This is an optimization exercise on Yosys and OpenROAD, whose aim is small area, a short achievable clock period and few clock cycles, not a production implementation.
Where RTL was checked, it was by simulation tests only, not by an equivalence proof against the original.
Some runs may be left out. An edit can pass the tests and still lose a function that they never use.
Only the layout flow was run in runs 5 and 6; the RTL was not checked for function there.
Power and IR drop assume default switching activity.

==> run_1/util_map.png <==
(1 px per um) 20 x 20 tiles, from dark purple (low) to yellow (high), 0 to 100% covered.
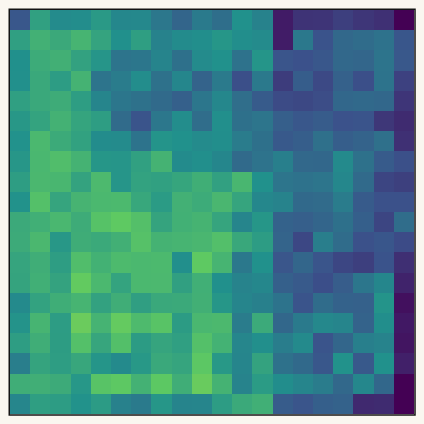
==> run_1/placed.png <==
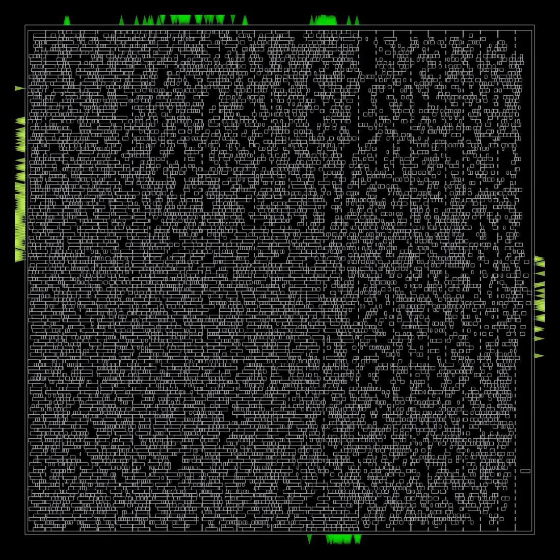
==> run_1/congestion_map.png <==
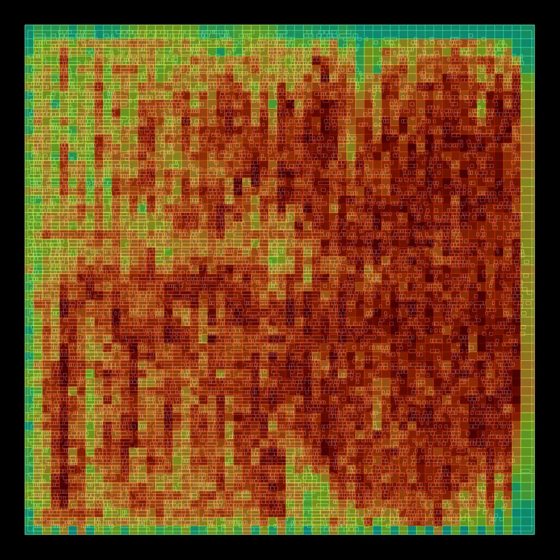
## design/flow/config.mk

```make
export PLATFORM = sky130hd
export DESIGN_NAME = TopModule
export DESIGN_NICKNAME = TopModule
export VERILOG_FILES = /design/flow/design.v
export SDC_FILE = /design/flow/constraint.sdc
export NUM_CORES = 4
export LEC_CHECK = 0
export CAP_MARGIN = 20
export CORE_MARGIN = 2
export CORE_UTILIZATION = 40
export SETUP_SLACK_MARGIN = 1.0
export SLEW_MARGIN = 20
```

## design/flow/constraint.sdc

```tcl
create_clock -name core_clock -period 26.0 [get_ports {clk}]
set_input_delay 5.2000 -clock core_clock [delete_from_list [all_inputs] [get_ports {clk}]]
set_output_delay 5.2000 -clock core_clock [all_outputs]
set_load 0.01 [all_outputs]
```

## design/flow/design.v

```verilog
module b32adder(input [31:0] a,b, output reg [31:0] out);
    assign out = a+ b;
endmodule
module b32regen(input [31:0] in, input clk, rst, enable, output reg [31:0] out);
  reg [31:0] a;
  always@(posedge clk, posedge rst) begin
    if(rst)
      out <= 31'b0;
  else begin
    if(enable)
          out <= in;
    end
    end
endmodule
module ALU (
  input [31:0] A, B,
  input [3:0] EXE_CMD,
  input cin,
  output reg [3:0] status,
  output reg [31:0] out
);
  reg [32:0] temp;
  assign out = temp[31:0];
  always @ (*) begin	 
	 case(EXE_CMD)
		4'b0001: begin 
			temp = B;
			status = {temp[31], (temp == 32'b0), 1'b0, 1'b0};
		end
		4'b1001: begin 
			temp = ~B;
			status = {temp[31], (temp == 32'b0), 1'b0, 1'b0};
		end
		4'b0010: begin 
			temp = {A[31],A} + {B[31],B};
			status = {temp[31], (temp == 32'b0), temp[32], temp[31]^temp[32]};
		end
		4'b0011: begin 
			temp = {A[31],A} + {B[31],B} + cin;
			status = {temp[31], (temp == 32'b0), temp[32], temp[31]^temp[32]};
		end
		4'b0100: begin 
			temp = {A[31],A} - {B[31],B};
			status = {temp[31], (temp == 32'b0), temp[32], temp[31]^temp[32]};
		end
		4'b0101: begin 
			temp = {A[31],A} - {B[31],B} - cin;
			status = {temp[31], (temp == 32'b0), temp[32], temp[31]^temp[32]};
		end
		4'b0110: begin 
			temp = A & B;
			status = {temp[31], (temp == 32'b0), 1'b0, 1'b0};
		end
		4'b0111: begin 
			temp = A | B;
			status = {temp[31], (temp == 32'b0), 1'b0, 1'b0};
		end
		4'b1000: begin 
			temp = A ^ B;
			status = {temp[31], (temp == 32'b0), 1'b0, 1'b0};
		end
		default: begin
			temp = 0;
			status = {temp[31], (temp == 32'b0), 1'b0, 1'b0};
	 	end
	endcase
  end
endmodule
module ControlUnit(
	input[1:0] mode,
	input[3:0] op_code,
	input S_in,
	output reg [3:0] execute_command,
	output reg mem_write, mem_read, WB_Enable, B, S
);
always@(*)begin
	if(mode == 2'b00)begin
		case(op_code)
		4'b1101: begin 
			execute_command = 4'b0001;
			S = S_in;
			mem_read = 0; mem_write = 0; B = 0; WB_Enable = 1;
		end
		4'b1111: begin 
			execute_command = 4'b1001;
			S = S_in;
			mem_read = 0; mem_write = 0; B = 0; WB_Enable = 1;
		end
		4'b0100: begin 
			execute_command = 4'b0010;
			S = S_in;
			mem_read = 0; mem_write = 0; B = 0; WB_Enable = 1;
		end
		4'b0101: begin 
			execute_command = 4'b0011;
			S = S_in;
			mem_read = 0; mem_write = 0; B = 0; WB_Enable = 1;
		end
		4'b0010: begin 
			execute_command = 4'b0100;
			S = S_in;
			mem_read = 0; mem_write = 0; B = 0; WB_Enable = 1;
		end
		4'b0110: begin 
			execute_command = 4'b0101;
			S = S_in;
			mem_read = 0; mem_write = 0; B = 0; WB_Enable = 1;
		end
		4'b0000: begin 
			execute_command = 4'b0110;
			S = S_in;
			mem_read = 0; mem_write = 0; B = 0; WB_Enable = 1;
		end
		4'b1100: begin 
			execute_command = 4'b0111;
			S = S_in;
			mem_read = 0; mem_write = 0; B = 0; WB_Enable = 1;
		end
		4'b0001: begin  
			execute_command = 4'b1000;
			S = S_in;
			mem_read = 0; mem_write = 0; B = 0; WB_Enable = 1;
		end
		4'b1010: begin  
			execute_command = 4'b0100;
			S = 1;
			mem_read = 0; mem_write = 0; B = 0; WB_Enable = 0;
		end
		4'b1000: begin 
			execute_command = 4'b0110;
			S = 1;
			mem_read = 0; mem_write = 0; B = 0; WB_Enable = 0;
		end
		default:begin
			execute_command = 4'b0000;
			mem_read = 1'b0 ;S = 0; mem_write = 0; B = 0; WB_Enable = 0;
			end
		endcase
	end
	else
		if(mode == 2'b01)begin
			if(S_in == 1'b1)
				if(op_code == 4'b0100)begin
					execute_command = 4'b0010;
					S = 0;
					mem_read = 1'b1; mem_write = 1'b0; B = 1'b0; WB_Enable = 1'b1;
				end
				else begin
					execute_command = 4'b0000;
					mem_read = 0; S = 0; mem_write = 0; B = 0; WB_Enable = 0;
				end
			else
				if(op_code == 4'b0100)begin
					execute_command = 4'b0010;
					S = 0;
					mem_read = 1'b0; mem_write = 1'b1; B = 1'b0; WB_Enable = 1'b0;
				end
				else begin
					execute_command = 4'b0000;
					mem_read = 0; S = 0; mem_write = 0; B = 0; WB_Enable = 0;
				end
		end
	else
	if(mode == 2'b10)begin
		execute_command = 4'b0000; 
		S = 0;
		mem_read = 0; mem_write = 0; B = 1'b1; WB_Enable = 1'b0;
	end
	else begin
		execute_command = 4'b0000;
		S = 0;
		mem_read = 0; mem_write = 0; B = 1'b1; WB_Enable = 1'b0;
	end
end
endmodule
module ConditionCheck(
	input[3:0] cond,
	input [3:0] status,
	output reg out);
logic z,n,c,v;
assign n = status[3];
assign z = status[2];
assign c = status[1];
assign v = status[0];
always @(*) begin
  if(cond == 4'b0000) 
    if(z == 1'b1)
      out = 1'b1;
	  else
		  out = 1'b0;
  else
  if(cond == 4'b0001) 
    if(z == 1'b0)
      out = 1'b1;
    else
		out = 0;
  else
  if(cond == 4'b0010) 
    if(c)
      out = 1'b1;
	 else
		out = 0;
  else
  if(cond == 4'b0011) 
    if(~c)
      out = 1'b1;
    else
		out = 0;
  else
  if(cond == 4'b0100) 
    if(n)
      out = 1'b1;
	 else
		out = 0;
  else
  if(cond == 4'b0101) 
    if(~n)
      out = 1'b1;
	 else
		out = 0;
  else   
  if(cond == 4'b0110) 
    if(v)
      out = 1'b1;
	 else
		out = 0;
  else
  if(cond == 4'b0111) 
    if(~v)
      out = 1'b1;
	 else
		out = 0;
  else
  if(cond == 4'b1000) 
    if(c & ~z)
      out = 1'b1;
	 else
		out = 0;
  else
  if(cond == 4'b1001) 
    if(~c | z)
      out = 1'b1;
    else
		out = 0;
  else
  if(cond == 4'b1010) 
    if(n == v)
      out = 1'b1;
	 else
		out = 0;
  else
  if(cond == 4'b1011) 
    if(n != v)
      out = 1'b1;
	 else
		out = 0;
  else
  if(cond == 4'b1100) 
    if((n == v) & (z == 0))
      out = 1'b1;
	 else
		out = 0;
  else
  if(cond == 4'b1101) 
    if((n != v) & (z == 1))
      out = 1'b1;
	 else
		out = 0;
	else
	if(cond == 4'b1110) 
    out = 1'b1;
  else
		out = 0;
end
endmodule
module Val2_Generate(
  input [31:0] val_Rm_in,
  input imm, mem_en,
  input [11:0] shift_oprand,
  output [31:0] out
  );
reg [31:0] val2;
assign out = val2;
integer counter;
always@(*) begin
  if(mem_en)
    val2 = {{20{shift_oprand[11]}}, shift_oprand};
  else begin
    if(imm == 0)begin
        case(shift_oprand[6:5])
        2'b00:begin 
             val2 = val_Rm_in;
              for(counter = 0; counter < 31; counter = counter + 1)if(counter < shift_oprand[11:7])begin
                 val2 = {val2[30:0] , 1'b0}; 
              end
        end
      2'b01:begin 
            val2 = val_Rm_in;
              for(counter = 0; counter < 31; counter = counter + 1)if(counter < shift_oprand[11:7])begin
                 val2 = {1'b0, val2[31:1]}; 
              end
        end
        2'b10:begin 
            val2 = val_Rm_in;
              for(counter = 0; counter < 31; counter = counter + 1)if(counter < shift_oprand[11:7])begin
                 val2 = {val2[31], val2[31:1]};  
              end
        end
        2'b11:begin  
            val2 = val_Rm_in;
              for(counter = 0; counter < 31; counter = counter + 1)if(counter < shift_oprand[11:7])begin
                 val2 = {val2[0], val2[31:1]}; 
             end
        end
        endcase
    end
    else begin
      val2 = shift_oprand[7:0];
      for(counter = 0; counter < 15; counter = counter + 1)if(counter < shift_oprand[11:8])begin
        val2 = {val2[1:0], val2[31:2]};
      end
    end
  end
end
endmodule
module RegisterFile(
	input clk, rst,
	input[3:0] src1, src2, Dest_wb,
	input[31:0] Result_WB,
	input writeBackEn,
	output[31:0] reg1, reg2 
);
  reg [31:0] Registers[0:15];
  integer i;
  assign reg1 = Registers[src1];
  assign reg2 = Registers[src2];
  always @(negedge clk, posedge rst)begin
    if(rst) begin
      for (i = 0; i < 16; i = i + 1) begin
         Registers[i] = i;
      end
    end
    else
	  if (writeBackEn)
	    Registers[Dest_wb] <= Result_WB;
  end
endmodule
module Status_Reg(
  input clk, rst,
  input Load,
  input [3:0] status_in,
  output reg [3:0] status
  );
  always @ (negedge clk)begin
    if(rst)
      status <= 4'b0;
    else
      if(Load)begin
        status <= status_in;
		  end
  end
endmodule
module ForwardingUnit(
  input[3:0] src1, src2,
  input MEM_WB_EN, 
  input [3:0] MEM_Dest,
  input WB_WB_EN,
  input [3:0] WB_Dest,
  output reg [1:0] AInputSelector, BInputSelector
  );
  always@(*)begin
	if((MEM_Dest == src1) & (MEM_WB_EN))begin
			AInputSelector = 2'b01;
	end
	else begin
		if((WB_Dest == src1) & (WB_WB_EN))begin
			AInputSelector = 2'b10;
		end
		else begin
			AInputSelector = 2'b00;
		end
	end
	if((MEM_Dest == src2) & (MEM_WB_EN))begin
       BInputSelector = 2'b01;
	end
	else begin
		if((WB_Dest == src2) & (WB_WB_EN))begin
			BInputSelector = 2'b10;
		end
		else begin
			BInputSelector = 2'b00;
		end
	end
  end
endmodule
module Hazard_Unit(
    input rst,
    input [3:0] src1, src2, EXE_Dest,
    input EXE_WB_EN,
    input [3:0] Mem_Dest,
    input MEM_WB_EN,
          EXE_MEM_R_EN,  
          two_src,
          is_forwarding,  
    output hazard_detection
);
  reg out;
  assign hazard_detection = out;
  always@(*)begin  
    if(rst)
      out = 0;
    else begin
        if(is_forwarding == 1'b0) begin
			     if(two_src) begin
				      if(((EXE_WB_EN & (src2 == EXE_Dest)) | (MEM_WB_EN & (src2 == Mem_Dest)) | (MEM_WB_EN & (src1 == Mem_Dest)) | (EXE_WB_EN & (src1 == EXE_Dest))))begin
					       out = 1'b1;
				      end
				      else
				         out = 0;
			     end
	       	 else begin
				      if(((MEM_WB_EN & (src1 == Mem_Dest)) | (EXE_WB_EN & (src1 == EXE_Dest))))begin
					       out = 1'b1;
				      end
				      else
				        out = 0;
			     end
      end
      else begin
    		    if(EXE_MEM_R_EN == 1'b1)
              out = (src1 == EXE_Dest)? 1'b1: ((src2 == EXE_Dest) ? 1'b1 : 1'b0);
			    else
				    out = 0;
      end
	  end
	 end
endmodule
module IF( input clk, rst, freeze, BranchTaken,
              input [31:0]  BranchAddr,               
              input [31:0]  imem_data,
              output [31:0] imem_addr,
              output [31:0] PC, Instruction);
  wire [31:0] n4 = 32'd4;
  logic [31:0] pcin ,pcout,
              addout,instmem_out;
  assign pcin = (BranchTaken == 1'b1) ? BranchAddr : addout;
  b32regen PCReg(pcin, clk, rst, ~freeze, pcout);
  assign imem_addr = pcout;
  assign instmem_out = imem_data;
  b32adder A1(n4, pcout, addout);
  assign PC = addout;
  assign Instruction = instmem_out;
endmodule
module IF_ID(input clk, rst, flush, freeze,
            input [31:0] instruction_in, pcin,
             output reg [31:0] Instruction, PC);
  always@(posedge clk, posedge rst ) begin
    if(rst)
      {Instruction, PC} = 64'b0;
    else begin
       if(flush)
        {Instruction, PC} = 64'b0;
       else begin
         if (~freeze) begin
            Instruction <= instruction_in;
            PC <= pcin;  
         end
     end
   end
  end
endmodule
module ID(
    input clk, rst,
    input [31:0] PC_in, Instruction,
    input [31:0] Result_WB,
    input writeBackEn,
    input [3:0] Dest_wb,
    input hazard,
    input [3:0] Status,
    output [8:0] control_out,
    output [31:0] PC, Val_Rn ,Val_Rm,
    output imm,
    output [11:0] shift_op,
    output [23:0] signed_imm_24,
    output [3:0] Dest,
    output [3:0] src1, src2,
    output two_src
);
    logic[3:0] reg2;
    logic CC_Out,
          C_mem_write, C_mem_read, C_WB_Enable, C_B, C_S,
          CUO_Selector;
    logic[3:0] C_execute_command;
	  assign PC = PC_in; 
    assign reg2 = C_mem_write ? Instruction[15:12] : Instruction[3:0];
    assign src2 = reg2;
    assign src1 = Instruction[19:16];
    assign CUO_Selector = ~CC_Out | hazard;
    assign control_out = CUO_Selector ? 9'b0 : {C_S, C_B, C_execute_command, C_mem_write, C_mem_read, C_WB_Enable}; 
    assign imm = Instruction[25];
    assign shift_op = Instruction[11:0];
    assign signed_imm_24 = Instruction[23:0];
    assign Dest = Instruction[15:12];
    assign two_src = C_mem_write | ~Instruction[25]; 
    ControlUnit CU(Instruction[27:26], Instruction[24:21], Instruction[20],
	               C_execute_command, C_mem_write, C_mem_read, C_WB_Enable, C_B, C_S);
    ConditionCheck CC(Instruction[31:28], Status, CC_Out);
    RegisterFile RF(clk, rst, Instruction[19:16], reg2 , Dest_wb,Result_WB,
                writeBackEn, Val_Rn, Val_Rm);
endmodule
module ID_EX(
    input clk, rst, flush,
    input WB_EN_in, MEM_W_EN_in, MEM_R_EN_in, imm_in,
     B_in, S_in,
    input [3:0] EXE_CMD_in,
    input [31:0] PC_in, Val_Rn_in, Val_Rm_in,
    input [11:0] shift_op_in,
    input [23:0] signed_imm_24_in,
    input [3:0] Dest_in, src1_in, src2_in,
    input  C_in,
    output reg [3:0] src1, src2,
    output reg [31:0] PC,
    output reg WB_EN, MEM_W_EN, MEM_R_EN, B, S, imm,
    output reg [3:0] EXE_CMD,
    output reg [31:0] val_Rn, val_Rm,
    output reg [11:0] shift_oprand,
    output reg [23:0] signed_imm_24,
    output reg [3:0] Dest,
    output reg  C);
always@(posedge rst, posedge clk)begin
  if (rst) begin
    {src1, src2, PC, WB_EN, MEM_W_EN, MEM_R_EN, B, S, imm, EXE_CMD, val_Rn, val_Rm, shift_oprand, signed_imm_24, Dest, C} <= 0;
  end
  else
    if(flush)begin
      {src1, src2, PC, WB_EN, MEM_W_EN, MEM_R_EN, B, S, imm, EXE_CMD, val_Rn, val_Rm, shift_oprand, signed_imm_24, Dest, C} <= 0; 
    end
    else begin
    src1 <= src1_in;
    src2 <= src2_in;
    PC <= PC_in;
    WB_EN <= WB_EN_in;
    MEM_W_EN <= MEM_W_EN_in;
    MEM_R_EN <= MEM_R_EN_in;
    B <= B_in;
    S <= S_in;
    imm <= imm_in;
    EXE_CMD <= EXE_CMD_in;
    val_Rn <= Val_Rn_in;
    val_Rm <= Val_Rm_in;
    shift_oprand <= shift_op_in;
    signed_imm_24 <= signed_imm_24_in;
    Dest <= Dest_in;
    C <= C_in;
  end
end
endmodule
module EXE(
    input clk, rst,
    input [3:0] EXE_CMD,
    input MEM_R_EN, MEM_W_EN, WB_EN, 
    input [31:0] PC,
    input [31:0] val_Rn, val_Rm, ALU_Res, WB_Val,
    input imm, 
    input [11:0] shift_oprand,
    input [23:0] signed_imm_24,
    input C_in,
    input [3:0] Dest,
    input [1:0] Sel_src1, Sel_src2,
    output [31:0] PC_out, ALU_result, Br_addr, val_Rm_out,
    output [3:0] status,
    output [3:0] Dest_out,
    output WB_EN_out, MEM_W_EN_out, MEM_R_EN_out
);
 logic mem_en;
 logic[31:0] val1, val2, val_gen_in;
 assign val1 = (Sel_src1 == 2'b00) ? val_Rn : ((Sel_src1 == 2'b01) ? ALU_Res : ((Sel_src1 == 2'b10) ? WB_Val : 32'b0));
 assign val_gen_in = (Sel_src2 == 2'b00) ? val_Rm : ((Sel_src2 == 2'b01) ? ALU_Res : ((Sel_src2 == 2'b10) ? WB_Val : 32'b0));
 assign mem_en = MEM_R_EN | MEM_W_EN;
 assign val_Rm_out = val_gen_in;
 assign Dest_out = Dest;
 assign WB_EN_out = WB_EN;
 assign MEM_W_EN_out = MEM_W_EN;
 assign MEM_R_EN_out = MEM_R_EN;
 assign PC_out = PC;
 Val2_Generate V2G(val_gen_in, imm, mem_en, shift_oprand, val2);
 ALU alu(val1, val2, EXE_CMD, C_in, status, ALU_result);
 b32adder adder(PC, {{{8{signed_imm_24[23]}}, signed_imm_24}<<2},Br_addr);
endmodule
module EXE_MEM(
    input clk, 
    input rst,
    input [31:0] PC, ALU_Result, Val_Rm ,
    input WB_EN, MEM_R_EN, MEM_W_EN,
    input [3:0] Dest,
    output reg [31:0] PC_out, ALU_res_out, Val_Rm_out,
    output reg WB_EN_out, MEM_R_EN_out, MEM_W_EN_out, 
    output reg [3:0]Dest_out
);
always@(posedge clk, posedge rst)
  if (rst) begin
    {PC_out, ALU_res_out, Val_Rm_out, WB_EN_out, MEM_R_EN_out, MEM_W_EN_out, Dest_out} <= 0;
  end
  else begin
    PC_out <= PC;
    ALU_res_out <= ALU_Result;
    Val_Rm_out <= Val_Rm;
    WB_EN_out <= WB_EN;
    MEM_R_EN_out <= MEM_R_EN;
    MEM_W_EN_out <= MEM_W_EN;
    Dest_out <= Dest;
  end
endmodule
module MEM(
    input clk, rst, 
    input MEM_W_EN, MEM_R_EN, WB_EN,
    input [31:0] ALU_result_in,
    input [31:0] PC, val_Rm,
    input [3:0] Dest_in,
    input [31:0] dmem_rdata,
    output [3:0] Dest_out,
    output WB_EN_out, MEM_R_EN_out, 
    output [31:0] PC_out, data, ALU_result,
    output [31:0] dmem_addr, dmem_wdata,
    output dmem_we, dmem_re
);
  logic [31:0] address;
  assign PC_out = PC;
  assign ALU_result = ALU_result_in;
  assign Dest_out = Dest_in;
  assign address = ALU_result_in - 32'd1024;
  assign WB_EN_out = WB_EN;
  assign MEM_R_EN_out = MEM_R_EN;
  assign dmem_addr = address;
  assign dmem_wdata = val_Rm;
  assign dmem_we = MEM_W_EN;
  assign dmem_re = MEM_R_EN;
  assign data = MEM_R_EN ? dmem_rdata : 32'b0;
endmodule
module MEM_WB(
    input clk, rst,
    input [31:0] PC,
    input WB_EN, MEM_R_EN,
    input [31:0] ALU_result, data,
    input [3:0] Dest,
    output reg WB_EN_out, MEM_R_EN_out, 
    output reg [3:0] Dest_out,
    output reg [31:0] ALU_result_out, data_out, PC_out
);
always@(posedge clk, posedge rst)
  if (rst) begin
    {WB_EN_out, MEM_R_EN_out, Dest_out, ALU_result_out, data_out, PC_out} <= 0;
  end
  else begin
    WB_EN_out <= WB_EN;
    MEM_R_EN_out <= MEM_R_EN;
    Dest_out <= Dest;
    ALU_result_out <= ALU_result;
    data_out <= data;
    PC_out <= PC;
  end
endmodule
module WB(
    input clk, rst, 
    input [3:0] WB_Dest,
    input WB_EN, MEM_R_EN,
    input [31:0] ALU_result, data, PC,
    output [3:0] WB_Dest_out,
    output WB_EN_out,
    output [31:0] WB_Value
);
assign WB_Dest_out = WB_Dest;
assign WB_EN_out = WB_EN;
assign WB_Value = MEM_R_EN ? data : ALU_result;
endmodule
module TopModule(input clk, rst,
  output [31:0] imem_addr,
  input  [31:0] imem_data,
  output [31:0] dmem_addr, dmem_wdata,
  output        dmem_we, dmem_re,
  input  [31:0] dmem_rdata);
  wire is_forwarding = 1'b1;
  logic       hazard, imm, two_src, B, S, 
              EX_WB_EN, EX_MEM_W_EN, EX_MEM_R_EN, EX_imm, EX_C,
              EX_WB_EN_out, EX_MEM_W_EN_out, EX_MEM_R_EN_out,
              MEM_WB_EN, MEM_MEM_R_EN, MEM_MEM_W_EN,
              MEM_WB_EN_out, MEM_MEM_R_EN_out,
              WB_WB_EN, WB_MEM_R_EN, WB_EN;
  logic[1:0]  Sel_src1, Sel_src2;          
  logic[3:0]  status, Dest_wb,
              Dest, src1, src2,
              EXE_CMD, EX_Dest, EX_src1_in, EX_src2_in,
              status_in, EX_Dest_out,
              MEM_Dest, MEM_Dest_out,
              WB_Dest;
  logic [8:0] control_out;
  logic[11:0] shift_op,
              EX_shift_oprand;
  logic[23:0] signed_imm_24,
              EX_signed_imm_24;
  logic[31:0] BranchAddr, Val_Rn ,Val_Rm, ALU_result, ALU_result_out,
              IF_PC_out,IF_instruction_out,
              ID_PC_in, ID_PC_out, ID_instruction_in, 
              EX_PC_in, EX_PC_out, EX_val_Rn, EX_val_Rm, EX_Val_Rm_out,
              MEM_PC_in, MEM_PC_out, MEM_data, MEM_ALU_result, MEM_Val_Rm,
              WB_PC_in, Result_WB, WB_data, WB_ALU_result;
  IF If(clk, rst, hazard, B, BranchAddr, imem_data, imem_addr, IF_PC_out, IF_instruction_out);
  IF_ID if_id(clk, rst, B, hazard, IF_instruction_out, IF_PC_out, ID_instruction_in, ID_PC_in);
 ID id(clk, rst, ID_PC_in, ID_instruction_in, Result_WB , WB_EN,
    Dest_wb, hazard, status, control_out, ID_PC_out, Val_Rn , Val_Rm,
    imm, shift_op, signed_imm_24, Dest, src1 , src2, two_src); 
 ID_EX id_ex(clk, rst, B, control_out[0], control_out[2], control_out[1], imm,
     	     control_out[7], control_out[8], control_out[6:3],
    	     ID_PC_out, Val_Rn, Val_Rm, shift_op, signed_imm_24, Dest, src1, src2, status[1], 
	     EX_src1_in, EX_src2_in, EX_PC_in, EX_WB_EN, EX_MEM_W_EN, EX_MEM_R_EN, B, S, EX_imm, EXE_CMD, EX_val_Rn, 
	     EX_val_Rm, EX_shift_oprand, EX_signed_imm_24, EX_Dest, EX_C);
 Hazard_Unit HU(rst, src1, src2, EX_Dest, EX_WB_EN, MEM_Dest, MEM_WB_EN, EX_MEM_R_EN, two_src, is_forwarding, hazard);
 EXE exe(clk, rst, EXE_CMD, EX_MEM_R_EN, EX_MEM_W_EN, EX_WB_EN, EX_PC_in, EX_val_Rn, 
	       EX_val_Rm, ALU_result_out, Result_WB, EX_imm, EX_shift_oprand, EX_signed_imm_24, EX_C, EX_Dest,
         Sel_src1, Sel_src2, EX_PC_out, ALU_result, BranchAddr, EX_Val_Rm_out,
         status_in, EX_Dest_out, EX_WB_EN_out, EX_MEM_W_EN_out, EX_MEM_R_EN_out);
 EXE_MEM exe_mem(clk, rst, EX_PC_out, ALU_result, EX_Val_Rm_out, EX_WB_EN_out, 
		 EX_MEM_R_EN_out, EX_MEM_W_EN_out, EX_Dest_out,
		 MEM_PC_in,  ALU_result_out, MEM_Val_Rm, MEM_WB_EN, 
		 MEM_MEM_R_EN, MEM_MEM_W_EN, MEM_Dest);
 Status_Reg SR(clk, rst, S, status_in, status);
 ForwardingUnit FU(EX_src1_in, EX_src2_in, MEM_WB_EN, MEM_Dest,
                  WB_EN, Dest_wb, Sel_src1, Sel_src2);
 MEM mem(clk, rst, MEM_MEM_W_EN, MEM_MEM_R_EN, MEM_WB_EN,
    	 ALU_result_out, MEM_PC_in, MEM_Val_Rm, MEM_Dest, dmem_rdata,
 	 MEM_Dest_out, MEM_WB_EN_out, MEM_MEM_R_EN_out, 
    	 MEM_PC_out, MEM_data, MEM_ALU_result,
    	 dmem_addr, dmem_wdata, dmem_we, dmem_re); 
 MEM_WB mem_wb(clk, rst, MEM_PC_out, MEM_WB_EN_out, MEM_MEM_R_EN_out,
    	      MEM_ALU_result, MEM_data, MEM_Dest_out, 
	       WB_WB_EN, WB_MEM_R_EN, WB_Dest, 
	       WB_ALU_result, WB_data, WB_PC_in);
 WB wb(clk, rst, WB_Dest, WB_WB_EN, WB_MEM_R_EN,
       WB_ALU_result, WB_data, WB_PC_in,
       Dest_wb, WB_EN, Result_WB);
endmodule
```

## design/flow/run.sh

```bash
#!/bin/bash
# synth_recipe.tcl (not shown) runs the flow's synth.tcl, then flattens the netlist and writes it again
# the make line also repeats each setting of config.mk as NAME=value (left out here)
make -C /OpenROAD-flow-scripts/flow DESIGN_CONFIG=/design/flow/config.mk WORK_HOME=/design/flow/orfs CLKGATE_MAP_FILE= SYNTH_SCRIPT=/design/flow/synth_recipe.tcl finish
```

==> impl_metrics.tcl, run 1 <==
set metrics [dict create \
    antenna_found_initial 28 \
    netlist_instances 8124 \
    route.detailed.drc 0 \
    rsz0062_at_grt "false" \
    hold_slack_ns 0.360 \
    synthTopCellsByCount "955 x nor2_1, 927 x a21oi_1, 736 x nand2_1" \
    vias 76600 \
    io_buffers 163 \
    setup_tns_ns 0 \
    dr.pass1.iters 13 \
    skew_ns 0.0755 \
    worstSkewPairLatency_ns 0.73 \
    cp.required_ns 13.62 \
    synth_cell_types 113 \
    cts_tree "done" \
    gp_congestion 1.11 \
    slew_headroom_pct 10.1 \
    synth_compound_area_share_pct 32.9 \
    max_slew.worst_pin.slew_ns 1.34 \
    timing.rr.start "mem_wb.Dest_out[3]" \
    syn_area_sq_mm 0.0641 \
    hold_viol_final 0 \
    ys_ff_latch 888 \
    crit_path_end_kind "flop" \
    hold_class "flop to flop" \
    syn_to_final_growth_pct 21.4 \
    setup_ws_ns 1.17 \
    htree_levels 3 \
    reg2reg_depth 48 \
    hpwlAfterDp_mm 279 \
    critical_path.max_fanout 17 \
    r2r_end "SR.status[2]" \
    first_global_vias 72900 \
    power.density_mw_per_mm2 137 \
    synth_mux_area_share_pct 2.17 \
    cts_root_buffer "clkbuf_16" \
    path_common_cell "buf_4" \
    cts_made_buffers 90 \
    synth.top_cells.by_area "dfrtn_1 19%, dfrtp_1 15%, a21oi_1 7.2%" \
    power.total_mw 10.7 \
    dp.cells 10600 \
    ant_nets 0 \
    cts_sinks 888 \
    synth_top_area_share_pct 18.8 \
    grt_usage_pct 48.1 \
    status "finished clean" \
    holdBufCountCts 0 \
    grt_overflow 0 \
    ir_worst_vdd_mv 0.0757 \
    slowest_delay_ns 0.52 \
    ys.warnings.count 16 \
    critPathArrivalTime_ns 12.45 \
    reg2reg_slack_ns 1.17 \
    whs_path_depth 0 \
    dieWidth_um 404 \
    critPathLaunchType "flop" \
    synth_top_family_by_area "compound AO/OA/AOI/OAI gates" \
    worstHoldStart "id_ex.WB_EN" \
    clk_path_buf_depth 3 \
    drv_slew 0 \
    grt_pass1_wl_mm 564 \
    synth_xor_area_share_pct 3.32 \
    synth-edff-count 0 \
    synthSimpleGateAreaFrac_pct 19.0 \
    finalWirelength_mm 405 \
    synth_sequential_area_ratio_pct 34.7 \
    yosysMostFrequentCell "nor2_1" \
    dieArea_sq_mm 0.163 \
    io_pins 164 \
    grt_start_max_net_pins 204 \
    worst-setup-path-type "flop to flop" \
    p_leak_nw 32.7 \
    hold_end "exe_mem.WB_EN_out" \
    synth-main-ff-cell "dfrtn_1" \
    startpoint "mem_wb.Dest_out[3]" \
    die_h_um 404 \
    synth_area_per_cell_sq_um 7.89 \
    post_synth_fa_ha_maj_area_fraction_pct 2.67 \
    path_clk_slew_ns 0.06 \
    nets 8906 \
    synthArstFlopShare_pct 99.5 \
    crit_slowest_cell "or4_1" \
    routedWlPerCell_um 37.3 \
    via_per_inst 7.05 \
    drive_gt1_share_pct 17.8 \
    yosys.area.top_type "dfrtn_1" \
    dp_slack_ns 0.557 \
    setup_viol_count_final 0 \
    max_cap_violations 0 \
    drtIter0Drc 11600 \
]
Testbench counts for the RTL of run 1, summed over its fixed seeds: cycles 34,121.
Back to the opening pictures, util_map.png:
- nearly empty tiles: 0.70%
- tiles over 75% full: 1.0%
- fullest tile: 77%
initial core utilization: 40.4%
core area: 0.159 sq mm

Back to the opening pictures, placed.png:
Filler cells: 15500
register fraction of the total cell area: 28.6%
Final Non-Filler Cells: 10900
Tap Count: 2072
FP Rows: 146

Back to the opening pictures, congestion_map.png:
post-layout util: 49.0%
routing usage on met2: 70.4%
met1 Track Usage GR: 56.7%
GR peak layer: met2

-- run 1: metrics by stage --
step | instance area, sq um | utilization (%)
2_1_floorplan | 64100 | -
3_3_place_gp | 73500 | 46.3
3_5_place_dp | 73500 | 46.3
4_1_cts | 76900 | 48.4
5_1_grt | 77700 | 49.0
6_report | 77800 | 49.0
-- run 1: cell type report --
class                      instances  area [sq um]
fill                           15500         81000
multi-input combinational       6391         39700
sequential                       888         22300
timing repair buffer            1153          9300
clock buffer                     130          2620
tap                             2072          2590
clock inverter                    73           671
inverter                         146           553
antenna                           19          47.5
-- run 1: report_power, final --
part | internal [mW] | switching [mW]
logic | 2.57 | 4.46
registers | 1.79 | 0.403
clock network | 0.801 | 0.629
-- run 1: critical path: cells and delay by family, from the launching register on --
family | cells | cell delay [ns]
adders and majority gates | 1 | 0.20
AOI/OAI and AO/OA | 26 | 5.33
xor gates and xnor gates | 1 | 0.33
DFF | 1 | 0.49
muxes | 1 | 0.30
and+or+nand+nor | 11 | 3.30
buffers and inverters | 8 | 1.75
-- run 1: sequential cells by signal, summed over array words and instances, names as in the netlist, 11 cells and up --
register and count:
if_id.Instruction 32, exe_mem.ALU_res_out 32, id_ex.val_Rn 32, mem_wb.ALU_result_out 32, id_ex.val_Rm 32, id_ex.PC 32, id_ex.shift_oprand 11, If.PCReg.out 32
exe_mem.Val_Rm_out 32, if_id.PC 32, id_ex.signed_imm_24 13, mem_wb.data_out 32, id.RF.Registers 512
-- run 1: per-layer routing --
layer,vias to the layer above,routed length [um],global-route usage (%),part of all wire (%)
li1,31500,-,-,-
met3,2077,49200,15.6,12
met2,6232,168000,70.4,42
met1,36800,143000,56.7,35
met5,-,174,0,0.043
met4,22,44200,41.2,11
-- run 1: repair_timing --
action	in CTS	in global routing
cloned	0	3
resized for setup	13	110
pin swaps	1	17
endpoints found under the setup margin	4	4
setup buffers	2	30
-- run 1: logic make-up (layout without fill, tap and decap cells) --
logic type / Yosys count / after routing
other: 0 / 19
flip-flops: 888 / 888
XOR/XNOR: 243 / 243
AND/OR/NAND/NOR: 2674 / 2677
multiplexers: 135 / 135
adder cells (fa/ha/maj): 135 / 135
buffers and inverters: 848 / 1502
AO/OA/AOI/OAI: 3201 / 3201
-- run 1: how the worst max path moves through the flow --
stage / end / slack, ns / cells after the start
final: SR.status[2] / 1.17 / 48
after global routing: SR.status[2] / 1.00 / 50
after CTS: SR.status[2] / 1.00 / 49
after detailed placement: SR.status[2] / 0.56 / 49
after global placement: SR.status[2] / 0.40 / 45
after floorplan: SR.status[2] / -6.20 / 7
-- run 1: cells in the final DEF, fill, tap and decap left out, types with 150 or more instances in the layout --
cell             synthesis  final
a22oi_1                416    413
dfrtn_1                480    480
a21oi_1                927    918
nor2_1                 955    901
xnor2_1                153    150
nand3_1                259    252
clkdlybuf4s50_1          0    163
o21ai_0                615    598
buf_4                   12    968
dfrtp_1                372    364
nand2_1                736    731
inv_1                  133    166
==> run_1/clock_wires.png <==
(1 px per um)
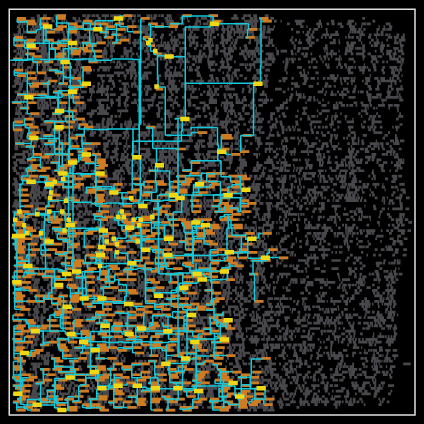

--- run 2 (changed files replaced; the others as in run 1) ---
==> design/flow/design.v <==
module TopModule(input clk, rst,
  output [31:0] imem_addr,
  input  [31:0] imem_data,
  output [31:0] dmem_addr, dmem_wdata,
  output        dmem_we, dmem_re,
  input  [31:0] dmem_rdata);
  reg [29:0] pc;                  
  reg        d_v;                 
  reg [31:0] d_i;                 
  reg        e_wb, e_fl, e_ld, e_st, e_br, e_pt;
  reg        e_arith, e_inv, e_mem;
  reg [1:0]  e_cin, e_lop;
  reg        e_fa, e_fm;
  reg [3:0]  e_cond, e_dest;
  reg [11:0] e_f;
  reg [31:0] e_a, e_m;
  reg        m_wb, m_ld, m_st;
  reg [3:0]  m_dest;
  reg [31:0] m_res, m_wd;
  reg fN, fZ, fC, fV;
  reg [31:0] R [0:15];
  reg [15:0] rv;
  assign dmem_addr  = m_res;
  assign dmem_wdata = m_wd;
  assign dmem_we    = m_st;
  assign dmem_re    = m_ld;
  wire        w_en = m_wb | m_ld;
  wire [31:0] w_d  = m_ld ? dmem_rdata : m_res;
  assign imem_addr = {pc, 2'b00};
  wire [3:0] i_cond = d_i[31:28];
  wire [1:0] i_cls  = d_i[27:26];
  wire       i_I    = d_i[25];
  wire [3:0] i_op   = d_i[24:21];
  wire       i_S    = d_i[20];
  wire [3:0] i_rn   = d_i[19:16];
  wire [3:0] i_rd   = d_i[15:12];
  wire op_mov = i_op == 4'b1101, op_mvn = i_op == 4'b1111, op_add = i_op == 4'b0100,
       op_adc = i_op == 4'b0101, op_sub = i_op == 4'b0010, op_sbc = i_op == 4'b0110,
       op_and = i_op == 4'b0000, op_orr = i_op == 4'b1100, op_eor = i_op == 4'b0001,
       op_cmp = i_op == 4'b1010, op_tst = i_op == 4'b1000;
  wire i_dp   = i_cls == 2'b00;
  wire i_dpwb = i_dp & (op_mov | op_mvn | op_add | op_adc | op_sub | op_sbc | op_and | op_orr | op_eor);
  wire i_dpfl = i_dp & ((i_S & i_dpwb) | op_cmp | op_tst);
  wire i_mem  = (i_cls == 2'b01) & op_add;
  wire i_ld   = i_mem & i_S;
  wire i_st   = i_mem & ~i_S;
  wire i_br   = i_cls[1];
  wire i_al   = i_cond == 4'b1110;
  wire i_nv   = i_cond == 4'b1111;
  wire [3:0] i_ms  = i_st ? i_rd : d_i[3:0];
  wire i_urn = (i_dp & (op_add | op_adc | op_sub | op_sbc | op_and | op_orr | op_eor | op_cmp | op_tst)) | i_mem;
  wire i_um  = (i_dp & ~i_I & (i_dpwb | op_cmp | op_tst)) | i_st;
  wire [31:0] rfa = rv[i_rn] ? R[i_rn] : {28'd0, i_rn};
  wire [31:0] rfm = rv[i_ms] ? R[i_ms] : {28'd0, i_ms};
  wire [31:0] rda = (w_en & (m_dest == i_rn)) ? w_d : rfa;
  wire [31:0] rdm = (w_en & (m_dest == i_ms)) ? w_d : rfm;
  wire [29:0] i_tgt = pc + {{6{d_i[23]}}, d_i[23:0]};
  wire        i_pt  = i_br & (i_al | (d_i[23] & ~i_nv));    
  wire [29:0] i_alt = i_pt ? pc : i_tgt;                    
  wire [4:0]  i_amt  = d_i[11:7];
  wire [1:0]  i_typ  = d_i[6:5];
  wire [11:0] i_f = i_mem ? d_i[11:0] :
                    i_I   ? {d_i[11:8], 1'b0, 5'd0, 2'b11} :
                            {(i_typ == 2'b00) ? (5'd0 - i_amt) : i_amt, i_amt, i_typ};
  reg ex_exec;
  always @(*) begin
    case (e_cond)
      4'b0000: ex_exec = fZ;
      4'b0001: ex_exec = ~fZ;
      4'b0010: ex_exec = fC;
      4'b0011: ex_exec = ~fC;
      4'b0100: ex_exec = fN;
      4'b0101: ex_exec = ~fN;
      4'b0110: ex_exec = fV;
      4'b0111: ex_exec = ~fV;
      4'b1000: ex_exec = fC & ~fZ;
      4'b1001: ex_exec = ~fC | fZ;
      4'b1010: ex_exec = fN == fV;
      4'b1011: ex_exec = fN != fV;
      4'b1100: ex_exec = (fN == fV) & ~fZ;
      4'b1101: ex_exec = (fN != fV) & fZ;
      4'b1110: ex_exec = 1'b1;
      default: ex_exec = 1'b0;
    endcase
  end
  wire ex_redirect = e_br & (ex_exec != e_pt);
  wire [31:0] a  = (e_fa & m_wb) ? m_res : e_a;
  wire [31:0] mm = (e_fm & m_wb) ? m_res : e_m;
  wire [4:0]  s_r   = e_f[11:7];
  wire [4:0]  s_n   = e_f[6:2];
  wire [1:0]  s_t   = e_f[1:0];
  wire [31:0] s_r0 = s_r[0] ? {mm[0],     mm[31:1]}    : mm;
  wire [31:0] s_r1 = s_r[1] ? {s_r0[1:0],  s_r0[31:2]}  : s_r0;
  wire [31:0] s_r2 = s_r[2] ? {s_r1[3:0],  s_r1[31:4]}  : s_r1;
  wire [31:0] s_r3 = s_r[3] ? {s_r2[7:0],  s_r2[31:8]}  : s_r2;
  wire [31:0] s_rot = s_r[4] ? {s_r3[15:0], s_r3[31:16]} : s_r3;
  reg  [31:0] s_mask;
  integer j;
  always @(*) begin
    for (j = 0; j < 32; j = j + 1)
      case (s_t)
        2'b00:   s_mask[j] = j >= s_n;
        2'b11:   s_mask[j] = 1'b1;
        default: s_mask[j] = j + s_n <= 31;
      endcase
  end
  wire [31:0] sh = (s_rot & s_mask) | ({32{(s_t == 2'b10) & mm[31]}} & ~s_mask);
  wire [31:0] memoff = {{20{e_f[11] | ~e_f[10]}}, ~(e_f[11] ^ e_f[10]), ~e_f[10], e_f[9:0]};
  wire [31:0] b = e_mem ? memoff : sh;
  wire [31:0] y   = e_inv ? ~b : b;
  wire        cin = e_cin[1] ? (fC ^ e_cin[0]) : e_cin[0];
  wire [32:0] s33 = {a[31], a} + {y[31], y} + {32'd0, cin};
  reg  [31:0] lg;
  always @(*) begin
    case (e_lop)
      2'b00:   lg = a & y;
      2'b01:   lg = a | y;
      2'b10:   lg = a ^ y;
      default: lg = y;
    endcase
  end
  wire [31:0] res = e_arith ? s33[31:0] : lg;
  wire nN = res[31];
  wire nZ = e_arith ? (s33 == 33'd0) : ((lg == 32'd0) & ~e_inv);
  wire nC = e_arith & s33[32];
  wire nV = e_arith & (s33[31] ^ s33[32]);
  wire stall = d_v & e_ld & ex_exec &
               ((i_urn & (e_dest == i_rn)) | (i_um & (e_dest == i_ms)));
  wire id_redirect = d_v & i_pt;
  wire bubble = ~d_v | stall | ex_redirect | i_nv;
  always @(posedge clk or posedge rst) begin
    if (rst) begin
      pc <= 30'd0;
      d_v <= 1'b0;
      {e_wb, e_fl, e_ld, e_st, e_br} <= 5'd0;
      {m_wb, m_ld, m_st} <= 3'd0;
      {fN, fZ, fC, fV} <= 4'd0;
      rv <= 16'd0;
    end else begin
      if (ex_redirect)      pc <= e_a[31:2];
      else if (id_redirect) pc <= i_tgt;
      else if (!stall)      pc <= pc + 30'd1;
      if (ex_redirect | id_redirect) d_v <= 1'b0;
      else if (!stall)               d_v <= 1'b1;
      if (bubble) {e_wb, e_fl, e_ld, e_st, e_br} <= 5'd0;
      else begin
        e_wb <= i_dpwb;
        e_fl <= i_dpfl;
        e_ld <= i_ld;
        e_st <= i_st;
        e_br <= i_br & ~i_al;
      end
      m_wb <= e_wb & ex_exec;
      m_ld <= e_ld & ex_exec;
      m_st <= e_st & ex_exec;
      if (e_fl & ex_exec) {fN, fZ, fC, fV} <= {nN, nZ, nC, nV};
      if (w_en) rv[m_dest] <= 1'b1;
    end
  end
  always @(posedge clk) begin
    if (!stall) d_i <= imem_data;
    e_pt    <= i_pt;
    e_arith <= (i_dp & (op_add | op_adc | op_sub | op_sbc | op_cmp)) | i_mem;
    e_inv   <= i_dp & (op_sub | op_sbc | op_cmp | op_mvn);
    e_cin   <= op_adc ? 2'b10 : op_sbc ? 2'b11 : (op_sub | op_cmp) ? 2'b01 : 2'b00;
    e_lop   <= (op_and | op_tst) ? 2'b00 : op_orr ? 2'b01 : op_eor ? 2'b10 : 2'b11;
    e_mem   <= i_mem;
    e_fa    <= i_urn & e_wb & (e_dest == i_rn);
    e_fm    <= i_um & e_wb & (e_dest == i_ms);
    e_cond  <= i_cond;
    e_dest  <= i_rd;
    e_f     <= i_f;
    e_a     <= i_br ? {i_alt, 2'b00} : rda;
    e_m     <= (i_dp & i_I) ? {24'd0, d_i[7:0]} : rdm;
    m_dest <= e_dest;
    m_res  <= res;
    m_wd   <= mm;
    if (w_en) R[m_dest] <= w_d;
  end
endmodule
==> run_2/clock_wires.png <==
(1.5 px per um)
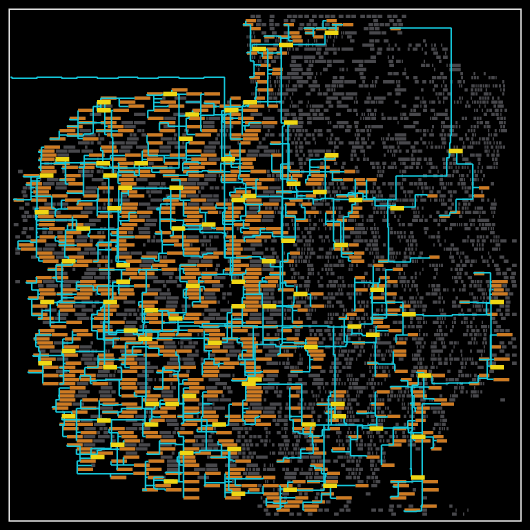
- flip-flops: orange (count 769)
- clock-net drivers: yellow (count 84)
- clock wires: cyan (length 10100 um)
- routed clock nets: 85
Clock Latency Late Sink: 0.70 ns
Clock Power Share: 29.6%

==> run_2/placed.png <==
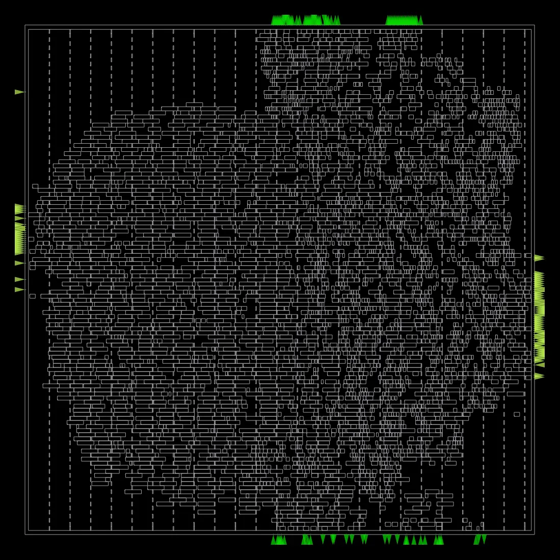
FP Rows: 123
Tap Count: 1500

==> run_2/congestion_map.png <==
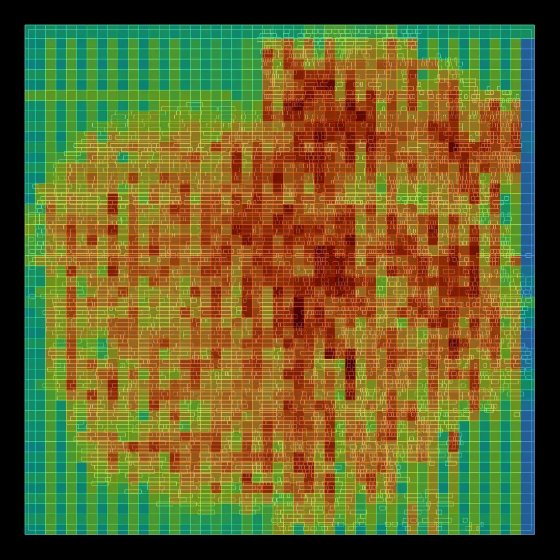
Avg WL per Cell: 31.7 um
grt met3 use: 6.62%
routing usage on met2: 43.6%

==> run_2/util_map.png <==
(1 px per um) 34 x 34 tiles, from dark purple (low) to yellow (high), 0 to 100% covered.
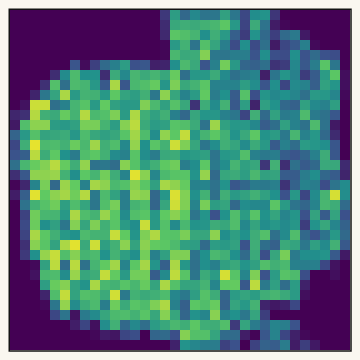
- emptiest ninth of the die: north-west
- nearly empty tiles: 19%
- tiles over 75% full: 12%
core area: 0.112 sq mm
post-layout util: 45.7%
initial core utilization: 40.3%

==> impl_metrics.tcl, run 2 <==
set metrics [dict create \
    hpwlAfterDp_mm 115 \
    synthSimpleGateAreaFrac_pct 8.79 \
    top_register "R" \
    design_area_sq_mm 0.0514 \
    synth_top_family_by_area "multiplexers" \
    grt_usage_pct 28.6 \
    path_buf_inv 2 \
    critPathLaunchType "flop" \
    via_per_inst 6.44 \
    layout_common_cells "544 x edfxtp_1, 351 x mux4_2, 281 x nand2_1, 237 x a21oi_1, 216 x nor2_1" \
    antenna_found_initial 16 \
    holdBufCountCts 0 \
    swShare_pct 36.4 \
    synth_top_area_share_pct 36.1 \
    ys.warnings.count 1 \
    cts_root_buffer "clkbuf_16" \
    setup_tns_ns 0 \
    dpl-instance-area_sq_mm 0.0484 \
    final_common_cell "edfxtp_1" \
    pwr-share-seq_pct 38.9 \
    drive_gt1_share_pct 18.3 \
    crit_path_end_kind "flop" \
    htree_levels 3 \
    synth-main-ff-cell "edfxtp_1" \
    grt_pass1_wl_mm 240 \
    p_switching_mw 1.58 \
    grt_start_max_net_pins 128 \
    post_cts_buffers 0 \
    whs_path_depth 0 \
    synthArstFlopShare_pct 7.67 \
    reg2reg_depth 23 \
    setup_viol_count_final 0 \
    post_synth_fa_ha_maj_area_fraction_pct 3.18 \
    fin_cells 5329 \
    cp.required_ns 26.58 \
    io_buffers 161 \
    critPathTopFamily "compound AO/OA/AOI/OAI gates" \
    netlist_instances 3687 \
    skew_ns 0.0525 \
    max_freq_mhz 127 \
    yosysMostFrequentCell "edfxtp_1" \
    dieArea_sq_mm 0.116 \
    worst-setup-path-type "flop to flop" \
    hold_class "flop to flop" \
    drv_slew 0 \
    slew_headroom_pct 24.1 \
    critical_path.max_fanout 74 \
    synth_mux_area_share_pct 23.4 \
    power.density_mw_per_mm2 84.2 \
    io_pins 164 \
    gp_congestion 1.02 \
    p_int_mw 2.75 \
    first_global_vias 32600 \
    synthTopCellsByCount "544 x edfxtp_1, 351 x mux4_2, 282 x nand2_1" \
    synth_cell_types 92 \
    status "finished clean" \
    max_cap_violations 0 \
    nets 3930 \
    synth-edff-count 544 \
    dieWidth_um 340 \
    dp.cells 5165 \
    synth.top_cells.by_area "edfxtp_1 36%, mux4_2 17%, dfxtp_1 7.3%" \
    drtIter0Drc 4902 \
    max_slew.worst_pin.slew_ns 1.13 \
    startpoint "e_f[10]" \
    cts_sinks 769 \
    cp_cell_sequence "buf_4 > mux2_2 > mux2i_1 > a2bb2oi_1 > o221ai_1 > o221ai_1 > o21ai_0 > a21oi_1 > xor2_1 > inv_1 > ha_1 > nor2b_1 > o32ai_1 > a21oi_1 > or4b_2 > nor4_1 > o211ai_1 > a2111oi_0 > o2111ai_1 > nor4_1 > nand4_1 > o31a_1 > o31ai_1" \
    p_comb_share_pct 31.5 \
    crit_slowest_cell "buf_4" \
    synth_area_per_cell_sq_um 12.3 \
    final.min_clock_period_ns 7.84 \
    cp_num_cells 23 \
    fillers 10100 \
    yosys.area.top_type "edfxtp_1" \
    ir_worst_vdd_mv 0.0608 \
    dr.pass1.iters 8 \
    ant_nets 0 \
    hold_viol_final 0 \
    p_leak_nw 18.6 \
    timing.rr.start "e_f[10]" \
    finalWirelength_mm 169 \
    grt_overflow 0 \
    rsz0062_at_grt "false" \
    critPathArrivalTime_ns 8.43 \
    clk_path_buf_depth 3 \
    route.detailed.drc 0 \
    worstHoldStart "d_i[29]" \
    ys_ff_latch 769 \
    die_h_um 340 \
    synth_compound_area_share_pct 11.9 \
    syn_to_final_growth_pct 13.7 \
    vias 34300 \
    synth_sequential_area_ratio_pct 46.7 \
    finalCritPeriodShare_pct 30.2 \
    syn_area_sq_mm 0.0452 \
    cts_resized 0 \
    path_clk_slew_ns 0.07 \
    synth_xor_area_share_pct 2.44 \
    cts_tree "done" \
    largest_reg_flops 512 \
    slowest_delay_ns 0.82 \
    cts_made_buffers 84 \
]
Testbench counts for the RTL of run 2, summed over its fixed seeds: cycles 33,203.
## run 2: cell types whose count changed in the layout (fill, tap and decap cells not counted), moves of 400 or more
cell | before | now
buf_4 | 968 | 78
dfrtn_1 | 480 | 0
a21oi_1 | 918 | 237
edfxtp_1 | 0 | 544
nand2_1 | 731 | 281
nor2_1 | 901 | 216
a22oi_1 | 413 | 13
o21ai_0 | 598 | 150
## run 2: cell type report
class | count | area [sq um] | share of cell area [%]
Antenna cell | 7 | 17.5 | 0.0341
Clock buffer | 112 | 2340 | 4.55
Clock inverter | 45 | 624 | 1.21
Inverter | 140 | 526 | 1.02
Multi-Input combinational cell | 2515 | 22600 | 44.0
Sequential cell | 769 | 21200 | 41.2
Tap cell | 1500 | 1880 | 3.65
Timing Repair Buffer | 241 | 2240 | 4.35
## run 2: final timing paths
kind,slack (ns),to
min reg2reg,0.40,e_cond[1]
max in group asynchronous,20.22,m_ld
min,0.40,e_cond[1]
max reg2reg,18.16,fZ
min in group asynchronous,5.12,pc[28]
max,18.16,fZ
## run 2: metal layers
layer | up-vias | share of wire, % | global-route usage, %
met5 | - | 0.012 | 0
met4 | 4 | 4.8 | 12.6
met3 | 338 | 11 | 6.62
met2 | 2127 | 45 | 43.6
met1 | 17400 | 39 | 39.1
li1 | 14500 | - | -
## run 2: cell families after synthesis
kind of cell,count (synthesis)
buf+inv,404
simple gates,838
xor+xnor,126
mux,610
flops,769
compound gates,826
fa+ha+maj,113
other cells,1
## run 2: power groups by stage
stage | sequential [mW] | clock [mW] | combinational [mW]
after detailed placement | 1.70 | 0 | 1.33
after CTS | 1.67 | 1.30 | 1.33
after global placement | 1.70 | 0 | 1.32
after floorplan | 1.59 | 0 | 0.844
after global routing | 1.68 | 1.34 | 1.46
final | 1.68 | 1.28 | 1.36
## run 2: worst register-to-register path, delay by kind of cell (launching register included)
| family | cells | cell delay (ns) |
|---|---|---|
| buffers and inverters | 2 | 0.90 |
| multiplexers | 2 | 1.02 |
| AND/OR/NAND/NOR | 5 | 1.68 |
| adder cells (fa/ha/maj) | 1 | 0.25 |
| XOR/XNOR | 1 | 0.23 |
| flip-flops | 1 | 0.33 |
| AO/OA/AOI/OAI | 12 | 3.32 |
## run 2: through the flow
stage | utilization (%) | setup WS, ns | hold WS, ns | total power [mW]
6_report | 45.7 | 18.16 | 0.396 | 4.33
2_1_floorplan | - | 19.34 | 0.348 | 2.43
4_1_cts | 45.7 | 18.36 | 0.403 | 4.30
3_3_place_gp | 43.1 | 18.41 | 0.389 | 3.02
5_1_grt | 45.7 | 17.70 | 0.413 | 4.48
3_5_place_dp | 43.1 | 18.39 | 0.390 | 3.02
==> run_2/sizing.png <==
(1.5 px per um)
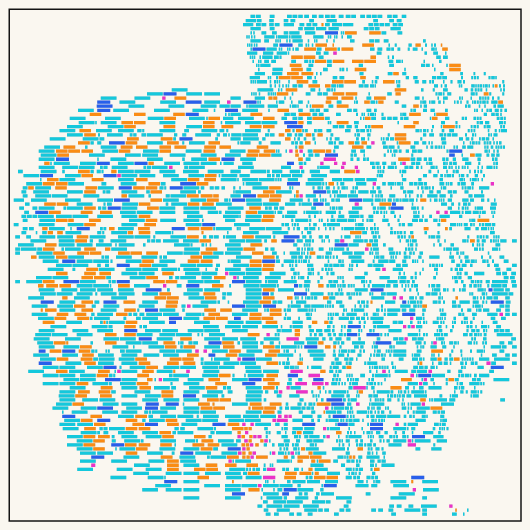

--- run 3 (changed files replaced; the others as in run 2) ---
removed: design/flow/run.sh
==> design/flow/design.v <==
module TopModule(input clk, rst,
  output [31:0] imem_addr,
  input  [31:0] imem_data,
  output [31:0] dmem_addr, dmem_wdata,
  output        dmem_we, dmem_re,
  input  [31:0] dmem_rdata);
  reg [29:0] pc;                  
  reg        d_v;                 
  reg [31:0] d_i;                 
  reg        e_wb, e_fl, e_ld, e_st;
  reg        e_arith, e_inv, e_mem;
  reg [1:0]  e_cin, e_lop;
  reg        e_fa, e_fm;
  reg [3:0]  e_cond, e_dest;
  reg [11:0] e_off;
  reg [31:0] e_a, e_m;
  reg        m_wb, m_ld, m_st;
  reg [3:0]  m_dest;
  reg [31:0] m_res, m_wd;
  reg fN, fZ, fC, fV;
  reg [31:0] R [0:15];
  reg [15:0] rv;
  assign dmem_addr  = m_res;
  assign dmem_wdata = m_wd;
  assign dmem_we    = m_st;
  assign dmem_re    = m_ld;
  wire        w_en = m_wb | m_ld;
  wire [31:0] w_d  = m_ld ? dmem_rdata : m_res;
  assign imem_addr = {pc, 2'b00};
  wire [3:0] i_cond = d_i[31:28];
  wire [1:0] i_cls  = d_i[27:26];
  wire       i_I    = d_i[25];
  wire [3:0] i_op   = d_i[24:21];
  wire       i_S    = d_i[20];
  wire [3:0] i_rn   = d_i[19:16];
  wire [3:0] i_rd   = d_i[15:12];
  wire op_mov = i_op == 4'b1101, op_mvn = i_op == 4'b1111, op_add = i_op == 4'b0100,
       op_adc = i_op == 4'b0101, op_sub = i_op == 4'b0010, op_sbc = i_op == 4'b0110,
       op_and = i_op == 4'b0000, op_orr = i_op == 4'b1100, op_eor = i_op == 4'b0001,
       op_cmp = i_op == 4'b1010, op_tst = i_op == 4'b1000;
  wire i_dp   = i_cls == 2'b00;
  wire i_dpwb = i_dp & (op_mov | op_mvn | op_add | op_adc | op_sub | op_sbc | op_and | op_orr | op_eor);
  wire i_dpfl = i_dp & ((i_S & i_dpwb) | op_cmp | op_tst);
  wire i_mem  = (i_cls == 2'b01) & op_add;
  wire i_ld   = i_mem & i_S;
  wire i_st   = i_mem & ~i_S;
  wire i_br   = i_cls[1];
  wire [3:0] i_ms  = i_st ? i_rd : d_i[3:0];
  wire i_urn = (i_dp & (op_add | op_adc | op_sub | op_sbc | op_and | op_orr | op_eor | op_cmp | op_tst)) | i_mem;
  wire i_urm = i_dp & ~i_I & (i_dpwb | op_cmp | op_tst);
  wire i_um  = i_urm | i_st;
  reg  [31:0] rfa, rfm;
  integer k;
  always @(*) begin
    rfa = 32'd0; rfm = 32'd0;
    for (k = 0; k < 16; k = k + 1) begin
      rfa = rfa | ({32{(i_rn == k) & rv[k]}} & R[k]);
      rfm = rfm | ({32{(i_ms == k) & rv[k]}} & R[k]);
    end
    rfa[3:0] = rfa[3:0] | (i_rn & {4{~rv[i_rn]}});
    rfm[3:0] = rfm[3:0] | (i_ms & {4{~rv[i_ms]}});
  end
  wire byp_a  = w_en & (m_dest == i_rn);
  wire byp_mr = m_wb & (m_dest == i_ms);
  wire byp_ml = m_ld & (m_dest == i_ms);
  wire [31:0] rda = byp_a  ? w_d   : rfa;
  wire [31:0] rdm = byp_mr ? m_res : rfm;
  wire        i_imm = i_dp & i_I;
  wire [4:0]  s_amt = d_i[11:7];
  wire [1:0]  s_typ = (i_imm | ~i_dp) ? 2'b11 : d_i[6:5];
  wire [4:0]  s_r   = i_imm ? {d_i[11:8], 1'b0} : ~i_dp ? 5'd0 :
                      (s_typ == 2'b00) ? (5'd0 - s_amt) : s_amt;
  wire [31:0] s_in  = i_imm ? {24'd0, d_i[7:0]} : rdm;
  wire [31:0] s_r0 = s_r[0] ? {s_in[0],    s_in[31:1]}  : s_in;
  wire [31:0] s_r1 = s_r[1] ? {s_r0[1:0],  s_r0[31:2]}  : s_r0;
  wire [31:0] s_r2 = s_r[2] ? {s_r1[3:0],  s_r1[31:4]}  : s_r1;
  wire [31:0] s_r3 = s_r[3] ? {s_r2[7:0],  s_r2[31:8]}  : s_r2;
  wire [31:0] s_rot = s_r[4] ? {s_r3[15:0], s_r3[31:16]} : s_r3;
  reg  [31:0] s_mask;
  integer j;
  always @(*) begin
    for (j = 0; j < 32; j = j + 1)
      case (s_typ)
        2'b00:   s_mask[j] = j >= s_amt;
        2'b11:   s_mask[j] = 1'b1;
        default: s_mask[j] = j + s_amt <= 31;
      endcase
  end
  wire [31:0] sh = (s_rot & s_mask) | ({32{(s_typ == 2'b10) & s_in[31]}} & ~s_mask);
  wire i_shifted = s_amt != 5'd0;            
  wire [31:0] i_m = (byp_ml & ~i_imm) ? dmem_rdata : sh;
  function automatic cond_ok(input [3:0] c, input n, z, cc, v);
    case (c)
      4'b0000: cond_ok = z;
      4'b0001: cond_ok = ~z;
      4'b0010: cond_ok = cc;
      4'b0011: cond_ok = ~cc;
      4'b0100: cond_ok = n;
      4'b0101: cond_ok = ~n;
      4'b0110: cond_ok = v;
      4'b0111: cond_ok = ~v;
      4'b1000: cond_ok = cc & ~z;
      4'b1001: cond_ok = ~cc | z;
      4'b1010: cond_ok = n == v;
      4'b1011: cond_ok = n != v;
      4'b1100: cond_ok = (n == v) & ~z;
      4'b1101: cond_ok = (n != v) & z;
      4'b1110: cond_ok = 1'b1;
      default: cond_ok = 1'b0;
    endcase
  endfunction
  wire ex_exec = cond_ok(e_cond, fN, fZ, fC, fV);
  wire [31:0] a  = e_fa ? m_res : e_a;
  wire [31:0] mm = e_fm ? m_res : e_m;
  wire [31:0] memoff = {{20{e_off[11] | ~e_off[10]}}, ~(e_off[11] ^ e_off[10]), ~e_off[10], e_off[9:0]};
  wire [31:0] b = e_mem ? memoff : mm;
  wire [31:0] y   = e_inv ? ~b : b;
  wire        cin = e_cin[1] ? (fC ^ e_cin[0]) : e_cin[0];
  wire [32:0] s33 = {a[31], a} + {y[31], y} + {32'd0, cin};
  reg  [31:0] lg;
  always @(*) begin
    case (e_lop)
      2'b00:   lg = a & y;
      2'b01:   lg = a | y;
      2'b10:   lg = a ^ y;
      default: lg = y;
    endcase
  end
  wire [31:0] res = e_arith ? s33[31:0] : lg;
  wire [32:0] x33 = {a[31], a}, y33 = {y[31], y};
  wire [32:0] zp  = x33 ^ y33;
  wire [32:0] zk  = {x33[31:0] | y33[31:0], cin};
  wire nZ = e_arith ? (zp == zk) : ((lg == 32'd0) & ~e_inv);
  wire nN = res[31];
  wire nC = e_arith & s33[32];
  wire nV = e_arith & (s33[31] ^ s33[32]);
  wire ex_setfl = e_fl & ex_exec;
  wire [29:0] i_tgt = pc + {{6{d_i[23]}}, d_i[23:0]};
  wire i_zonly  = (i_cond[3:1] == 3'b000) | (i_cond[3:1] == 3'b111);    
  wire z_now    = ex_setfl ? nZ : fZ;
  wire br_wait  = i_br & ex_setfl & ~i_zonly;
  wire br_taken = i_br & cond_ok(i_cond, fN, z_now, fC, fV);
  wire ex_w = e_wb & ex_exec;       
  wire stall = d_v & (
        (e_ld & ex_exec & ((i_urn & (e_dest == i_rn)) | (i_um & (e_dest == i_ms))))
      | (i_urm & i_shifted & ((ex_w & (e_dest == i_ms)) | byp_ml))
      | br_wait);
  wire id_redirect = d_v & br_taken & ~stall;
  wire bubble = ~d_v | stall | i_br;
  wire [29:0] pc_inc = pc + 30'd1;
  wire [29:0] pc_next = ({30{id_redirect}} & i_tgt) | ({30{~id_redirect & ~stall}} & pc_inc) |
                        ({30{~id_redirect & stall}} & pc);
  always @(posedge clk or posedge rst) begin
    if (rst) begin
      pc <= 30'd0;
      d_v <= 1'b0;
      {e_wb, e_fl, e_ld, e_st} <= 4'd0;
      {m_wb, m_ld, m_st} <= 3'd0;
      {fN, fZ, fC, fV} <= 4'd0;
      rv <= 16'd0;
    end else begin
      pc <= pc_next;
      if (id_redirect) d_v <= 1'b0;
      else if (!stall) d_v <= 1'b1;
      if (bubble) {e_wb, e_fl, e_ld, e_st} <= 4'd0;
      else begin
        e_wb <= i_dpwb;
        e_fl <= i_dpfl;
        e_ld <= i_ld;
        e_st <= i_st;
      end
      m_wb <= ex_w;
      m_ld <= e_ld & ex_exec;
      m_st <= e_st & ex_exec;
      if (ex_setfl) {fN, fZ, fC, fV} <= {nN, nZ, nC, nV};
      if (w_en) rv[m_dest] <= 1'b1;
    end
  end
  always @(posedge clk) begin
    if (!stall) d_i <= imem_data;
    e_arith <= (i_dp & (op_add | op_adc | op_sub | op_sbc | op_cmp)) | i_mem;
    e_inv   <= i_dp & (op_sub | op_sbc | op_cmp | op_mvn);
    e_cin   <= op_adc ? 2'b10 : op_sbc ? 2'b11 : (op_sub | op_cmp) ? 2'b01 : 2'b00;
    e_lop   <= (op_and | op_tst) ? 2'b00 : op_orr ? 2'b01 : op_eor ? 2'b10 : 2'b11;
    e_mem   <= i_mem;
    e_fa    <= i_urn & ex_w & (e_dest == i_rn);
    e_fm    <= i_um & ex_w & (e_dest == i_ms);
    e_cond  <= i_cond;
    e_dest  <= i_rd;
    e_off   <= d_i[11:0];
    e_a     <= rda;
    e_m     <= i_m;
    m_dest <= e_dest;
    m_res  <= res;
    m_wd   <= mm;
    if (w_en) R[m_dest] <= w_d;
  end
endmodule
==> design/flow/flow/run.sh <==
#!/bin/bash
set -euo pipefail
bash standard.sh SETUP_SLACK_MARGIN=19.5 finish > make_finish.log 2>&1
==> design/flow/standard.sh <==
#!/bin/bash
# synth_recipe.tcl (not shown) runs the flow's synth.tcl, then flattens the netlist and writes it again
# the make line also repeats each setting of config.mk as NAME=value (left out here)
make -C /OpenROAD-flow-scripts/flow DESIGN_CONFIG=/design/flow/config.mk WORK_HOME=/design/flow/orfs CLKGATE_MAP_FILE= SYNTH_SCRIPT=/design/flow/synth_recipe.tcl "${@:-finish}"
==> run_3/sizing.png <==
(1.5 px per um)
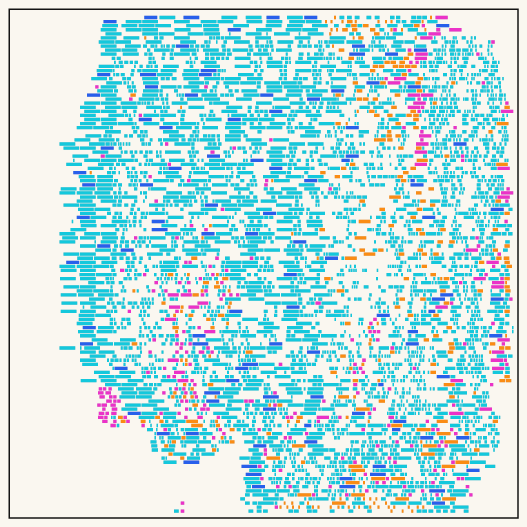
- x3 and x4: magenta (cells 282)
- x6 and larger: blue (cells 107)
- x2: orange (cells 313)
- x1 and smaller: cyan (cells 3868)
Setup WS post-layout: 19.51 ns
Signal buffers: 372

==> run_3/congestion_map.png <==
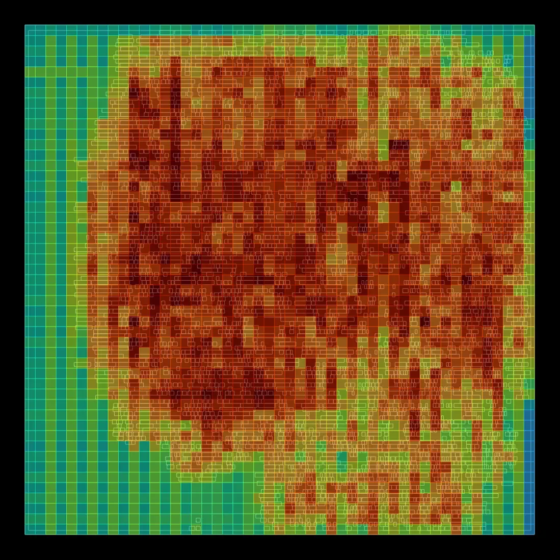
Avg WL per Cell: 37.0 um
GRT Overall Usage: 37.7%
grt met3 use: 13.1%
routing usage on met2: 56.3%
post-layout util: 46.5%

==> run_3/placed.png <==
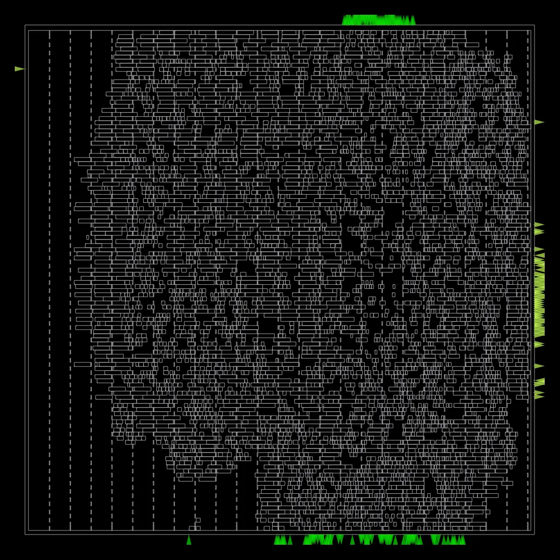
core area: 0.111 sq mm
sequential cells: 763
Final Non-Filler Cells: 6061
FP Rows: 122

==> run_3/util_map.png <==
(1 px per um) 34 x 34 tiles, from dark purple (low) to yellow (high), 0 to 100% covered.
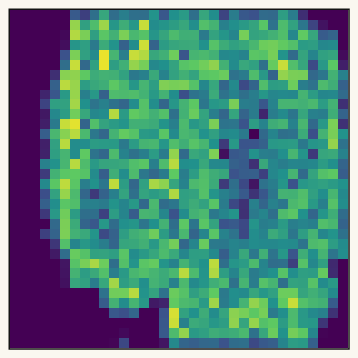
- tiles over 75% full: 9.0%
- nearly empty tiles: 18%
- emptiest ninth of the die: south-west
- fullest tile: 97%
- mean over tiles: 43%
initial core utilization: 40.4%

==> impl_metrics.tcl, run 3 <==
set metrics [dict create \
    first_global_vias 40400 \
    drive_gt1_share_pct 15.4 \
    status "finished clean" \
    io_pins 164 \
    die_h_um 338 \
    top_register "R" \
    vias 42500 \
    antenna_found_initial 15 \
    finalCritPeriodShare_pct 25.0 \
    path_clk_slew_ns 0.07 \
    synth_sequential_area_ratio_pct 47.0 \
    cp.required_ns 20.80 \
    synthTopCellsByCount "544 x edfxtp_1, 292 x nor2_1, 278 x o21ai_0" \
    finalWirelength_mm 224 \
    hold_class "flop to flop" \
    ant_nets 0 \
    largest_reg_flops 512 \
    crit_slowest_cell "dfxtp_4" \
    clkPwrFrac_pct 34.9 \
    syn_to_final_growth_pct 15.2 \
    path_buf_inv 1 \
    io_buffers 161 \
    critPathLaunchType "flop" \
    dieArea_sq_mm 0.114 \
    synth.top_cells.by_area "edfxtp_1 37%, dfxtp_1 7.2%, a22oi_1 4.1%" \
    htree_levels 3 \
    ys_ff_latch 763 \
    pwr-share-seq_pct 40.2 \
    nets 4685 \
    design_area_sq_mm 0.0515 \
    cts_made_buffers 85 \
    synth-main-ff-cell "edfxtp_1" \
    synthArstFlopShare_pct 7.60 \
    final.min_clock_period_ns 6.49 \
    netlist_instances 4367 \
    cp_cell_sequence "clkdlybuf4s15_2" \
    dieWidth_um 338 \
    crit_path_end_kind "primary output" \
    grt_overflow 0 \
    synth_cell_types 98 \
    synth_area_per_cell_sq_um 10.2 \
    dpl-instance-area_sq_mm 0.0482 \
    fillers 10200 \
    final_common_cell "edfxtp_1" \
    drv_slew 0 \
    slew_headroom_pct 13.1 \
    max_freq_mhz 154 \
    gp_congestion 1.06 \
    synth_top_area_share_pct 36.6 \
    route.detailed.drc 0 \
    p_switching_mw 1.19 \
    skew_ns 0.0418 \
    max_cap_violations 0 \
    worst-setup-path-type "flop to primary output" \
    critPathArrivalTime_ns 1.29 \
    setup_viol_count_final 0 \
    max_slew.worst_pin.slew_ns 1.29 \
    critical_path.max_fanout 2 \
    cts_tree "done" \
    p_int_mw 2.49 \
    grt_start_max_net_pins 62 \
    setup_tns_ns 0 \
    p_leak_nw 19.0 \
    yosys.area.top_type "edfxtp_1" \
    p_comb_share_pct 25.0 \
    worstSkewPairLatency_ns 0.70 \
    rsz0062_at_grt "false" \
    critPathTopFamily "flip-flops" \
    dp_slack_ns 19.31 \
    yosysMostFrequentCell "edfxtp_1" \
    power.density_mw_per_mm2 71.5 \
    grt_pass1_wl_mm 310 \
    drtIter0Drc 7733 \
    ir_worst_vdd_mv 0.0412 \
    synth-edff-count 544 \
    dr.pass1.iters 8 \
    slowest_delay_ns 0.37 \
    ys.warnings.count 1 \
    syn_area_sq_mm 0.0447 \
    cts_sinks 763 \
    hpwlAfterDp_mm 147 \
    via_per_inst 7.01 \
    swShare_pct 32.4 \
    layout_common_cells "544 x edfxtp_1, 278 x o21ai_0, 262 x nor2_1, 243 x a22oi_1, 220 x nand2_1" \
    hold_viol_final 0 \
    clk_path_buf_depth 3 \
    cts_root_buffer "clkbuf_16" \
]
Testbench counts for the RTL of run 3, summed over its fixed seeds: cycles 32,103.
## run 3: timing repair
item / 4_1_cts / 5_1_grt
setup buffers: 58 / 1
hold buffers: 0 / 0
gates resized for setup: 372 / 15
endpoints found under the setup margin: 96 / 18
## run 3: layout make-up
type | instances | area (sq um) | area share (%)
Tap cell | 1488 | 1860 | 3.62
Sequential cell | 763 | 21200 | 41.1
Antenna cell | 3 | 7.51 | 0.0146
Inverter | 134 | 507 | 0.984
Multi-Input combinational cell | 3145 | 22100 | 42.9
Timing Repair Buffer | 372 | 2940 | 5.72
Clock inverter | 55 | 703 | 1.37
Clock buffer | 101 | 2210 | 4.29
## run 3: stage by stage
step	instances	utilization (%)	hold WS (ns)	total power [mW]
floorplan	4368	-	0.346	1.99
global placement	5841	43.5	0.386	2.35
detailed placement	5841	43.5	0.390	2.35
CTS	6055	46.5	0.398	3.64
global route	6058	46.5	0.406	3.78
finish	6061	46.5	0.399	3.68
## run 3: power by group through the flow
| stage | Combinational, mW | Clock, mW | Sequential, mW |
|---|---|---|---|
| after floorplan | 0.488 | 0 | 1.50 |
| after global placement | 0.816 | 0 | 1.53 |
| after detailed placement | 0.819 | 0 | 1.53 |
| after CTS | 0.885 | 1.28 | 1.48 |
| after global routing | 0.970 | 1.33 | 1.48 |
| final | 0.919 | 1.28 | 1.48 |
## run 3: worst paths after layout
| kind | cells past startpoint | slack [ns] | endpoint | startpoint |
|---|---|---|---|---|
| hold reg to reg | 0 | 0.40 | m_dest[2] | e_dest[2] |
| min in group asynchronous | 3 | 5.14 | rv[12] | rst |
| max in group asynchronous | 3 | 20.24 | pc[4] | rst |
| setup / recovery | 1 | 19.51 | dmem_addr[25] | m_res[25] |
| setup reg to reg | 15 | 19.67 | e_m[22] | d_i[23] |
| hold / removal | 0 | 0.40 | m_dest[2] | e_dest[2] |
## run 3: logic make-up (layout without fill, tap and decap cells)
kind of cell             count (synthesis)  in the layout  synth area share, %
flip-flops                             763            763                 47.0
multiplexers                           237            237                 5.90
adder cells (fa/ha/maj)                118            118                 3.35
other                                    1              5              0.00839
AO/OA/AOI/OAI                         1406           1406                 22.1
XOR/XNOR                               166            166                 3.25
buffers and inverters                  460            662                 4.10
AND/OR/NAND/NOR                       1216           1216                 14.3
## run 3: layer usage
layer	vias to the layer above	track usage, %	share of wire, %
li1	17200	-	-
met1	20400	44.9	34
met2	3701	56.3	42
met3	1166	13.1	14
met4	20	27.8	9.4
met5	-	1.29	0.13
==> run_3/clock_wires.png <==
(1.5 px per um)
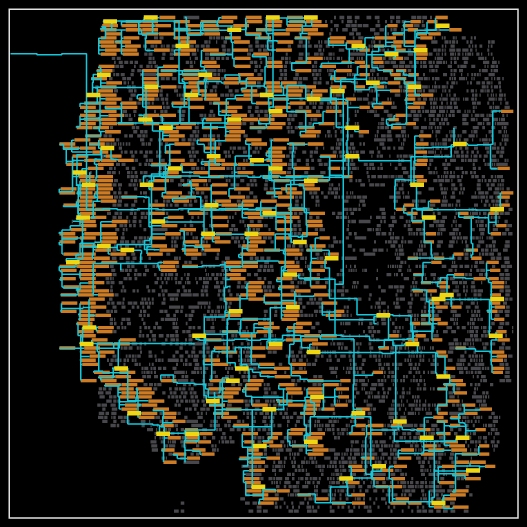

--- run 4 (diff from run 3) ---
==> design/flow/run.sh (new file) <==
#!/bin/bash
# synth_recipe.tcl (not shown) runs the flow's synth.tcl, then flattens the netlist and writes it again
# the make line also repeats each setting of config.mk as NAME=value (left out here)
make -C /OpenROAD-flow-scripts/flow DESIGN_CONFIG=/design/flow/config.mk WORK_HOME=/design/flow/orfs CLKGATE_MAP_FILE= SYNTH_SCRIPT=/design/flow/synth_recipe.tcl finish
removed: design/flow/flow/run.sh
removed: design/flow/standard.sh
==> run_4/clock_wires.png <==
(1.5 px per um)
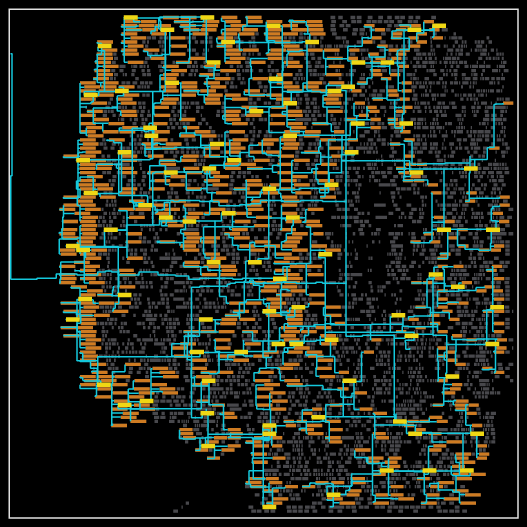
- flip-flops: orange (count 763)
- clock wires: cyan (length 10600 um)
- clock-net drivers: yellow (count 87)
- flops lie: all over the die
P_clk: 1.29 mW
Clock Latency Late Sink: 0.73 ns
Clock Power Share: 35.4%
worst clock skew: 0.0596 ns

==> run_4/util_map.png <==
(1 px per um) 34 x 34 tiles, from dark purple (low) to yellow (high), 0 to 100% covered.
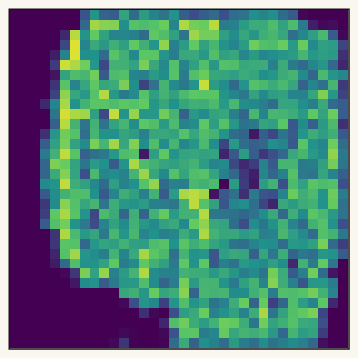
- tiles over 75% full: 8.5%
- mean over tiles: 43%
- emptiest ninth of the die: south-west
- fullest tile: 95%
post-layout util: 46.2%

==> run_4/placed.png <==
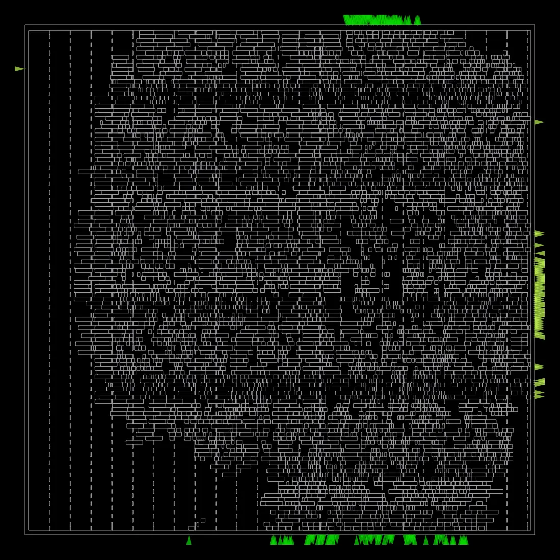
Filler cells: 10200
register fraction of the total cell area: 41.1%
Final Non-Filler Cells: 6011
Tap Count: 1488

==> run_4/congestion_map.png <==
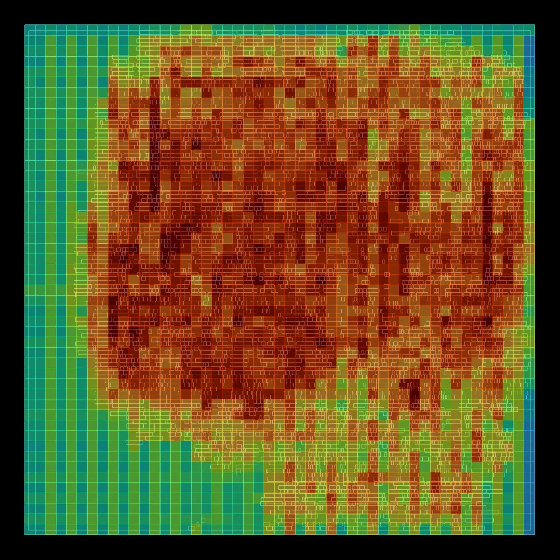
GRT Overall Usage: 36.3%
Avg WL per Cell: 36.0 um
grt met3 use: 13.8%
met1 Track Usage GR: 42.2%

==> impl_metrics.tcl, run 4 <==
set metrics [dict create \
    hold_class "flop to flop" \
    ir_worst_vdd_mv 0.0508 \
    p_comb_share_pct 23.2 \
    yosys.area.top_type "edfxtp_1" \
    grt_overflow 0 \
    critical_path.max_fanout 6 \
    cts_tree "done" \
    final.min_clock_period_ns 7.19 \
    max_slew.worst_pin.slew_ns 1.22 \
    r2r_end "e_m[21]" \
    reg2reg_slack_ns 19.68 \
    worst-setup-path-type "flop to primary output" \
    synthTopCellsByCount "544 x edfxtp_1, 292 x nor2_1, 278 x o21ai_0" \
    synth-main-ff-cell "edfxtp_1" \
    dieArea_sq_mm 0.114 \
    gp_congestion 1.01 \
    path_buf_inv 1 \
    top_register "R" \
    cp.required_ns 20.80 \
    final_common_cell "edfxtp_1" \
    die_h_um 338 \
    rsz0062_at_grt "false" \
    io_buffers 161 \
    cts_sinks 763 \
    synth_sequential_area_ratio_pct 47.0 \
    dp_slack_ns 19.39 \
    rows 122 \
    power.total_mw 3.64 \
    cp_num_cells 1 \
    first_global_vias 39500 \
    whs_path_depth 0 \
    setup_tns_ns 0 \
    cts_resized 0 \
    synthArstFlopShare_pct 7.60 \
    cp_cell_sequence "clkdlybuf4s50_1" \
    dp.cells 5839 \
    core_sq_mm 0.111 \
    yosysMostFrequentCell "edfxtp_1" \
    worstHoldStart "e_dest[2]" \
    netlist_instances 4367 \
    dieWidth_um 338 \
    dpl-instance-area_sq_mm 0.0482 \
    finalWirelength_mm 216 \
    grt_start_max_net_pins 59 \
    crit_path_end_kind "primary output" \
    status "finished clean" \
    p_switching_mw 1.17 \
    nets 4625 \
    synth.top_cells.by_area "edfxtp_1 37%, dfxtp_1 7.2%, a22oi_1 4.1%" \
    post_cts_buffers 0 \
    syn_area_sq_mm 0.0447 \
    path_clk_slew_ns 0.06 \
    slew_headroom_pct 18.4 \
    swShare_pct 32.3 \
    layout_common_cells "544 x edfxtp_1, 278 x o21ai_0, 265 x nor2_1, 243 x a22oi_1, 221 x nand2_1" \
    p_leak_nw 18.6 \
    grt_pass1_wl_mm 299 \
    hold_viol_final 0 \
    dr.pass1.iters 9 \
    design_area_sq_mm 0.0511 \
    crit_slowest_cell "dfxtp_1" \
    finalCritPeriodShare_pct 27.7 \
    slowest_delay_ns 0.64 \
    io_pins 164 \
    critPathLaunchType "flop" \
    drv_slew 0 \
    largest_reg_flops 512 \
    synth_cell_types 98 \
    start_util_pct 40.4 \
    hpwlAfterDp_mm 142 \
    setup_viol_count_final 0 \
    p_int_mw 2.47 \
    antenna_found_initial 16 \
    cts_made_buffers 87 \
    clk_path_buf_depth 3 \
    ant_nets 0 \
    via_per_inst 7.00 \
    hold_slack_ns 0.382 \
    route.detailed.drc 0 \
    htree_levels 3 \
    critPathArrivalTime_ns 1.99 \
    synth_top_area_share_pct 36.6 \
    syn_to_final_growth_pct 14.4 \
    drive_gt1_share_pct 11.4 \
    hold_end "m_dest[2]" \
    synth-edff-count 544 \
    ys.warnings.count 1 \
    pwr-share-seq_pct 41.4 \
    synth_area_per_cell_sq_um 10.2 \
    cts_root_buffer "clkbuf_16" \
    vias 42100 \
    critPathTopFamily "flip-flops" \
    power.density_mw_per_mm2 71.2 \
    timing.rr.start "d_i[21]" \
    reg2reg_depth 13 \
    holdBufCountCts 0 \
    drtIter0Drc 6941 \
    max_cap_violations 0 \
    setup_ws_ns 18.81 \
    max_freq_mhz 139 \
    ys_ff_latch 763 \
]
## run 4: logic make-up (layout without fill, tap and decap cells)
group / Yosys count / after routing / synth area share [%]
buffers and inverters: 460 / 604 / 4.10
AND/OR/NAND/NOR: 1216 / 1216 / 14.3
multiplexers: 237 / 237 / 5.90
AO/OA/AOI/OAI: 1406 / 1406 / 22.1
other: 1 / 13 / 0.00839
XOR/XNOR: 166 / 166 / 3.25
flip-flops: 763 / 763 / 47.0
adder cells (fa/ha/maj): 118 / 118 / 3.35
## run 4: power groups by stage
stage,clock network (mW),logic [mW],registers [mW]
2_1_floorplan,0,0.488,1.50
3_3_place_gp,0,0.809,1.53
3_5_place_dp,0,0.813,1.53
4_1_cts,1.29,0.818,1.51
5_1_grt,1.34,0.893,1.51
6_report,1.29,0.845,1.51
## run 4: cell type report
cell class / count / area (sq um) / area share [%]
Multi-Input combinational cell: 3145 / 22100 / 43.2
Sequential cell: 763 / 21000 / 41.1
Timing Repair Buffer: 310 / 2730 / 5.34
Clock buffer: 103 / 2300 / 4.50
Tap cell: 1488 / 1860 / 3.64
Clock inverter: 57 / 616 / 1.20
Inverter: 134 / 503 / 0.984
Antenna cell: 11 / 27.5 / 0.0538
## run 4: per-layer routing
| layer | part of all wire, % | up-vias | wire length (um) | GRT usage [%] |
|---|---|---|---|---|
| met5 | 0.041 | - | 89 | 0 |
| met4 | 9.3 | 12 | 20200 | 26.7 |
| met3 | 14 | 1158 | 29700 | 13.8 |
| met2 | 42 | 3580 | 91300 | 54.6 |
| met1 | 35 | 20200 | 75100 | 42.2 |
| li1 | - | 17100 | - | - |
## run 4: worst max-delay path by stage
stage	from	to	slack [ns]
after detailed placement	dmem_rdata[18]	e_a[18]	19.39
after global routing	m_res[24]	dmem_addr[24]	18.80
after global placement	dmem_rdata[28]	e_a[28]	19.40
after floorplan	rst	d_v	19.37
final	m_res[31]	dmem_addr[31]	18.81
after CTS	m_res[24]	dmem_addr[24]	18.81
==> run_4/sizing.png <==
(1.5 px per um)
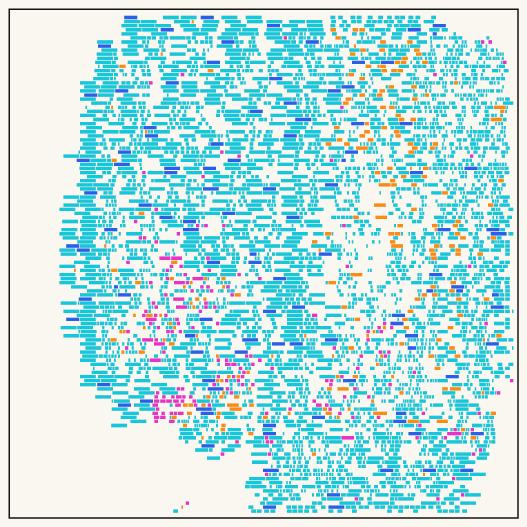

==> run 5: a larger rewrite; changed files in full <==
removed: design/flow/run.sh
==> design/flow/design.v <==
module TopModule(input clk, rst,
  output [31:0] imem_addr,
  input  [31:0] imem_data,
  output [31:0] dmem_addr, dmem_wdata,
  output        dmem_we, dmem_re,
  input  [31:0] dmem_rdata);
  reg [29:0] pc;                  
  reg        d_v;                 
  reg [31:0] d_i;                 
  reg        e_wb, e_fl, e_ld, e_st;
  reg        e_arith, e_inv;
  reg [1:0]  e_cin, e_lop;
  reg [3:0]  e_cond, e_dest;
  reg [31:0] e_a, e_m;            
  reg fN, fZ, fC, fV;
  reg [31:0] R [0:15];
  reg [15:0] rv;
  function automatic cond_ok(input [3:0] c, input n, z, cc, v);
    case (c)
      4'b0000: cond_ok = z;
      4'b0001: cond_ok = ~z;
      4'b0010: cond_ok = cc;
      4'b0011: cond_ok = ~cc;
      4'b0100: cond_ok = n;
      4'b0101: cond_ok = ~n;
      4'b0110: cond_ok = v;
      4'b0111: cond_ok = ~v;
      4'b1000: cond_ok = cc & ~z;
      4'b1001: cond_ok = ~cc | z;
      4'b1010: cond_ok = n == v;
      4'b1011: cond_ok = n != v;
      4'b1100: cond_ok = (n == v) & ~z;
      4'b1101: cond_ok = (n != v) & z;
      4'b1110: cond_ok = 1'b1;
      default: cond_ok = 1'b0;
    endcase
  endfunction
  assign imem_addr = {pc, 2'b00};
  assign dmem_addr  = e_a;
  assign dmem_wdata = e_m;
  assign dmem_we    = e_st;
  assign dmem_re    = e_ld;
  wire ex_exec = cond_ok(e_cond, fN, fZ, fC, fV);
  wire [31:0] a   = e_a;
  wire [31:0] y   = e_inv ? ~e_m : e_m;
  wire        cin = e_cin[1] ? (fC ^ e_cin[0]) : e_cin[0];
  wire [32:0] s33 = {a[31], a} + {y[31], y} + {32'd0, cin};
  reg  [31:0] lg;
  always @(*) begin
    case (e_lop)
      2'b00:   lg = a & y;
      2'b01:   lg = a | y;
      2'b10:   lg = a ^ y;
      default: lg = y;
    endcase
  end
  wire [31:0] res = e_arith ? s33[31:0] : lg;
  wire [32:0] x33 = {a[31], a}, y33 = {y[31], y};
  wire [32:0] zp  = x33 ^ y33;
  wire [32:0] zk  = {x33[31:0] | y33[31:0], cin};
  wire nZ = e_arith ? (zp == zk) : ((lg == 32'd0) & ~e_inv);
  wire nN = res[31];
  wire nC = e_arith & s33[32];
  wire nV = e_arith & (s33[31] ^ s33[32]);
  wire ex_setfl = e_fl & ex_exec;
  wire ex_wr = e_wb & ex_exec;
  wire w_en  = ex_wr | e_ld;
  wire [31:0] w_d = e_ld ? dmem_rdata : res;
  wire [3:0] i_cond = d_i[31:28];
  wire [1:0] i_cls  = d_i[27:26];
  wire       i_I    = d_i[25];
  wire [3:0] i_op   = d_i[24:21];
  wire       i_S    = d_i[20];
  wire [3:0] i_rn   = d_i[19:16];
  wire [3:0] i_rd   = d_i[15:12];
  wire op_mov = i_op == 4'b1101, op_mvn = i_op == 4'b1111, op_add = i_op == 4'b0100,
       op_adc = i_op == 4'b0101, op_sub = i_op == 4'b0010, op_sbc = i_op == 4'b0110,
       op_and = i_op == 4'b0000, op_orr = i_op == 4'b1100, op_eor = i_op == 4'b0001,
       op_cmp = i_op == 4'b1010, op_tst = i_op == 4'b1000;
  wire i_dp   = i_cls == 2'b00;
  wire i_dpwb = i_dp & (op_mov | op_mvn | op_add | op_adc | op_sub | op_sbc | op_and | op_orr | op_eor);
  wire i_dpfl = i_dp & ((i_S & i_dpwb) | op_cmp | op_tst);
  wire i_mem  = (i_cls == 2'b01) & op_add;
  wire i_ld   = i_mem & i_S;
  wire i_st   = i_mem & ~i_S;
  wire i_br   = i_cls[1];
  wire i_imm  = i_dp & i_I;
  wire [3:0] i_ms  = i_st ? i_rd : d_i[3:0];
  wire i_urn = (i_dp & (op_add | op_adc | op_sub | op_sbc | op_and | op_orr | op_eor | op_cmp | op_tst)) | i_mem;
  wire i_urm = i_dp & ~i_I & (i_dpwb | op_cmp | op_tst);
  reg  [31:0] rfa, rfm;
  integer k;
  always @(*) begin
    rfa = 32'd0; rfm = 32'd0;
    for (k = 0; k < 16; k = k + 1) begin
      rfa = rfa | ({32{(i_rn == k) & rv[k]}} & R[k]);
      rfm = rfm | ({32{(i_ms == k) & rv[k]}} & R[k]);
    end
    rfa[3:0] = rfa[3:0] | (i_rn & {4{~rv[i_rn]}});
    rfm[3:0] = rfm[3:0] | (i_ms & {4{~rv[i_ms]}});
  end
  wire byp_a = w_en & (e_dest == i_rn);
  wire byp_m = w_en & (e_dest == i_ms);
  wire [4:0]  s_amt = d_i[11:7];
  wire [1:0]  s_typ = (i_imm | ~i_dp) ? 2'b11 : d_i[6:5];
  wire [4:0]  s_r   = i_imm ? {d_i[11:8], 1'b0} : ~i_dp ? 5'd0 :
                      (s_typ == 2'b00) ? (5'd0 - s_amt) : s_amt;
  wire [31:0] s_in  = i_imm ? {24'd0, d_i[7:0]} : rfm;
  wire [31:0] s_r0 = s_r[0] ? {s_in[0],    s_in[31:1]}  : s_in;
  wire [31:0] s_r1 = s_r[1] ? {s_r0[1:0],  s_r0[31:2]}  : s_r0;
  wire [31:0] s_r2 = s_r[2] ? {s_r1[3:0],  s_r1[31:4]}  : s_r1;
  wire [31:0] s_r3 = s_r[3] ? {s_r2[7:0],  s_r2[31:8]}  : s_r2;
  wire [31:0] s_rot = s_r[4] ? {s_r3[15:0], s_r3[31:16]} : s_r3;
  reg  [31:0] s_mask;
  integer j;
  always @(*) begin
    for (j = 0; j < 32; j = j + 1)
      case (s_typ)
        2'b00:   s_mask[j] = j >= s_amt;
        2'b11:   s_mask[j] = 1'b1;
        default: s_mask[j] = j + s_amt <= 31;
      endcase
  end
  wire [31:0] sh = (s_rot & s_mask) | ({32{(s_typ == 2'b10) & s_in[31]}} & ~s_mask);
  wire [31:0] memoff = {{20{d_i[11] | ~d_i[10]}}, ~(d_i[11] ^ d_i[10]), ~d_i[10], d_i[9:0]};
  wire [31:0] i_addr = rfa + memoff;
  wire        sel_ra = byp_a & ~e_ld & ~i_mem;       
  wire [31:0] a_pre  = i_mem ? i_addr : (byp_a & e_ld) ? dmem_rdata : rfa;
  wire [31:0] i_a    = sel_ra ? res : a_pre;
  wire        sel_rm = byp_m & ~e_ld & ~i_imm;
  wire [31:0] m_pre  = (byp_m & e_ld & ~i_imm) ? dmem_rdata : sh;
  wire [31:0] i_m    = sel_rm ? res : m_pre;
  wire [29:0] i_tgt = pc + {{6{d_i[23]}}, d_i[23:0]};
  wire i_zonly  = (i_cond[3:1] == 3'b000) | (i_cond[3:1] == 3'b111);    
  wire z_now    = ex_setfl ? nZ : fZ;
  wire i_ok     = cond_ok(i_cond, fN, z_now, fC, fV);
  wire fl_wait  = (i_br | i_mem) & ex_setfl & ~i_zonly;
  wire stall = d_v & (
        (i_mem & byp_a)                                    
      | (i_urm & (s_amt != 5'd0) & byp_m)                  
      | fl_wait);
  wire id_redirect = d_v & i_br & i_ok & ~stall;
  wire go = d_v & ~stall;
  wire [29:0] pc_inc  = pc + 30'd1;
  wire [29:0] pc_next = ({30{id_redirect}} & i_tgt) | ({30{~id_redirect & ~stall}} & pc_inc) |
                        ({30{~id_redirect & stall}} & pc);
  always @(posedge clk or posedge rst) begin
    if (rst) begin
      pc <= 30'd0;
      d_v <= 1'b0;
      {e_wb, e_fl, e_ld, e_st} <= 4'd0;
      {fN, fZ, fC, fV} <= 4'd0;
      rv <= 16'd0;
    end else begin
      pc <= pc_next;
      if (id_redirect) d_v <= 1'b0;
      else if (!stall) d_v <= 1'b1;
      e_wb <= go & i_dpwb;
      e_fl <= go & i_dpfl;
      e_ld <= go & i_ld & i_ok;
      e_st <= go & i_st & i_ok;
      if (ex_setfl) {fN, fZ, fC, fV} <= {nN, nZ, nC, nV};
      if (w_en) rv[e_dest] <= 1'b1;
    end
  end
  always @(posedge clk) begin
    if (!stall) d_i <= imem_data;
    e_arith <= (i_dp & (op_add | op_adc | op_sub | op_sbc | op_cmp));
    e_inv   <= i_dp & (op_sub | op_sbc | op_cmp | op_mvn);
    e_cin   <= op_adc ? 2'b10 : op_sbc ? 2'b11 : (op_sub | op_cmp) ? 2'b01 : 2'b00;
    e_lop   <= (op_and | op_tst) ? 2'b00 : op_orr ? 2'b01 : op_eor ? 2'b10 : 2'b11;
    e_cond  <= i_cond;
    e_dest  <= i_rd;
    e_a     <= i_a;
    e_m     <= i_m;
    if (w_en) R[e_dest] <= w_d;
  end
endmodule
==> design/flow/flow/run.sh <==
#!/bin/bash
# The standard layout (standard.sh: the standard synthesis and ORFS steps),
# with two changes to how the layout is made; the SDC is left as it is:
#  - the setup repair steps are asked for more slack than the clock period
#    needs (SETUP_SLACK_MARGIN), so they size up the critical paths;
#  - the port buffers are buf_2 cells (repair sizes them as it needs).
# make's output goes to make_finish.log; ORFS keeps each step's log under orfs/logs.
set -euo pipefail
bash standard.sh SETUP_SLACK_MARGIN=19.6 "BUFFER_PORTS_ARGS=-buffer_cell sky130_fd_sc_hd__buf_2" finish > make_finish.log 2>&1
==> design/flow/standard.sh <==
#!/bin/bash
# synth_recipe.tcl (not shown) runs the flow's synth.tcl, then flattens the netlist and writes it again
# the make line also repeats each setting of config.mk as NAME=value (left out here)
make -C /OpenROAD-flow-scripts/flow DESIGN_CONFIG=/design/flow/config.mk WORK_HOME=/design/flow/orfs CLKGATE_MAP_FILE= SYNTH_SCRIPT=/design/flow/synth_recipe.tcl "${@:-finish}"
==> design/flow/config.mk <==
export PLATFORM = sky130hd
export DESIGN_NAME = TopModule
export DESIGN_NICKNAME = TopModule
export VERILOG_FILES = /design/flow/design.v
export SDC_FILE = /design/flow/constraint.sdc
export NUM_CORES = 4
export LEC_CHECK = 0
export ABC_AREA = 1
export CAP_MARGIN = 30
export CORE_MARGIN = 2
export CORE_UTILIZATION = 40
export CTS_CLUSTER_DIAMETER = 120
export CTS_CLUSTER_SIZE = 22
export SLEW_MARGIN = 20
==> run_5/sizing.png <==
(1.5 px per um)
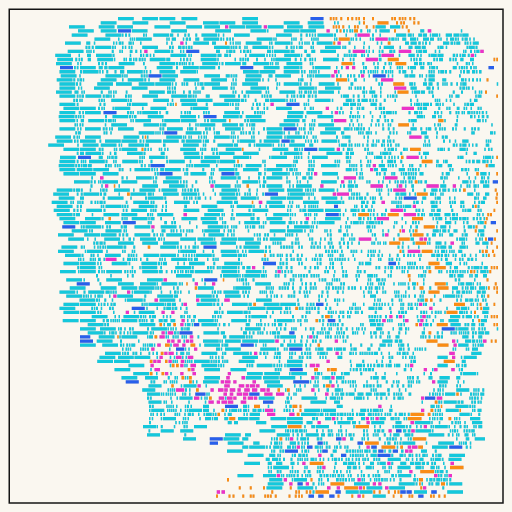
- x3 and x4: magenta (cells 231)
- x1 and smaller: cyan (cells 4834)
- x6 and larger: blue (cells 77)
- x2: orange (cells 268)
Signal buffers: 335
Area Overhead vs Synth: 10.8%

==> run_5/clock_wires.png <==
(1.5 px per um)
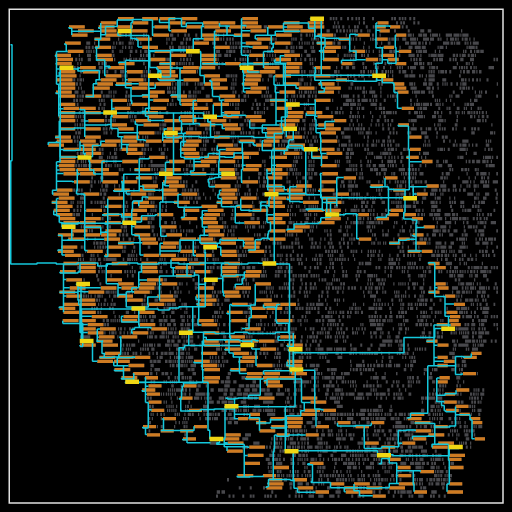
- flip-flops: orange (count 677)
- clock wires: cyan (length 8330 um)
- clock-net drivers: yellow (count 38)
- flops lie: all over the die
Clock Power Share: 21.9%
Clock Latency Late Sink: 0.64 ns

==> impl_metrics.tcl, run 5 <==
set metrics [dict create \
    status "finished clean" \
    yosys.area.top_type "edfxtp_1" \
    hold_class "flop to flop" \
    setup_viol_count_final 0 \
    antenna_found_initial 4 \
    synth_top_area_share_pct 38.9 \
    p_leak_nw 19.7 \
    rows 118 \
    clk_path_buf_depth 3 \
    dieWidth_um 328 \
    finalCritPeriodShare_pct 24.7 \
    power.density_mw_per_mm2 65.9 \
    path_buf_inv 1 \
    syn_area_sq_mm 0.0420 \
    hpwlAfterDp_mm 129 \
    drive_gt1_share_pct 10.6 \
    final_common_cell "nand2_1" \
    hold_viol_final 0 \
    routedWlPerCell_um 28.0 \
    layout_common_cells "1457 x nand2_1, 636 x nand3_1, 544 x edfxtp_1, 436 x inv_1, 356 x nor2_1" \
    htree_levels 2 \
    max_freq_mhz 156 \
    ant_nets 0 \
    route.detailed.drc 0 \
    grt_pass1_wl_mm 269 \
    drv_slew 0 \
    crit_slowest_cell "dfrtp_1" \
    critPathTopFamily "flip-flops" \
    slowest_delay_ns 0.43 \
    critPathArrivalTime_ns 1.23 \
    setup_ws_ns 19.57 \
    dieArea_sq_mm 0.108 \
    io_buffers 161 \
    cp_cell_sequence "buf_2" \
    cp.required_ns 20.80 \
    ys_ff_latch 677 \
    critPathLaunchType "flop" \
    path_clk_slew_ns 0.09 \
    critical_path.max_fanout 3 \
    rsz0062_at_grt "true" \
    yosysMostFrequentCell "nand2_1" \
    slew_headroom_pct 26.6 \
    synth_area_per_cell_sq_um 8.02 \
    finalWirelength_mm 190 \
    dp_slack_ns 19.59 \
    drtIter0Drc 6107 \
    grt_overflow 0 \
    synth-edff-count 544 \
    worst-setup-path-type "flop to primary output" \
    synth.top_cells.by_area "edfxtp_1 39%, nand2_1 13%, nand3_1 7.6%" \
    cts_sinks 677 \
    largest_reg_flops 512 \
    io_pins 164 \
    netlist_instances 5243 \
    cts_made_buffers 38 \
    via_per_inst 6.14 \
    skew_ns 0.0337 \
    synthTopCellsByCount "1458 x nand2_1, 636 x nand3_1, 544 x edfxtp_1" \
    synth_cell_types 61 \
    max_slew.worst_pin.slew_ns 1.10 \
    max_cap_violations 0 \
    crit_path_end_kind "primary output" \
    final.min_clock_period_ns 6.43 \
    synth-main-ff-cell "edfxtp_1" \
    vias 41700 \
    ys.warnings.count 1 \
    cts_root_buffer "clkbuf_16" \
    grt_usage_pct 34.3 \
    top_register "R" \
    setup_tns_ns 0 \
    nets 5610 \
    synth_sequential_area_ratio_pct 45.9 \
    grt_start_max_net_pins 77 \
    die_h_um 328 \
    gp_congestion 1.02 \
    dr.pass1.iters 8 \
    first_global_vias 38400 \
    synthArstFlopShare_pct 8.12 \
    cts_tree "done" \
    ir_worst_vdd_mv 0.0378 \
]
==> run_5/util_map.png <==
(1 px per um) 33 x 33 tiles, from dark purple (low) to yellow (high), 0 to 100% covered.
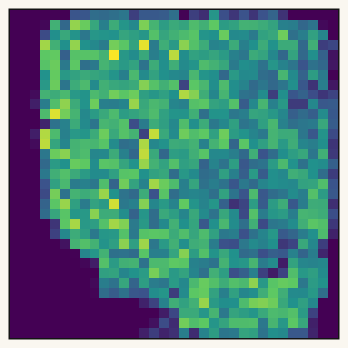
- emptiest ninth of the die: south-west
- fullest tile: 99%
- tiles over 75% full: 5.9%
- mean over tiles: 42%
post-layout util: 44.8%
initial core utilization: 40.5%
core area: 0.104 sq mm

==> run_5/placed.png <==
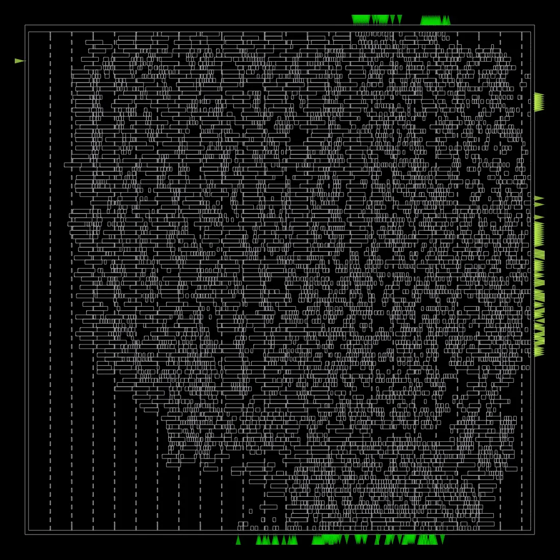
sequential cells: 677
Tap Count: 1380
register fraction of the total cell area: 41.7%

-- run 5: where the power goes --
part,internal [mW],leakage (nW),total [mW],switching (mW)
Sequential,1.27,6.36,1.33,0.0576
Combinational,0.354,12.8,1.07,0.713
Clock,0.281,0.538,0.670,0.390
Total,1.91,19.7,3.07,1.16
-- run 5: routing by layer --
| metal | wire length, um | track usage (%) |
|---|---|---|
| met5 | 200 | 0 |
| met4 | 14800 | 22.3 |
| met3 | 23300 | 8.80 |
| met2 | 81700 | 52.3 |
| met1 | 70500 | 43.2 |
-- run 5: timing repair --
item,in CTS,in global routing
pin swaps,0,1
resized for setup,81,40
hold buffers,0,0
setup endpoints to repair,66,71
setup buffers,33,8
-- run 5: logic make-up after synthesis --
| family | synth area share [%] |
|---|---|
| compound gates | 12.8 |
| xor+xnor | 2.46 |
| fa+ha+maj | 4.66 |
| buf+inv | 6.65 |
| flops | 45.9 |
| other cells | 0.00892 |
| simple gates | 27.6 |
-- run 5: area by class of cell --
class	instances	area [sq um]
multi-input cells	3877	20200
clock buffers	53	1010
fillers	10300	57200
flip-flops and latches	677	19400
diodes	4	10.0
inverters	461	1730
well taps	1380	1730
clock inverters	7	119
repair buffers	335	2300
-- run 5: through the flow --
stage	total power [mW]	std cells	hold slack, ns	utilization [%]	cell area, sq um
3_3_place_gp	2.30	6674	0.455	43.0	44600
4_1_cts	3.01	6778	0.480	44.6	46300
6_report	3.07	6794	0.475	44.8	46500
5_1_grt	3.18	6790	0.486	44.8	46500
2_1_floorplan	1.93	5244	0.396	-	42000
3_5_place_dp	2.31	6685	0.457	43.1	44700
-- run 5: path summary, 6_finish.rpt --
check | startpoint | endpoint | slack (ns) | cells after the start
min in group asynchronous | rst | rv[12] | 4.80 | 3
max in group asynchronous | rst | pc[27] | 20.61 | 3
worst max register to register | d_i[23] | e_m[12] | 19.94 | 25
worst max-delay path | pc[28] | imem_addr[30] | 19.57 | 1
worst min-delay path | d_i[31] | e_cond[3] | 0.47 | 0
worst min register to register | d_i[31] | e_cond[3] | 0.47 | 0
==> run_5/congestion_map.png <==
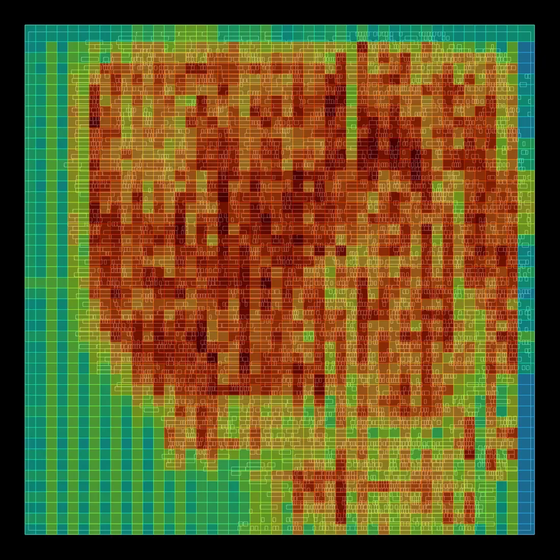

--- run 6 (diff from run 5) ---
--- a/design/flow/config.mk
+++ b/design/flow/config.mk
@@ -8,7 +8,7 @@
 export ABC_AREA = 1
 export CAP_MARGIN = 30
 export CORE_MARGIN = 2
-export CORE_UTILIZATION = 40
+export CORE_UTILIZATION = 55
 export CTS_CLUSTER_DIAMETER = 120
 export CTS_CLUSTER_SIZE = 22
 export SLEW_MARGIN = 20
==> run_6/congestion_map.png <==
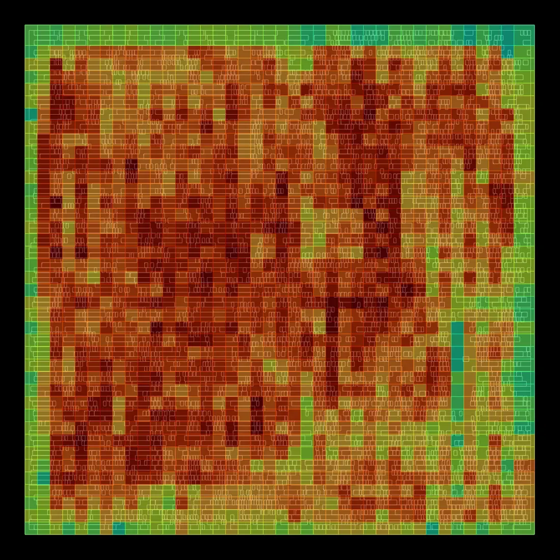
Avg WL per Cell: 29.2 um
post-layout util: 60.7%
grt met3 use: 13.2%

==> run_6/gates.png <==
(1.5 px per um)
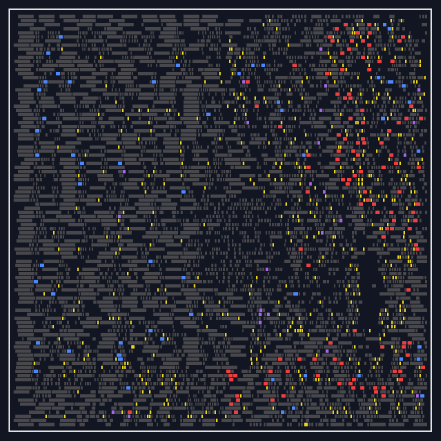
- xor and xnor cells: red (cells 118)
- inv cells: yellow (cells 461; where all over the die)
- and/or cells: purple (cells 24; where all over the die)
- non-inverting ao/oa cells: blue (cells 56; where all over the die)
Final Non-Filler Cells: 6387
commonest non-fill, non-tap cell in the layout: nand2_1
fraction of area in multi-input gates: 44.0%

==> impl_metrics.tcl, run 6 <==
set metrics [dict create \
    grt_usage_pct 46.5 \
    dieArea_sq_mm 0.0786 \
    rsz0062_at_grt "true" \
    synthArstFlopShare_pct 8.12 \
    rows 101 \
    io_buffers 161 \
    critical_path.max_fanout 5 \
    power.density_mw_per_mm2 66.1 \
    worst-setup-path-type "flop to primary output" \
    crit_path_end_kind "primary output" \
    synth_top_area_share_pct 38.9 \
    cts_sinks 677 \
    skew_ns 0.0274 \
    max_cap_violations 0 \
    cts_root_buffer "clkbuf_16" \
    yosysMostFrequentCell "nand2_1" \
    hpwlAfterDp_mm 126 \
    syn_area_sq_mm 0.0420 \
    grt_overflow 0 \
    synth.top_cells.by_area "edfxtp_1 39%, nand2_1 13%, nand3_1 7.6%" \
    cts_made_buffers 36 \
    slew_headroom_pct 25.3 \
    layout_common_cells "1457 x nand2_1, 636 x nand3_1, 544 x edfxtp_1, 435 x inv_1, 356 x nor2_1" \
    critPathArrivalTime_ns 1.24 \
    p_int_mw 1.89 \
    drive_gt1_share_pct 10.7 \
    vias 42100 \
    grt_pass1_wl_mm 264 \
    p_leak_nw 19.6 \
    swShare_pct 37.7 \
    final.min_clock_period_ns 6.44 \
    ys_ff_latch 677 \
    ir_worst_vdd_mv 0.0666 \
    synthTopCellsByCount "1458 x nand2_1, 636 x nand3_1, 544 x edfxtp_1" \
    setup_tns_ns 0 \
    clk_path_buf_depth 3 \
    dieWidth_um 280 \
    pwr-share-seq_pct 44.0 \
    p_comb_share_pct 34.8 \
    netlist_instances 5243 \
    clkPwrFrac_pct 21.2 \
    path_clk_slew_ns 0.11 \
    status "finished clean" \
    route.detailed.drc 0 \
    yosys.area.top_type "edfxtp_1" \
    hold_slack_ns 0.523 \
    cts_tree "done" \
    drtIter0Drc 6624 \
    via_per_inst 6.59 \
    slowest_delay_ns 0.47 \
    top_register "R" \
    htree_levels 2 \
    die_h_um 280 \
    first_global_vias 38500 \
    ys.warnings.count 1 \
    finalCritPeriodShare_pct 24.8 \
    grt_start_max_net_pins 56 \
    gp_congestion 1.04 \
    io_pins 164 \
    synth-main-ff-cell "edfxtp_1" \
    synth_cell_types 61 \
    drv_slew 0 \
    nets 5601 \
    synth_area_per_cell_sq_um 8.02 \
    largest_reg_flops 512 \
    hold_viol_final 0 \
    worstSkewPairLatency_ns 0.64 \
    cp.required_ns 20.80 \
    max_freq_mhz 155 \
    crit_slowest_cell "dfrtp_2" \
    critPathTopFamily "flip-flops" \
    synth_sequential_area_ratio_pct 45.9 \
    finalWirelength_mm 187 \
    dr.pass1.iters 7 \
    fillers 6915 \
    hold_class "flop to flop" \
    p_switching_mw 1.15 \
    ant_nets 0 \
    path_buf_inv 1 \
    setup_viol_count_final 0 \
    critPathLaunchType "flop" \
    antenna_found_initial 8 \
    max_slew.worst_pin.slew_ns 1.12 \
    cp_cell_sequence "buf_6" \
    synth-edff-count 544 \
]
==> run_6/util_map.png <==
(1.5 px per um) 28 x 28 tiles, from dark purple (low) to yellow (high), 0 to 100% covered.
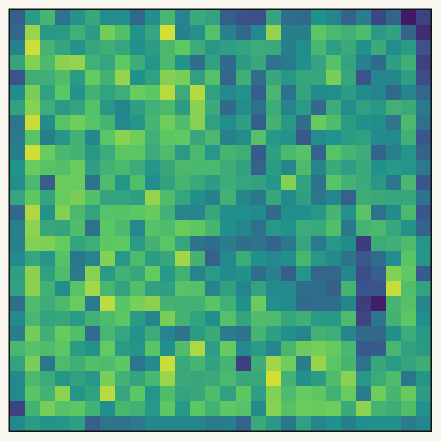
- tiles over 75% full: 12%
- fullest tile: 93%
- mean over tiles: 57%
core area: 0.0758 sq mm
initial core utilization: 55.4%

==> run_6/sizing.png <==
(1.5 px per um)
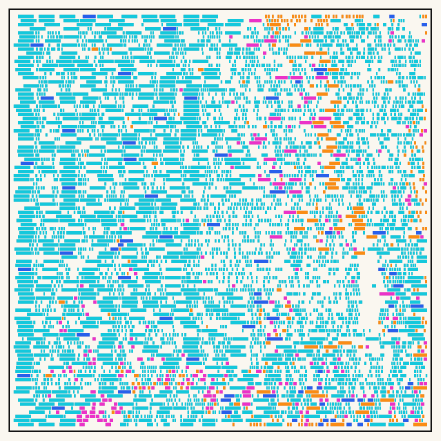
- x1 and smaller: cyan (cells 4820)
- x6 and larger: blue (cells 74)
- x3 and x4: magenta (cells 219)
- x2: orange (cells 286)
Area Overhead vs Synth: 9.45%
Setup WS post-layout: 19.56 ns
design area: 0.0460 sq mm
Signal buffers: 328

-- run 6: cell families after synthesis --
kind of cell | count (synthesis) | share of synthesized area, %
DFF | 677 | 45.9
and+or+nand+nor | 2705 | 27.6
buffers and inverters | 690 | 6.65
xor gates and xnor gates | 118 | 2.46
adders and majority gates | 154 | 4.66
AOI/OAI and AO/OA | 898 | 12.8
other | 1 | 0.00892
-- run 6: layout make-up --
cell class / count / area [sq um] / area share (%)
inverter: 461 / 1740 / 3.78
clock inverter: 3 / 76.3 / 0.166
antenna: 10 / 25.0 / 0.0544
timing repair buffer: 328 / 2280 / 4.96
clock buffer: 53 / 985 / 2.14
sequential: 677 / 19400 / 42.2
multi-input combinational: 3877 / 20200 / 44.0
tap: 978 / 1220 / 2.66
-- run 6: through the flow --
step	power, mW	worst slack, ns	cell area [sq um]	utilization (%)	instances
2_1_floorplan	1.93	19.69	42000	-	5244
3_5_place_dp	2.30	19.56	44100	58.2	6269
3_3_place_gp	2.29	19.31	44100	58.1	6263
4_1_cts	2.97	19.55	45600	60.2	6358
5_1_grt	3.15	19.53	46000	60.6	6378
6_report	3.04	19.56	46000	60.7	6387
-- run 6: worst paths after layout --
| kind | end | slack, ns | cells after the start | start |
|---|---|---|---|---|
| max | imem_addr[13] | 19.56 | 1 | pc[11] |
| min | e_cond[2] | 0.52 | 0 | d_i[30] |
| max reg2reg | e_a[24] | 19.93 | 33 | d_i[16] |
| min reg2reg | e_cond[2] | 0.52 | 0 | d_i[30] |
| max in group asynchronous | e_ld | 20.55 | 3 | rst |
| min in group asynchronous | pc[16] | 4.83 | 3 | rst |
-- run 6: what timing repair did --
action,4_1_cts,5_1_grt
hold buffers,0,0
endpoints found under the setup margin,80,61
pin swaps,0,2
gates cloned,0,0
endpoints found under the hold margin,0,0
gates resized for setup,86,37
setup buffers,33,14
-- run 6: per-layer routing --
metal	GRT usage (%)	vias to the layer above	share of wire, %
li1	-	18300	-
met1	57.7	19500	35
met2	69.6	3416	42
met3	13.2	902	14
met4	33.8	4	9.0
met5	0	-	0.080
-- run 6: worst register-to-register path: cells and delay by family, from the launching register on --
family | cells | cell delay [ns]
flops | 1 | 0.56
simple gates | 21 | 2.69
compound gates | 7 | 1.30
fa+ha+maj | 2 | 0.83
buf+inv | 3 | 0.61
-- run 6: power groups by stage --
| stage | Clock [mW] | Sequential [mW] | Combinational (mW) |
|---|---|---|---|
| after floorplan | 0 | 1.36 | 0.579 |
| after global placement | 0 | 1.37 | 0.920 |
| after detailed placement | 0 | 1.37 | 0.928 |
| after CTS | 0.638 | 1.33 | 0.996 |
| after global routing | 0.675 | 1.34 | 1.13 |
| final | 0.646 | 1.34 | 1.06 |
==> run_6/placed.png <==
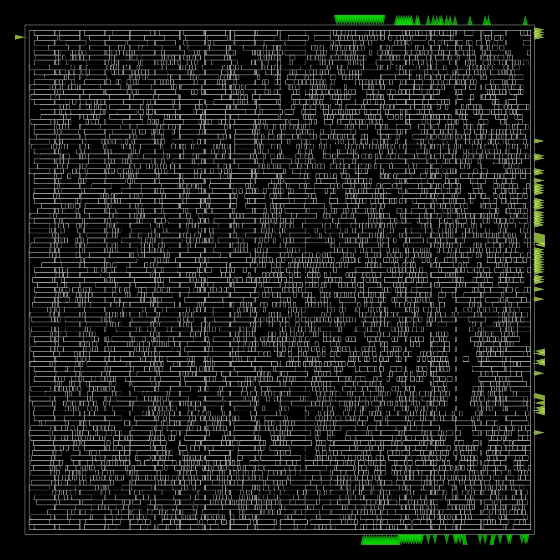

--- run 7 (diff from run 6) ---
--- a/design/flow/design.v
+++ b/design/flow/design.v
@@ -85,7 +85,7 @@
   wire i_st   = i_mem & ~i_S;
   wire i_br   = i_cls[1];
   wire i_imm  = i_dp & i_I;
-  wire [3:0] i_ms  = i_st ? i_rd : d_i[3:0];
+  wire [3:0] i_ms  = d_i[26] ? i_rd : d_i[3:0];
   wire i_urn = (i_dp & (op_add | op_adc | op_sub | op_sbc | op_and | op_orr | op_eor | op_cmp | op_tst)) | i_mem;
   wire i_urm = i_dp & ~i_I & (i_dpwb | op_cmp | op_tst);
   reg  [31:0] rfa, rfm;
--- a/design/flow/config.mk
+++ b/design/flow/config.mk
@@ -8,7 +8,7 @@
 export ABC_AREA = 1
 export CAP_MARGIN = 30
 export CORE_MARGIN = 2
-export CORE_UTILIZATION = 55
+export CORE_UTILIZATION = 40
 export CTS_CLUSTER_DIAMETER = 120
 export CTS_CLUSTER_SIZE = 22
 export SLEW_MARGIN = 20
==> run_7/placed.png <==
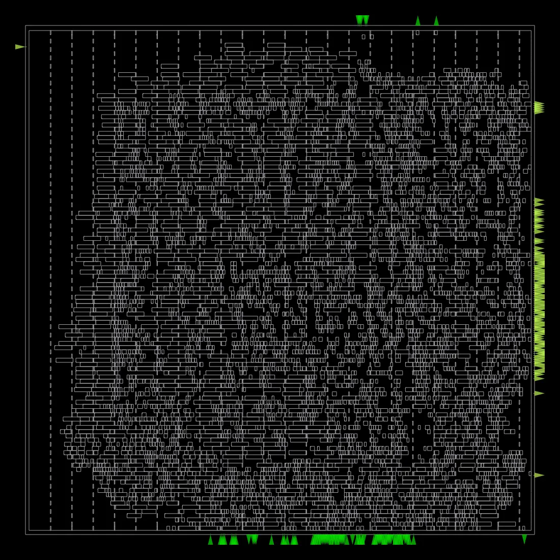
FP Rows: 119
core area: 0.105 sq mm
Final Non-Filler Cells: 6849

==> run_7/congestion_map.png <==
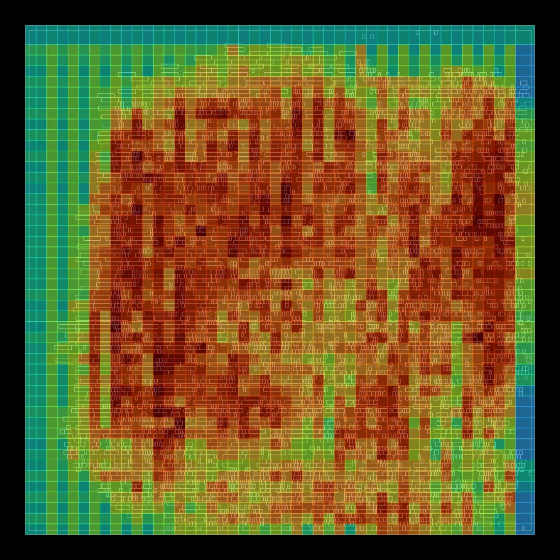
post-layout util: 44.5%
met1 Track Usage GR: 46.0%
GRT Overall Usage: 35.5%

==> impl_metrics.tcl, run 7 <==
set metrics [dict create \
    status "finished clean" \
    path_buf_inv 1 \
    cts_tree "done" \
    hold_viol_final 0 \
    synthSimpleGateAreaFrac_pct 27.1 \
    nets 5652 \
    dieArea_sq_mm 0.109 \
    worst-setup-path-type "flop to primary output" \
    vias 41900 \
    grt_overflow 0 \
    ys_ff_latch 677 \
    synth-edff-count 544 \
    route.detailed.drc 0 \
    synth_xor_area_share_pct 2.61 \
    max_freq_mhz 156 \
    final.min_clock_period_ns 6.41 \
    crit_path_end_kind "primary output" \
    hold_end "e_dest[3]" \
    ir_worst_vdd_mv 0.0466 \
    cts_made_buffers 37 \
    dr.pass1.iters 10 \
    ys.warnings.count 1 \
    p_switching_mw 1.19 \
    setup_ws_ns 19.59 \
    worstHoldStart "d_i[15]" \
    critical_path.max_fanout 2 \
    first_global_vias 38300 \
    p_comb_share_pct 35.4 \
    path_clk_slew_ns 0.10 \
    pwr-share-seq_pct 43.3 \
    dp.cells 6746 \
    synth_area_per_cell_sq_um 8.00 \
    max_slew.worst_pin.slew_ns 1.14 \
    dpl-instance-area_sq_mm 0.0450 \
    setup_tns_ns 0 \
    drive_gt1_share_pct 10.9 \
    reg2reg_depth 26 \
    reg2reg_slack_ns 19.80 \
    clk_path_buf_depth 3 \
    synthTopCellsByCount "1486 x nand2_1, 572 x nand3_1, 544 x edfxtp_1" \
    slowest_delay_ns 0.45 \
    syn_area_sq_mm 0.0424 \
    synthArstFlopShare_pct 8.12 \
    finalWirelength_mm 198 \
    cts_sinks 677 \
    drtIter0Drc 6594 \
    critPathTopFamily "flip-flops" \
    cp_cell_sequence "buf_6" \
    io_pins 164 \
    rsz0062_at_grt "true" \
    grt_pass1_wl_mm 276 \
    ant_nets 0 \
    critPathLaunchType "flop" \
    cp.required_ns 20.80 \
    dp_slack_ns 19.53 \
    synth.top_cells.by_area "edfxtp_1 38%, nand2_1 13%, nand3_1 6.7%" \
    synth_compound_area_share_pct 13.4 \
    fillers 10500 \
    whs_path_depth 0 \
    synth_sequential_area_ratio_pct 45.4 \
    io_buffers 161 \
    power.density_mw_per_mm2 66.2 \
    worstSkewPairLatency_ns 0.64 \
    r2r_end "e_a[25]" \
    largest_reg_flops 512 \
    synth_top_family_by_area "simple AND/OR/NAND/NOR gates" \
    die_h_um 330 \
    regArea_sq_mm 0.0194 \
    htree_levels 2 \
    antenna_found_initial 15 \
    cts_root_buffer "clkbuf_16" \
    swShare_pct 38.3 \
    yosys.area.top_type "edfxtp_1" \
    yosysMostFrequentCell "nand2_1" \
    setup_viol_count_final 0 \
    drv_slew 0 \
    max_cap_violations 0 \
    netlist_instances 5304 \
    top_register "R" \
    synth-main-ff-cell "edfxtp_1" \
    cp_num_cells 1 \
    via_per_inst 6.12 \
    dieWidth_um 330 \
    synth_top_area_share_pct 38.5 \
    crit_slowest_cell "dfrtp_2" \
    design_area_sq_mm 0.0469 \
    hpwlAfterDp_mm 135 \
    gp_congestion 1.01 \
    p_leak_nw 19.7 \
    multi_input_area_sq_mm 0.0205 \
    finalCritPeriodShare_pct 24.7 \
    final_common_cell "nand2_1" \
    synth_mux_area_share_pct 0.0236 \
    layout_common_cells "1485 x nand2_1, 570 x nand3_1, 544 x edfxtp_1, 448 x inv_1, 388 x nor2_1" \
    hold_class "flop to flop" \
    critPathArrivalTime_ns 1.21 \
    routedWlPerCell_um 28.9 \
    post_synth_fa_ha_maj_area_fraction_pct 4.61 \
    p_int_mw 1.91 \
    syn_to_final_growth_pct 10.4 \
    slew_headroom_pct 23.5 \
    grt_start_max_net_pins 66 \
    synth_cell_types 73 \
    skew_ns 0.0317 \
    timing.rr.start "d_i[19]" \
]
Testbench counts for the RTL of run 7, summed over its fixed seeds: cycles 31,878.
==> run_7/clock_wires.png <==
(1.5 px per um)
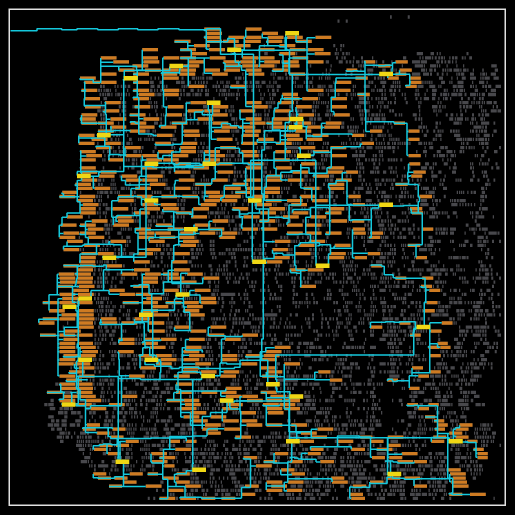
- clock wires: cyan (length 8400 um)
- clock-net drivers: yellow (count 37)
- flip-flops: orange (count 677)
- flops lie: all over the die
- routed clock nets: 38
P_clk: 0.659 mW
Clock Power Share: 21.3%

==> run_7/util_map.png <==
(1 px per um) 33 x 33 tiles, from dark purple (low) to yellow (high), 0 to 100% covered.
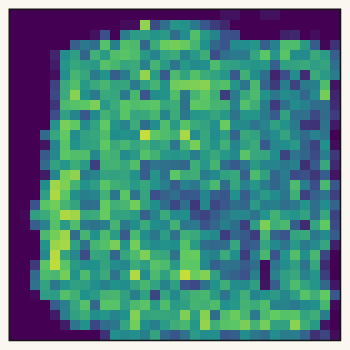
- fullest tile: 92%
- tiles over 75% full: 5.3%
- emptiest ninth of the die: north-west
- nearly empty tiles: 16%
- densest ninth of the die: south
- mean over tiles: 42%
initial core utilization: 40.3%

-- run 7: cell count changes after synthesis, moves of 9 or more --
cell      delta
nand3_1     -64
xnor2_1     -30
nand2_1     +28
nor2_1      +27
a21oi_1     +22
nand4_1     -22
xor2_1      +18
inv_1       +13
a22oi_1     +12
xnor2_2     +11
nand3b_1    +10
o21ai_0     +10
nor2_4       +9
-- run 7: cell families after synthesis --
logic type / after synthesis
and+or+nand+nor: 2693
AOI/OAI and AO/OA: 954
buffers and inverters: 707
DFF: 677
adders and majority gates: 154
xor gates and xnor gates: 117
other: 1
muxes: 1
-- run 7: power by group through the flow --
| stage | Sequential [mW] | Combinational, mW | Clock, mW |
|---|---|---|---|
| 5_1_grt | 1.35 | 1.17 | 0.697 |
| 3_3_place_gp | 1.38 | 0.959 | 0 |
| 2_1_floorplan | 1.36 | 0.598 | 0 |
| 3_5_place_dp | 1.38 | 0.967 | 0 |
| 6_report | 1.34 | 1.10 | 0.659 |
| 4_1_cts | 1.34 | 1.05 | 0.660 |
-- run 7: metrics by stage --
| stage | hold WS, ns | total power, mW |
|---|---|---|
| finish | 0.484 | 3.10 |
| global placement | 0.462 | 2.34 |
| detailed placement | 0.464 | 2.34 |
| global route | 0.499 | 3.22 |
| CTS | 0.486 | 3.05 |
| floorplan | 0.346 | 1.96 |
-- run 7: how the worst max path moves through the flow --
stage                    from        endpoint  slack (ns)
5_1_grt                pc[22]   imem_addr[24]       19.57
6_report               pc[20]   imem_addr[22]       19.59
4_1_cts               e_m[12]  dmem_wdata[12]       19.53
2_1_floorplan  dmem_rdata[11]        R[0][11]       19.69
3_5_place_dp   dmem_rdata[25]        R[0][25]       19.53
3_3_place_gp   dmem_rdata[10]       R[11][10]       19.34
-- run 7: final cells by class --
type	instances	share of cell area (%)
inverters	481	3.88
well taps	1391	3.71
clock buffers	56	2.22
diodes	6	0.0320
clock inverters	3	0.0881
flip-flops and latches	677	41.5
multi-input cells	3921	43.8
repair buffers	314	4.79
-- run 7: repair_timing --
item                                   in CTS  in global routing
endpoints found under the hold margin       0                  0
pin swaps                                   0                  0
hold buffers                                0                  0
gates resized for setup                   138                 24
setup endpoints to repair                  85                 48
setup buffers                              31                  3
-- run 7: per-layer routing --
metal / up-vias / GRT usage [%] / part of all wire (%)
li1: 18400 / - / -
met1: 19600 / 46.0 / 38
met2: 3070 / 52.8 / 42
met3: 795 / 8.55 / 12
met4: 16 / 23.2 / 8.1
met5: - / 0 / 0.079

-- what the ideal ports hide --
Ports are ideal in the flow. The routed layouts listed here were re-timed in OpenROAD.
Step 1 (the two cells are an assumption about what drives the block):
set clk [get_ports {clk}]
set_driving_cell -lib_cell sky130_fd_sc_hd__clkbuf_16 $clk
set_driving_cell -lib_cell sky130_fd_sc_hd__buf_2 [delete_from_list [all_inputs] $clk]
Step 2 moves the port delays by t, midway between the first and last clock arrival at a register: inputs arrive t later, outputs are due t later. That takes back most of the time a late clock gives input paths.
Three values: ideal ports, drivers, drivers and shift; two values: the first two.
| run | shift t [ns] | slack for setup (ns) | worst setup path after step 2 | worst data-port slew with drivers (ns) |
|---|---|---|---|---|
| run 2 | 0.740 | 18.155 / 18.155 / 18.155 | register to register | 0.06 |
| run 3 | 0.767 | 19.513 / 19.429 / 19.228 | input to register | 0.11 |
| run 4 | 0.774 | 18.806 / 18.732 / 19.338 | input to register | 0.09 |
| run 5 | 0.699 | 19.573 / 19.503 / 19.407 | input to register | 0.09 |
| run 6 | 0.702 | 19.561 / 19.483 / 19.461 | input to register | 0.12 |
| run 7 | 0.691 | 19.588 / 19.518 / 19.443 | input to register | 0.20 |
After both steps setup and hold are still met in every run listed. For run 3, which loses most, drivers alone change the setup slack by -0.084 ns; drivers and shift together by -0.285 ns.
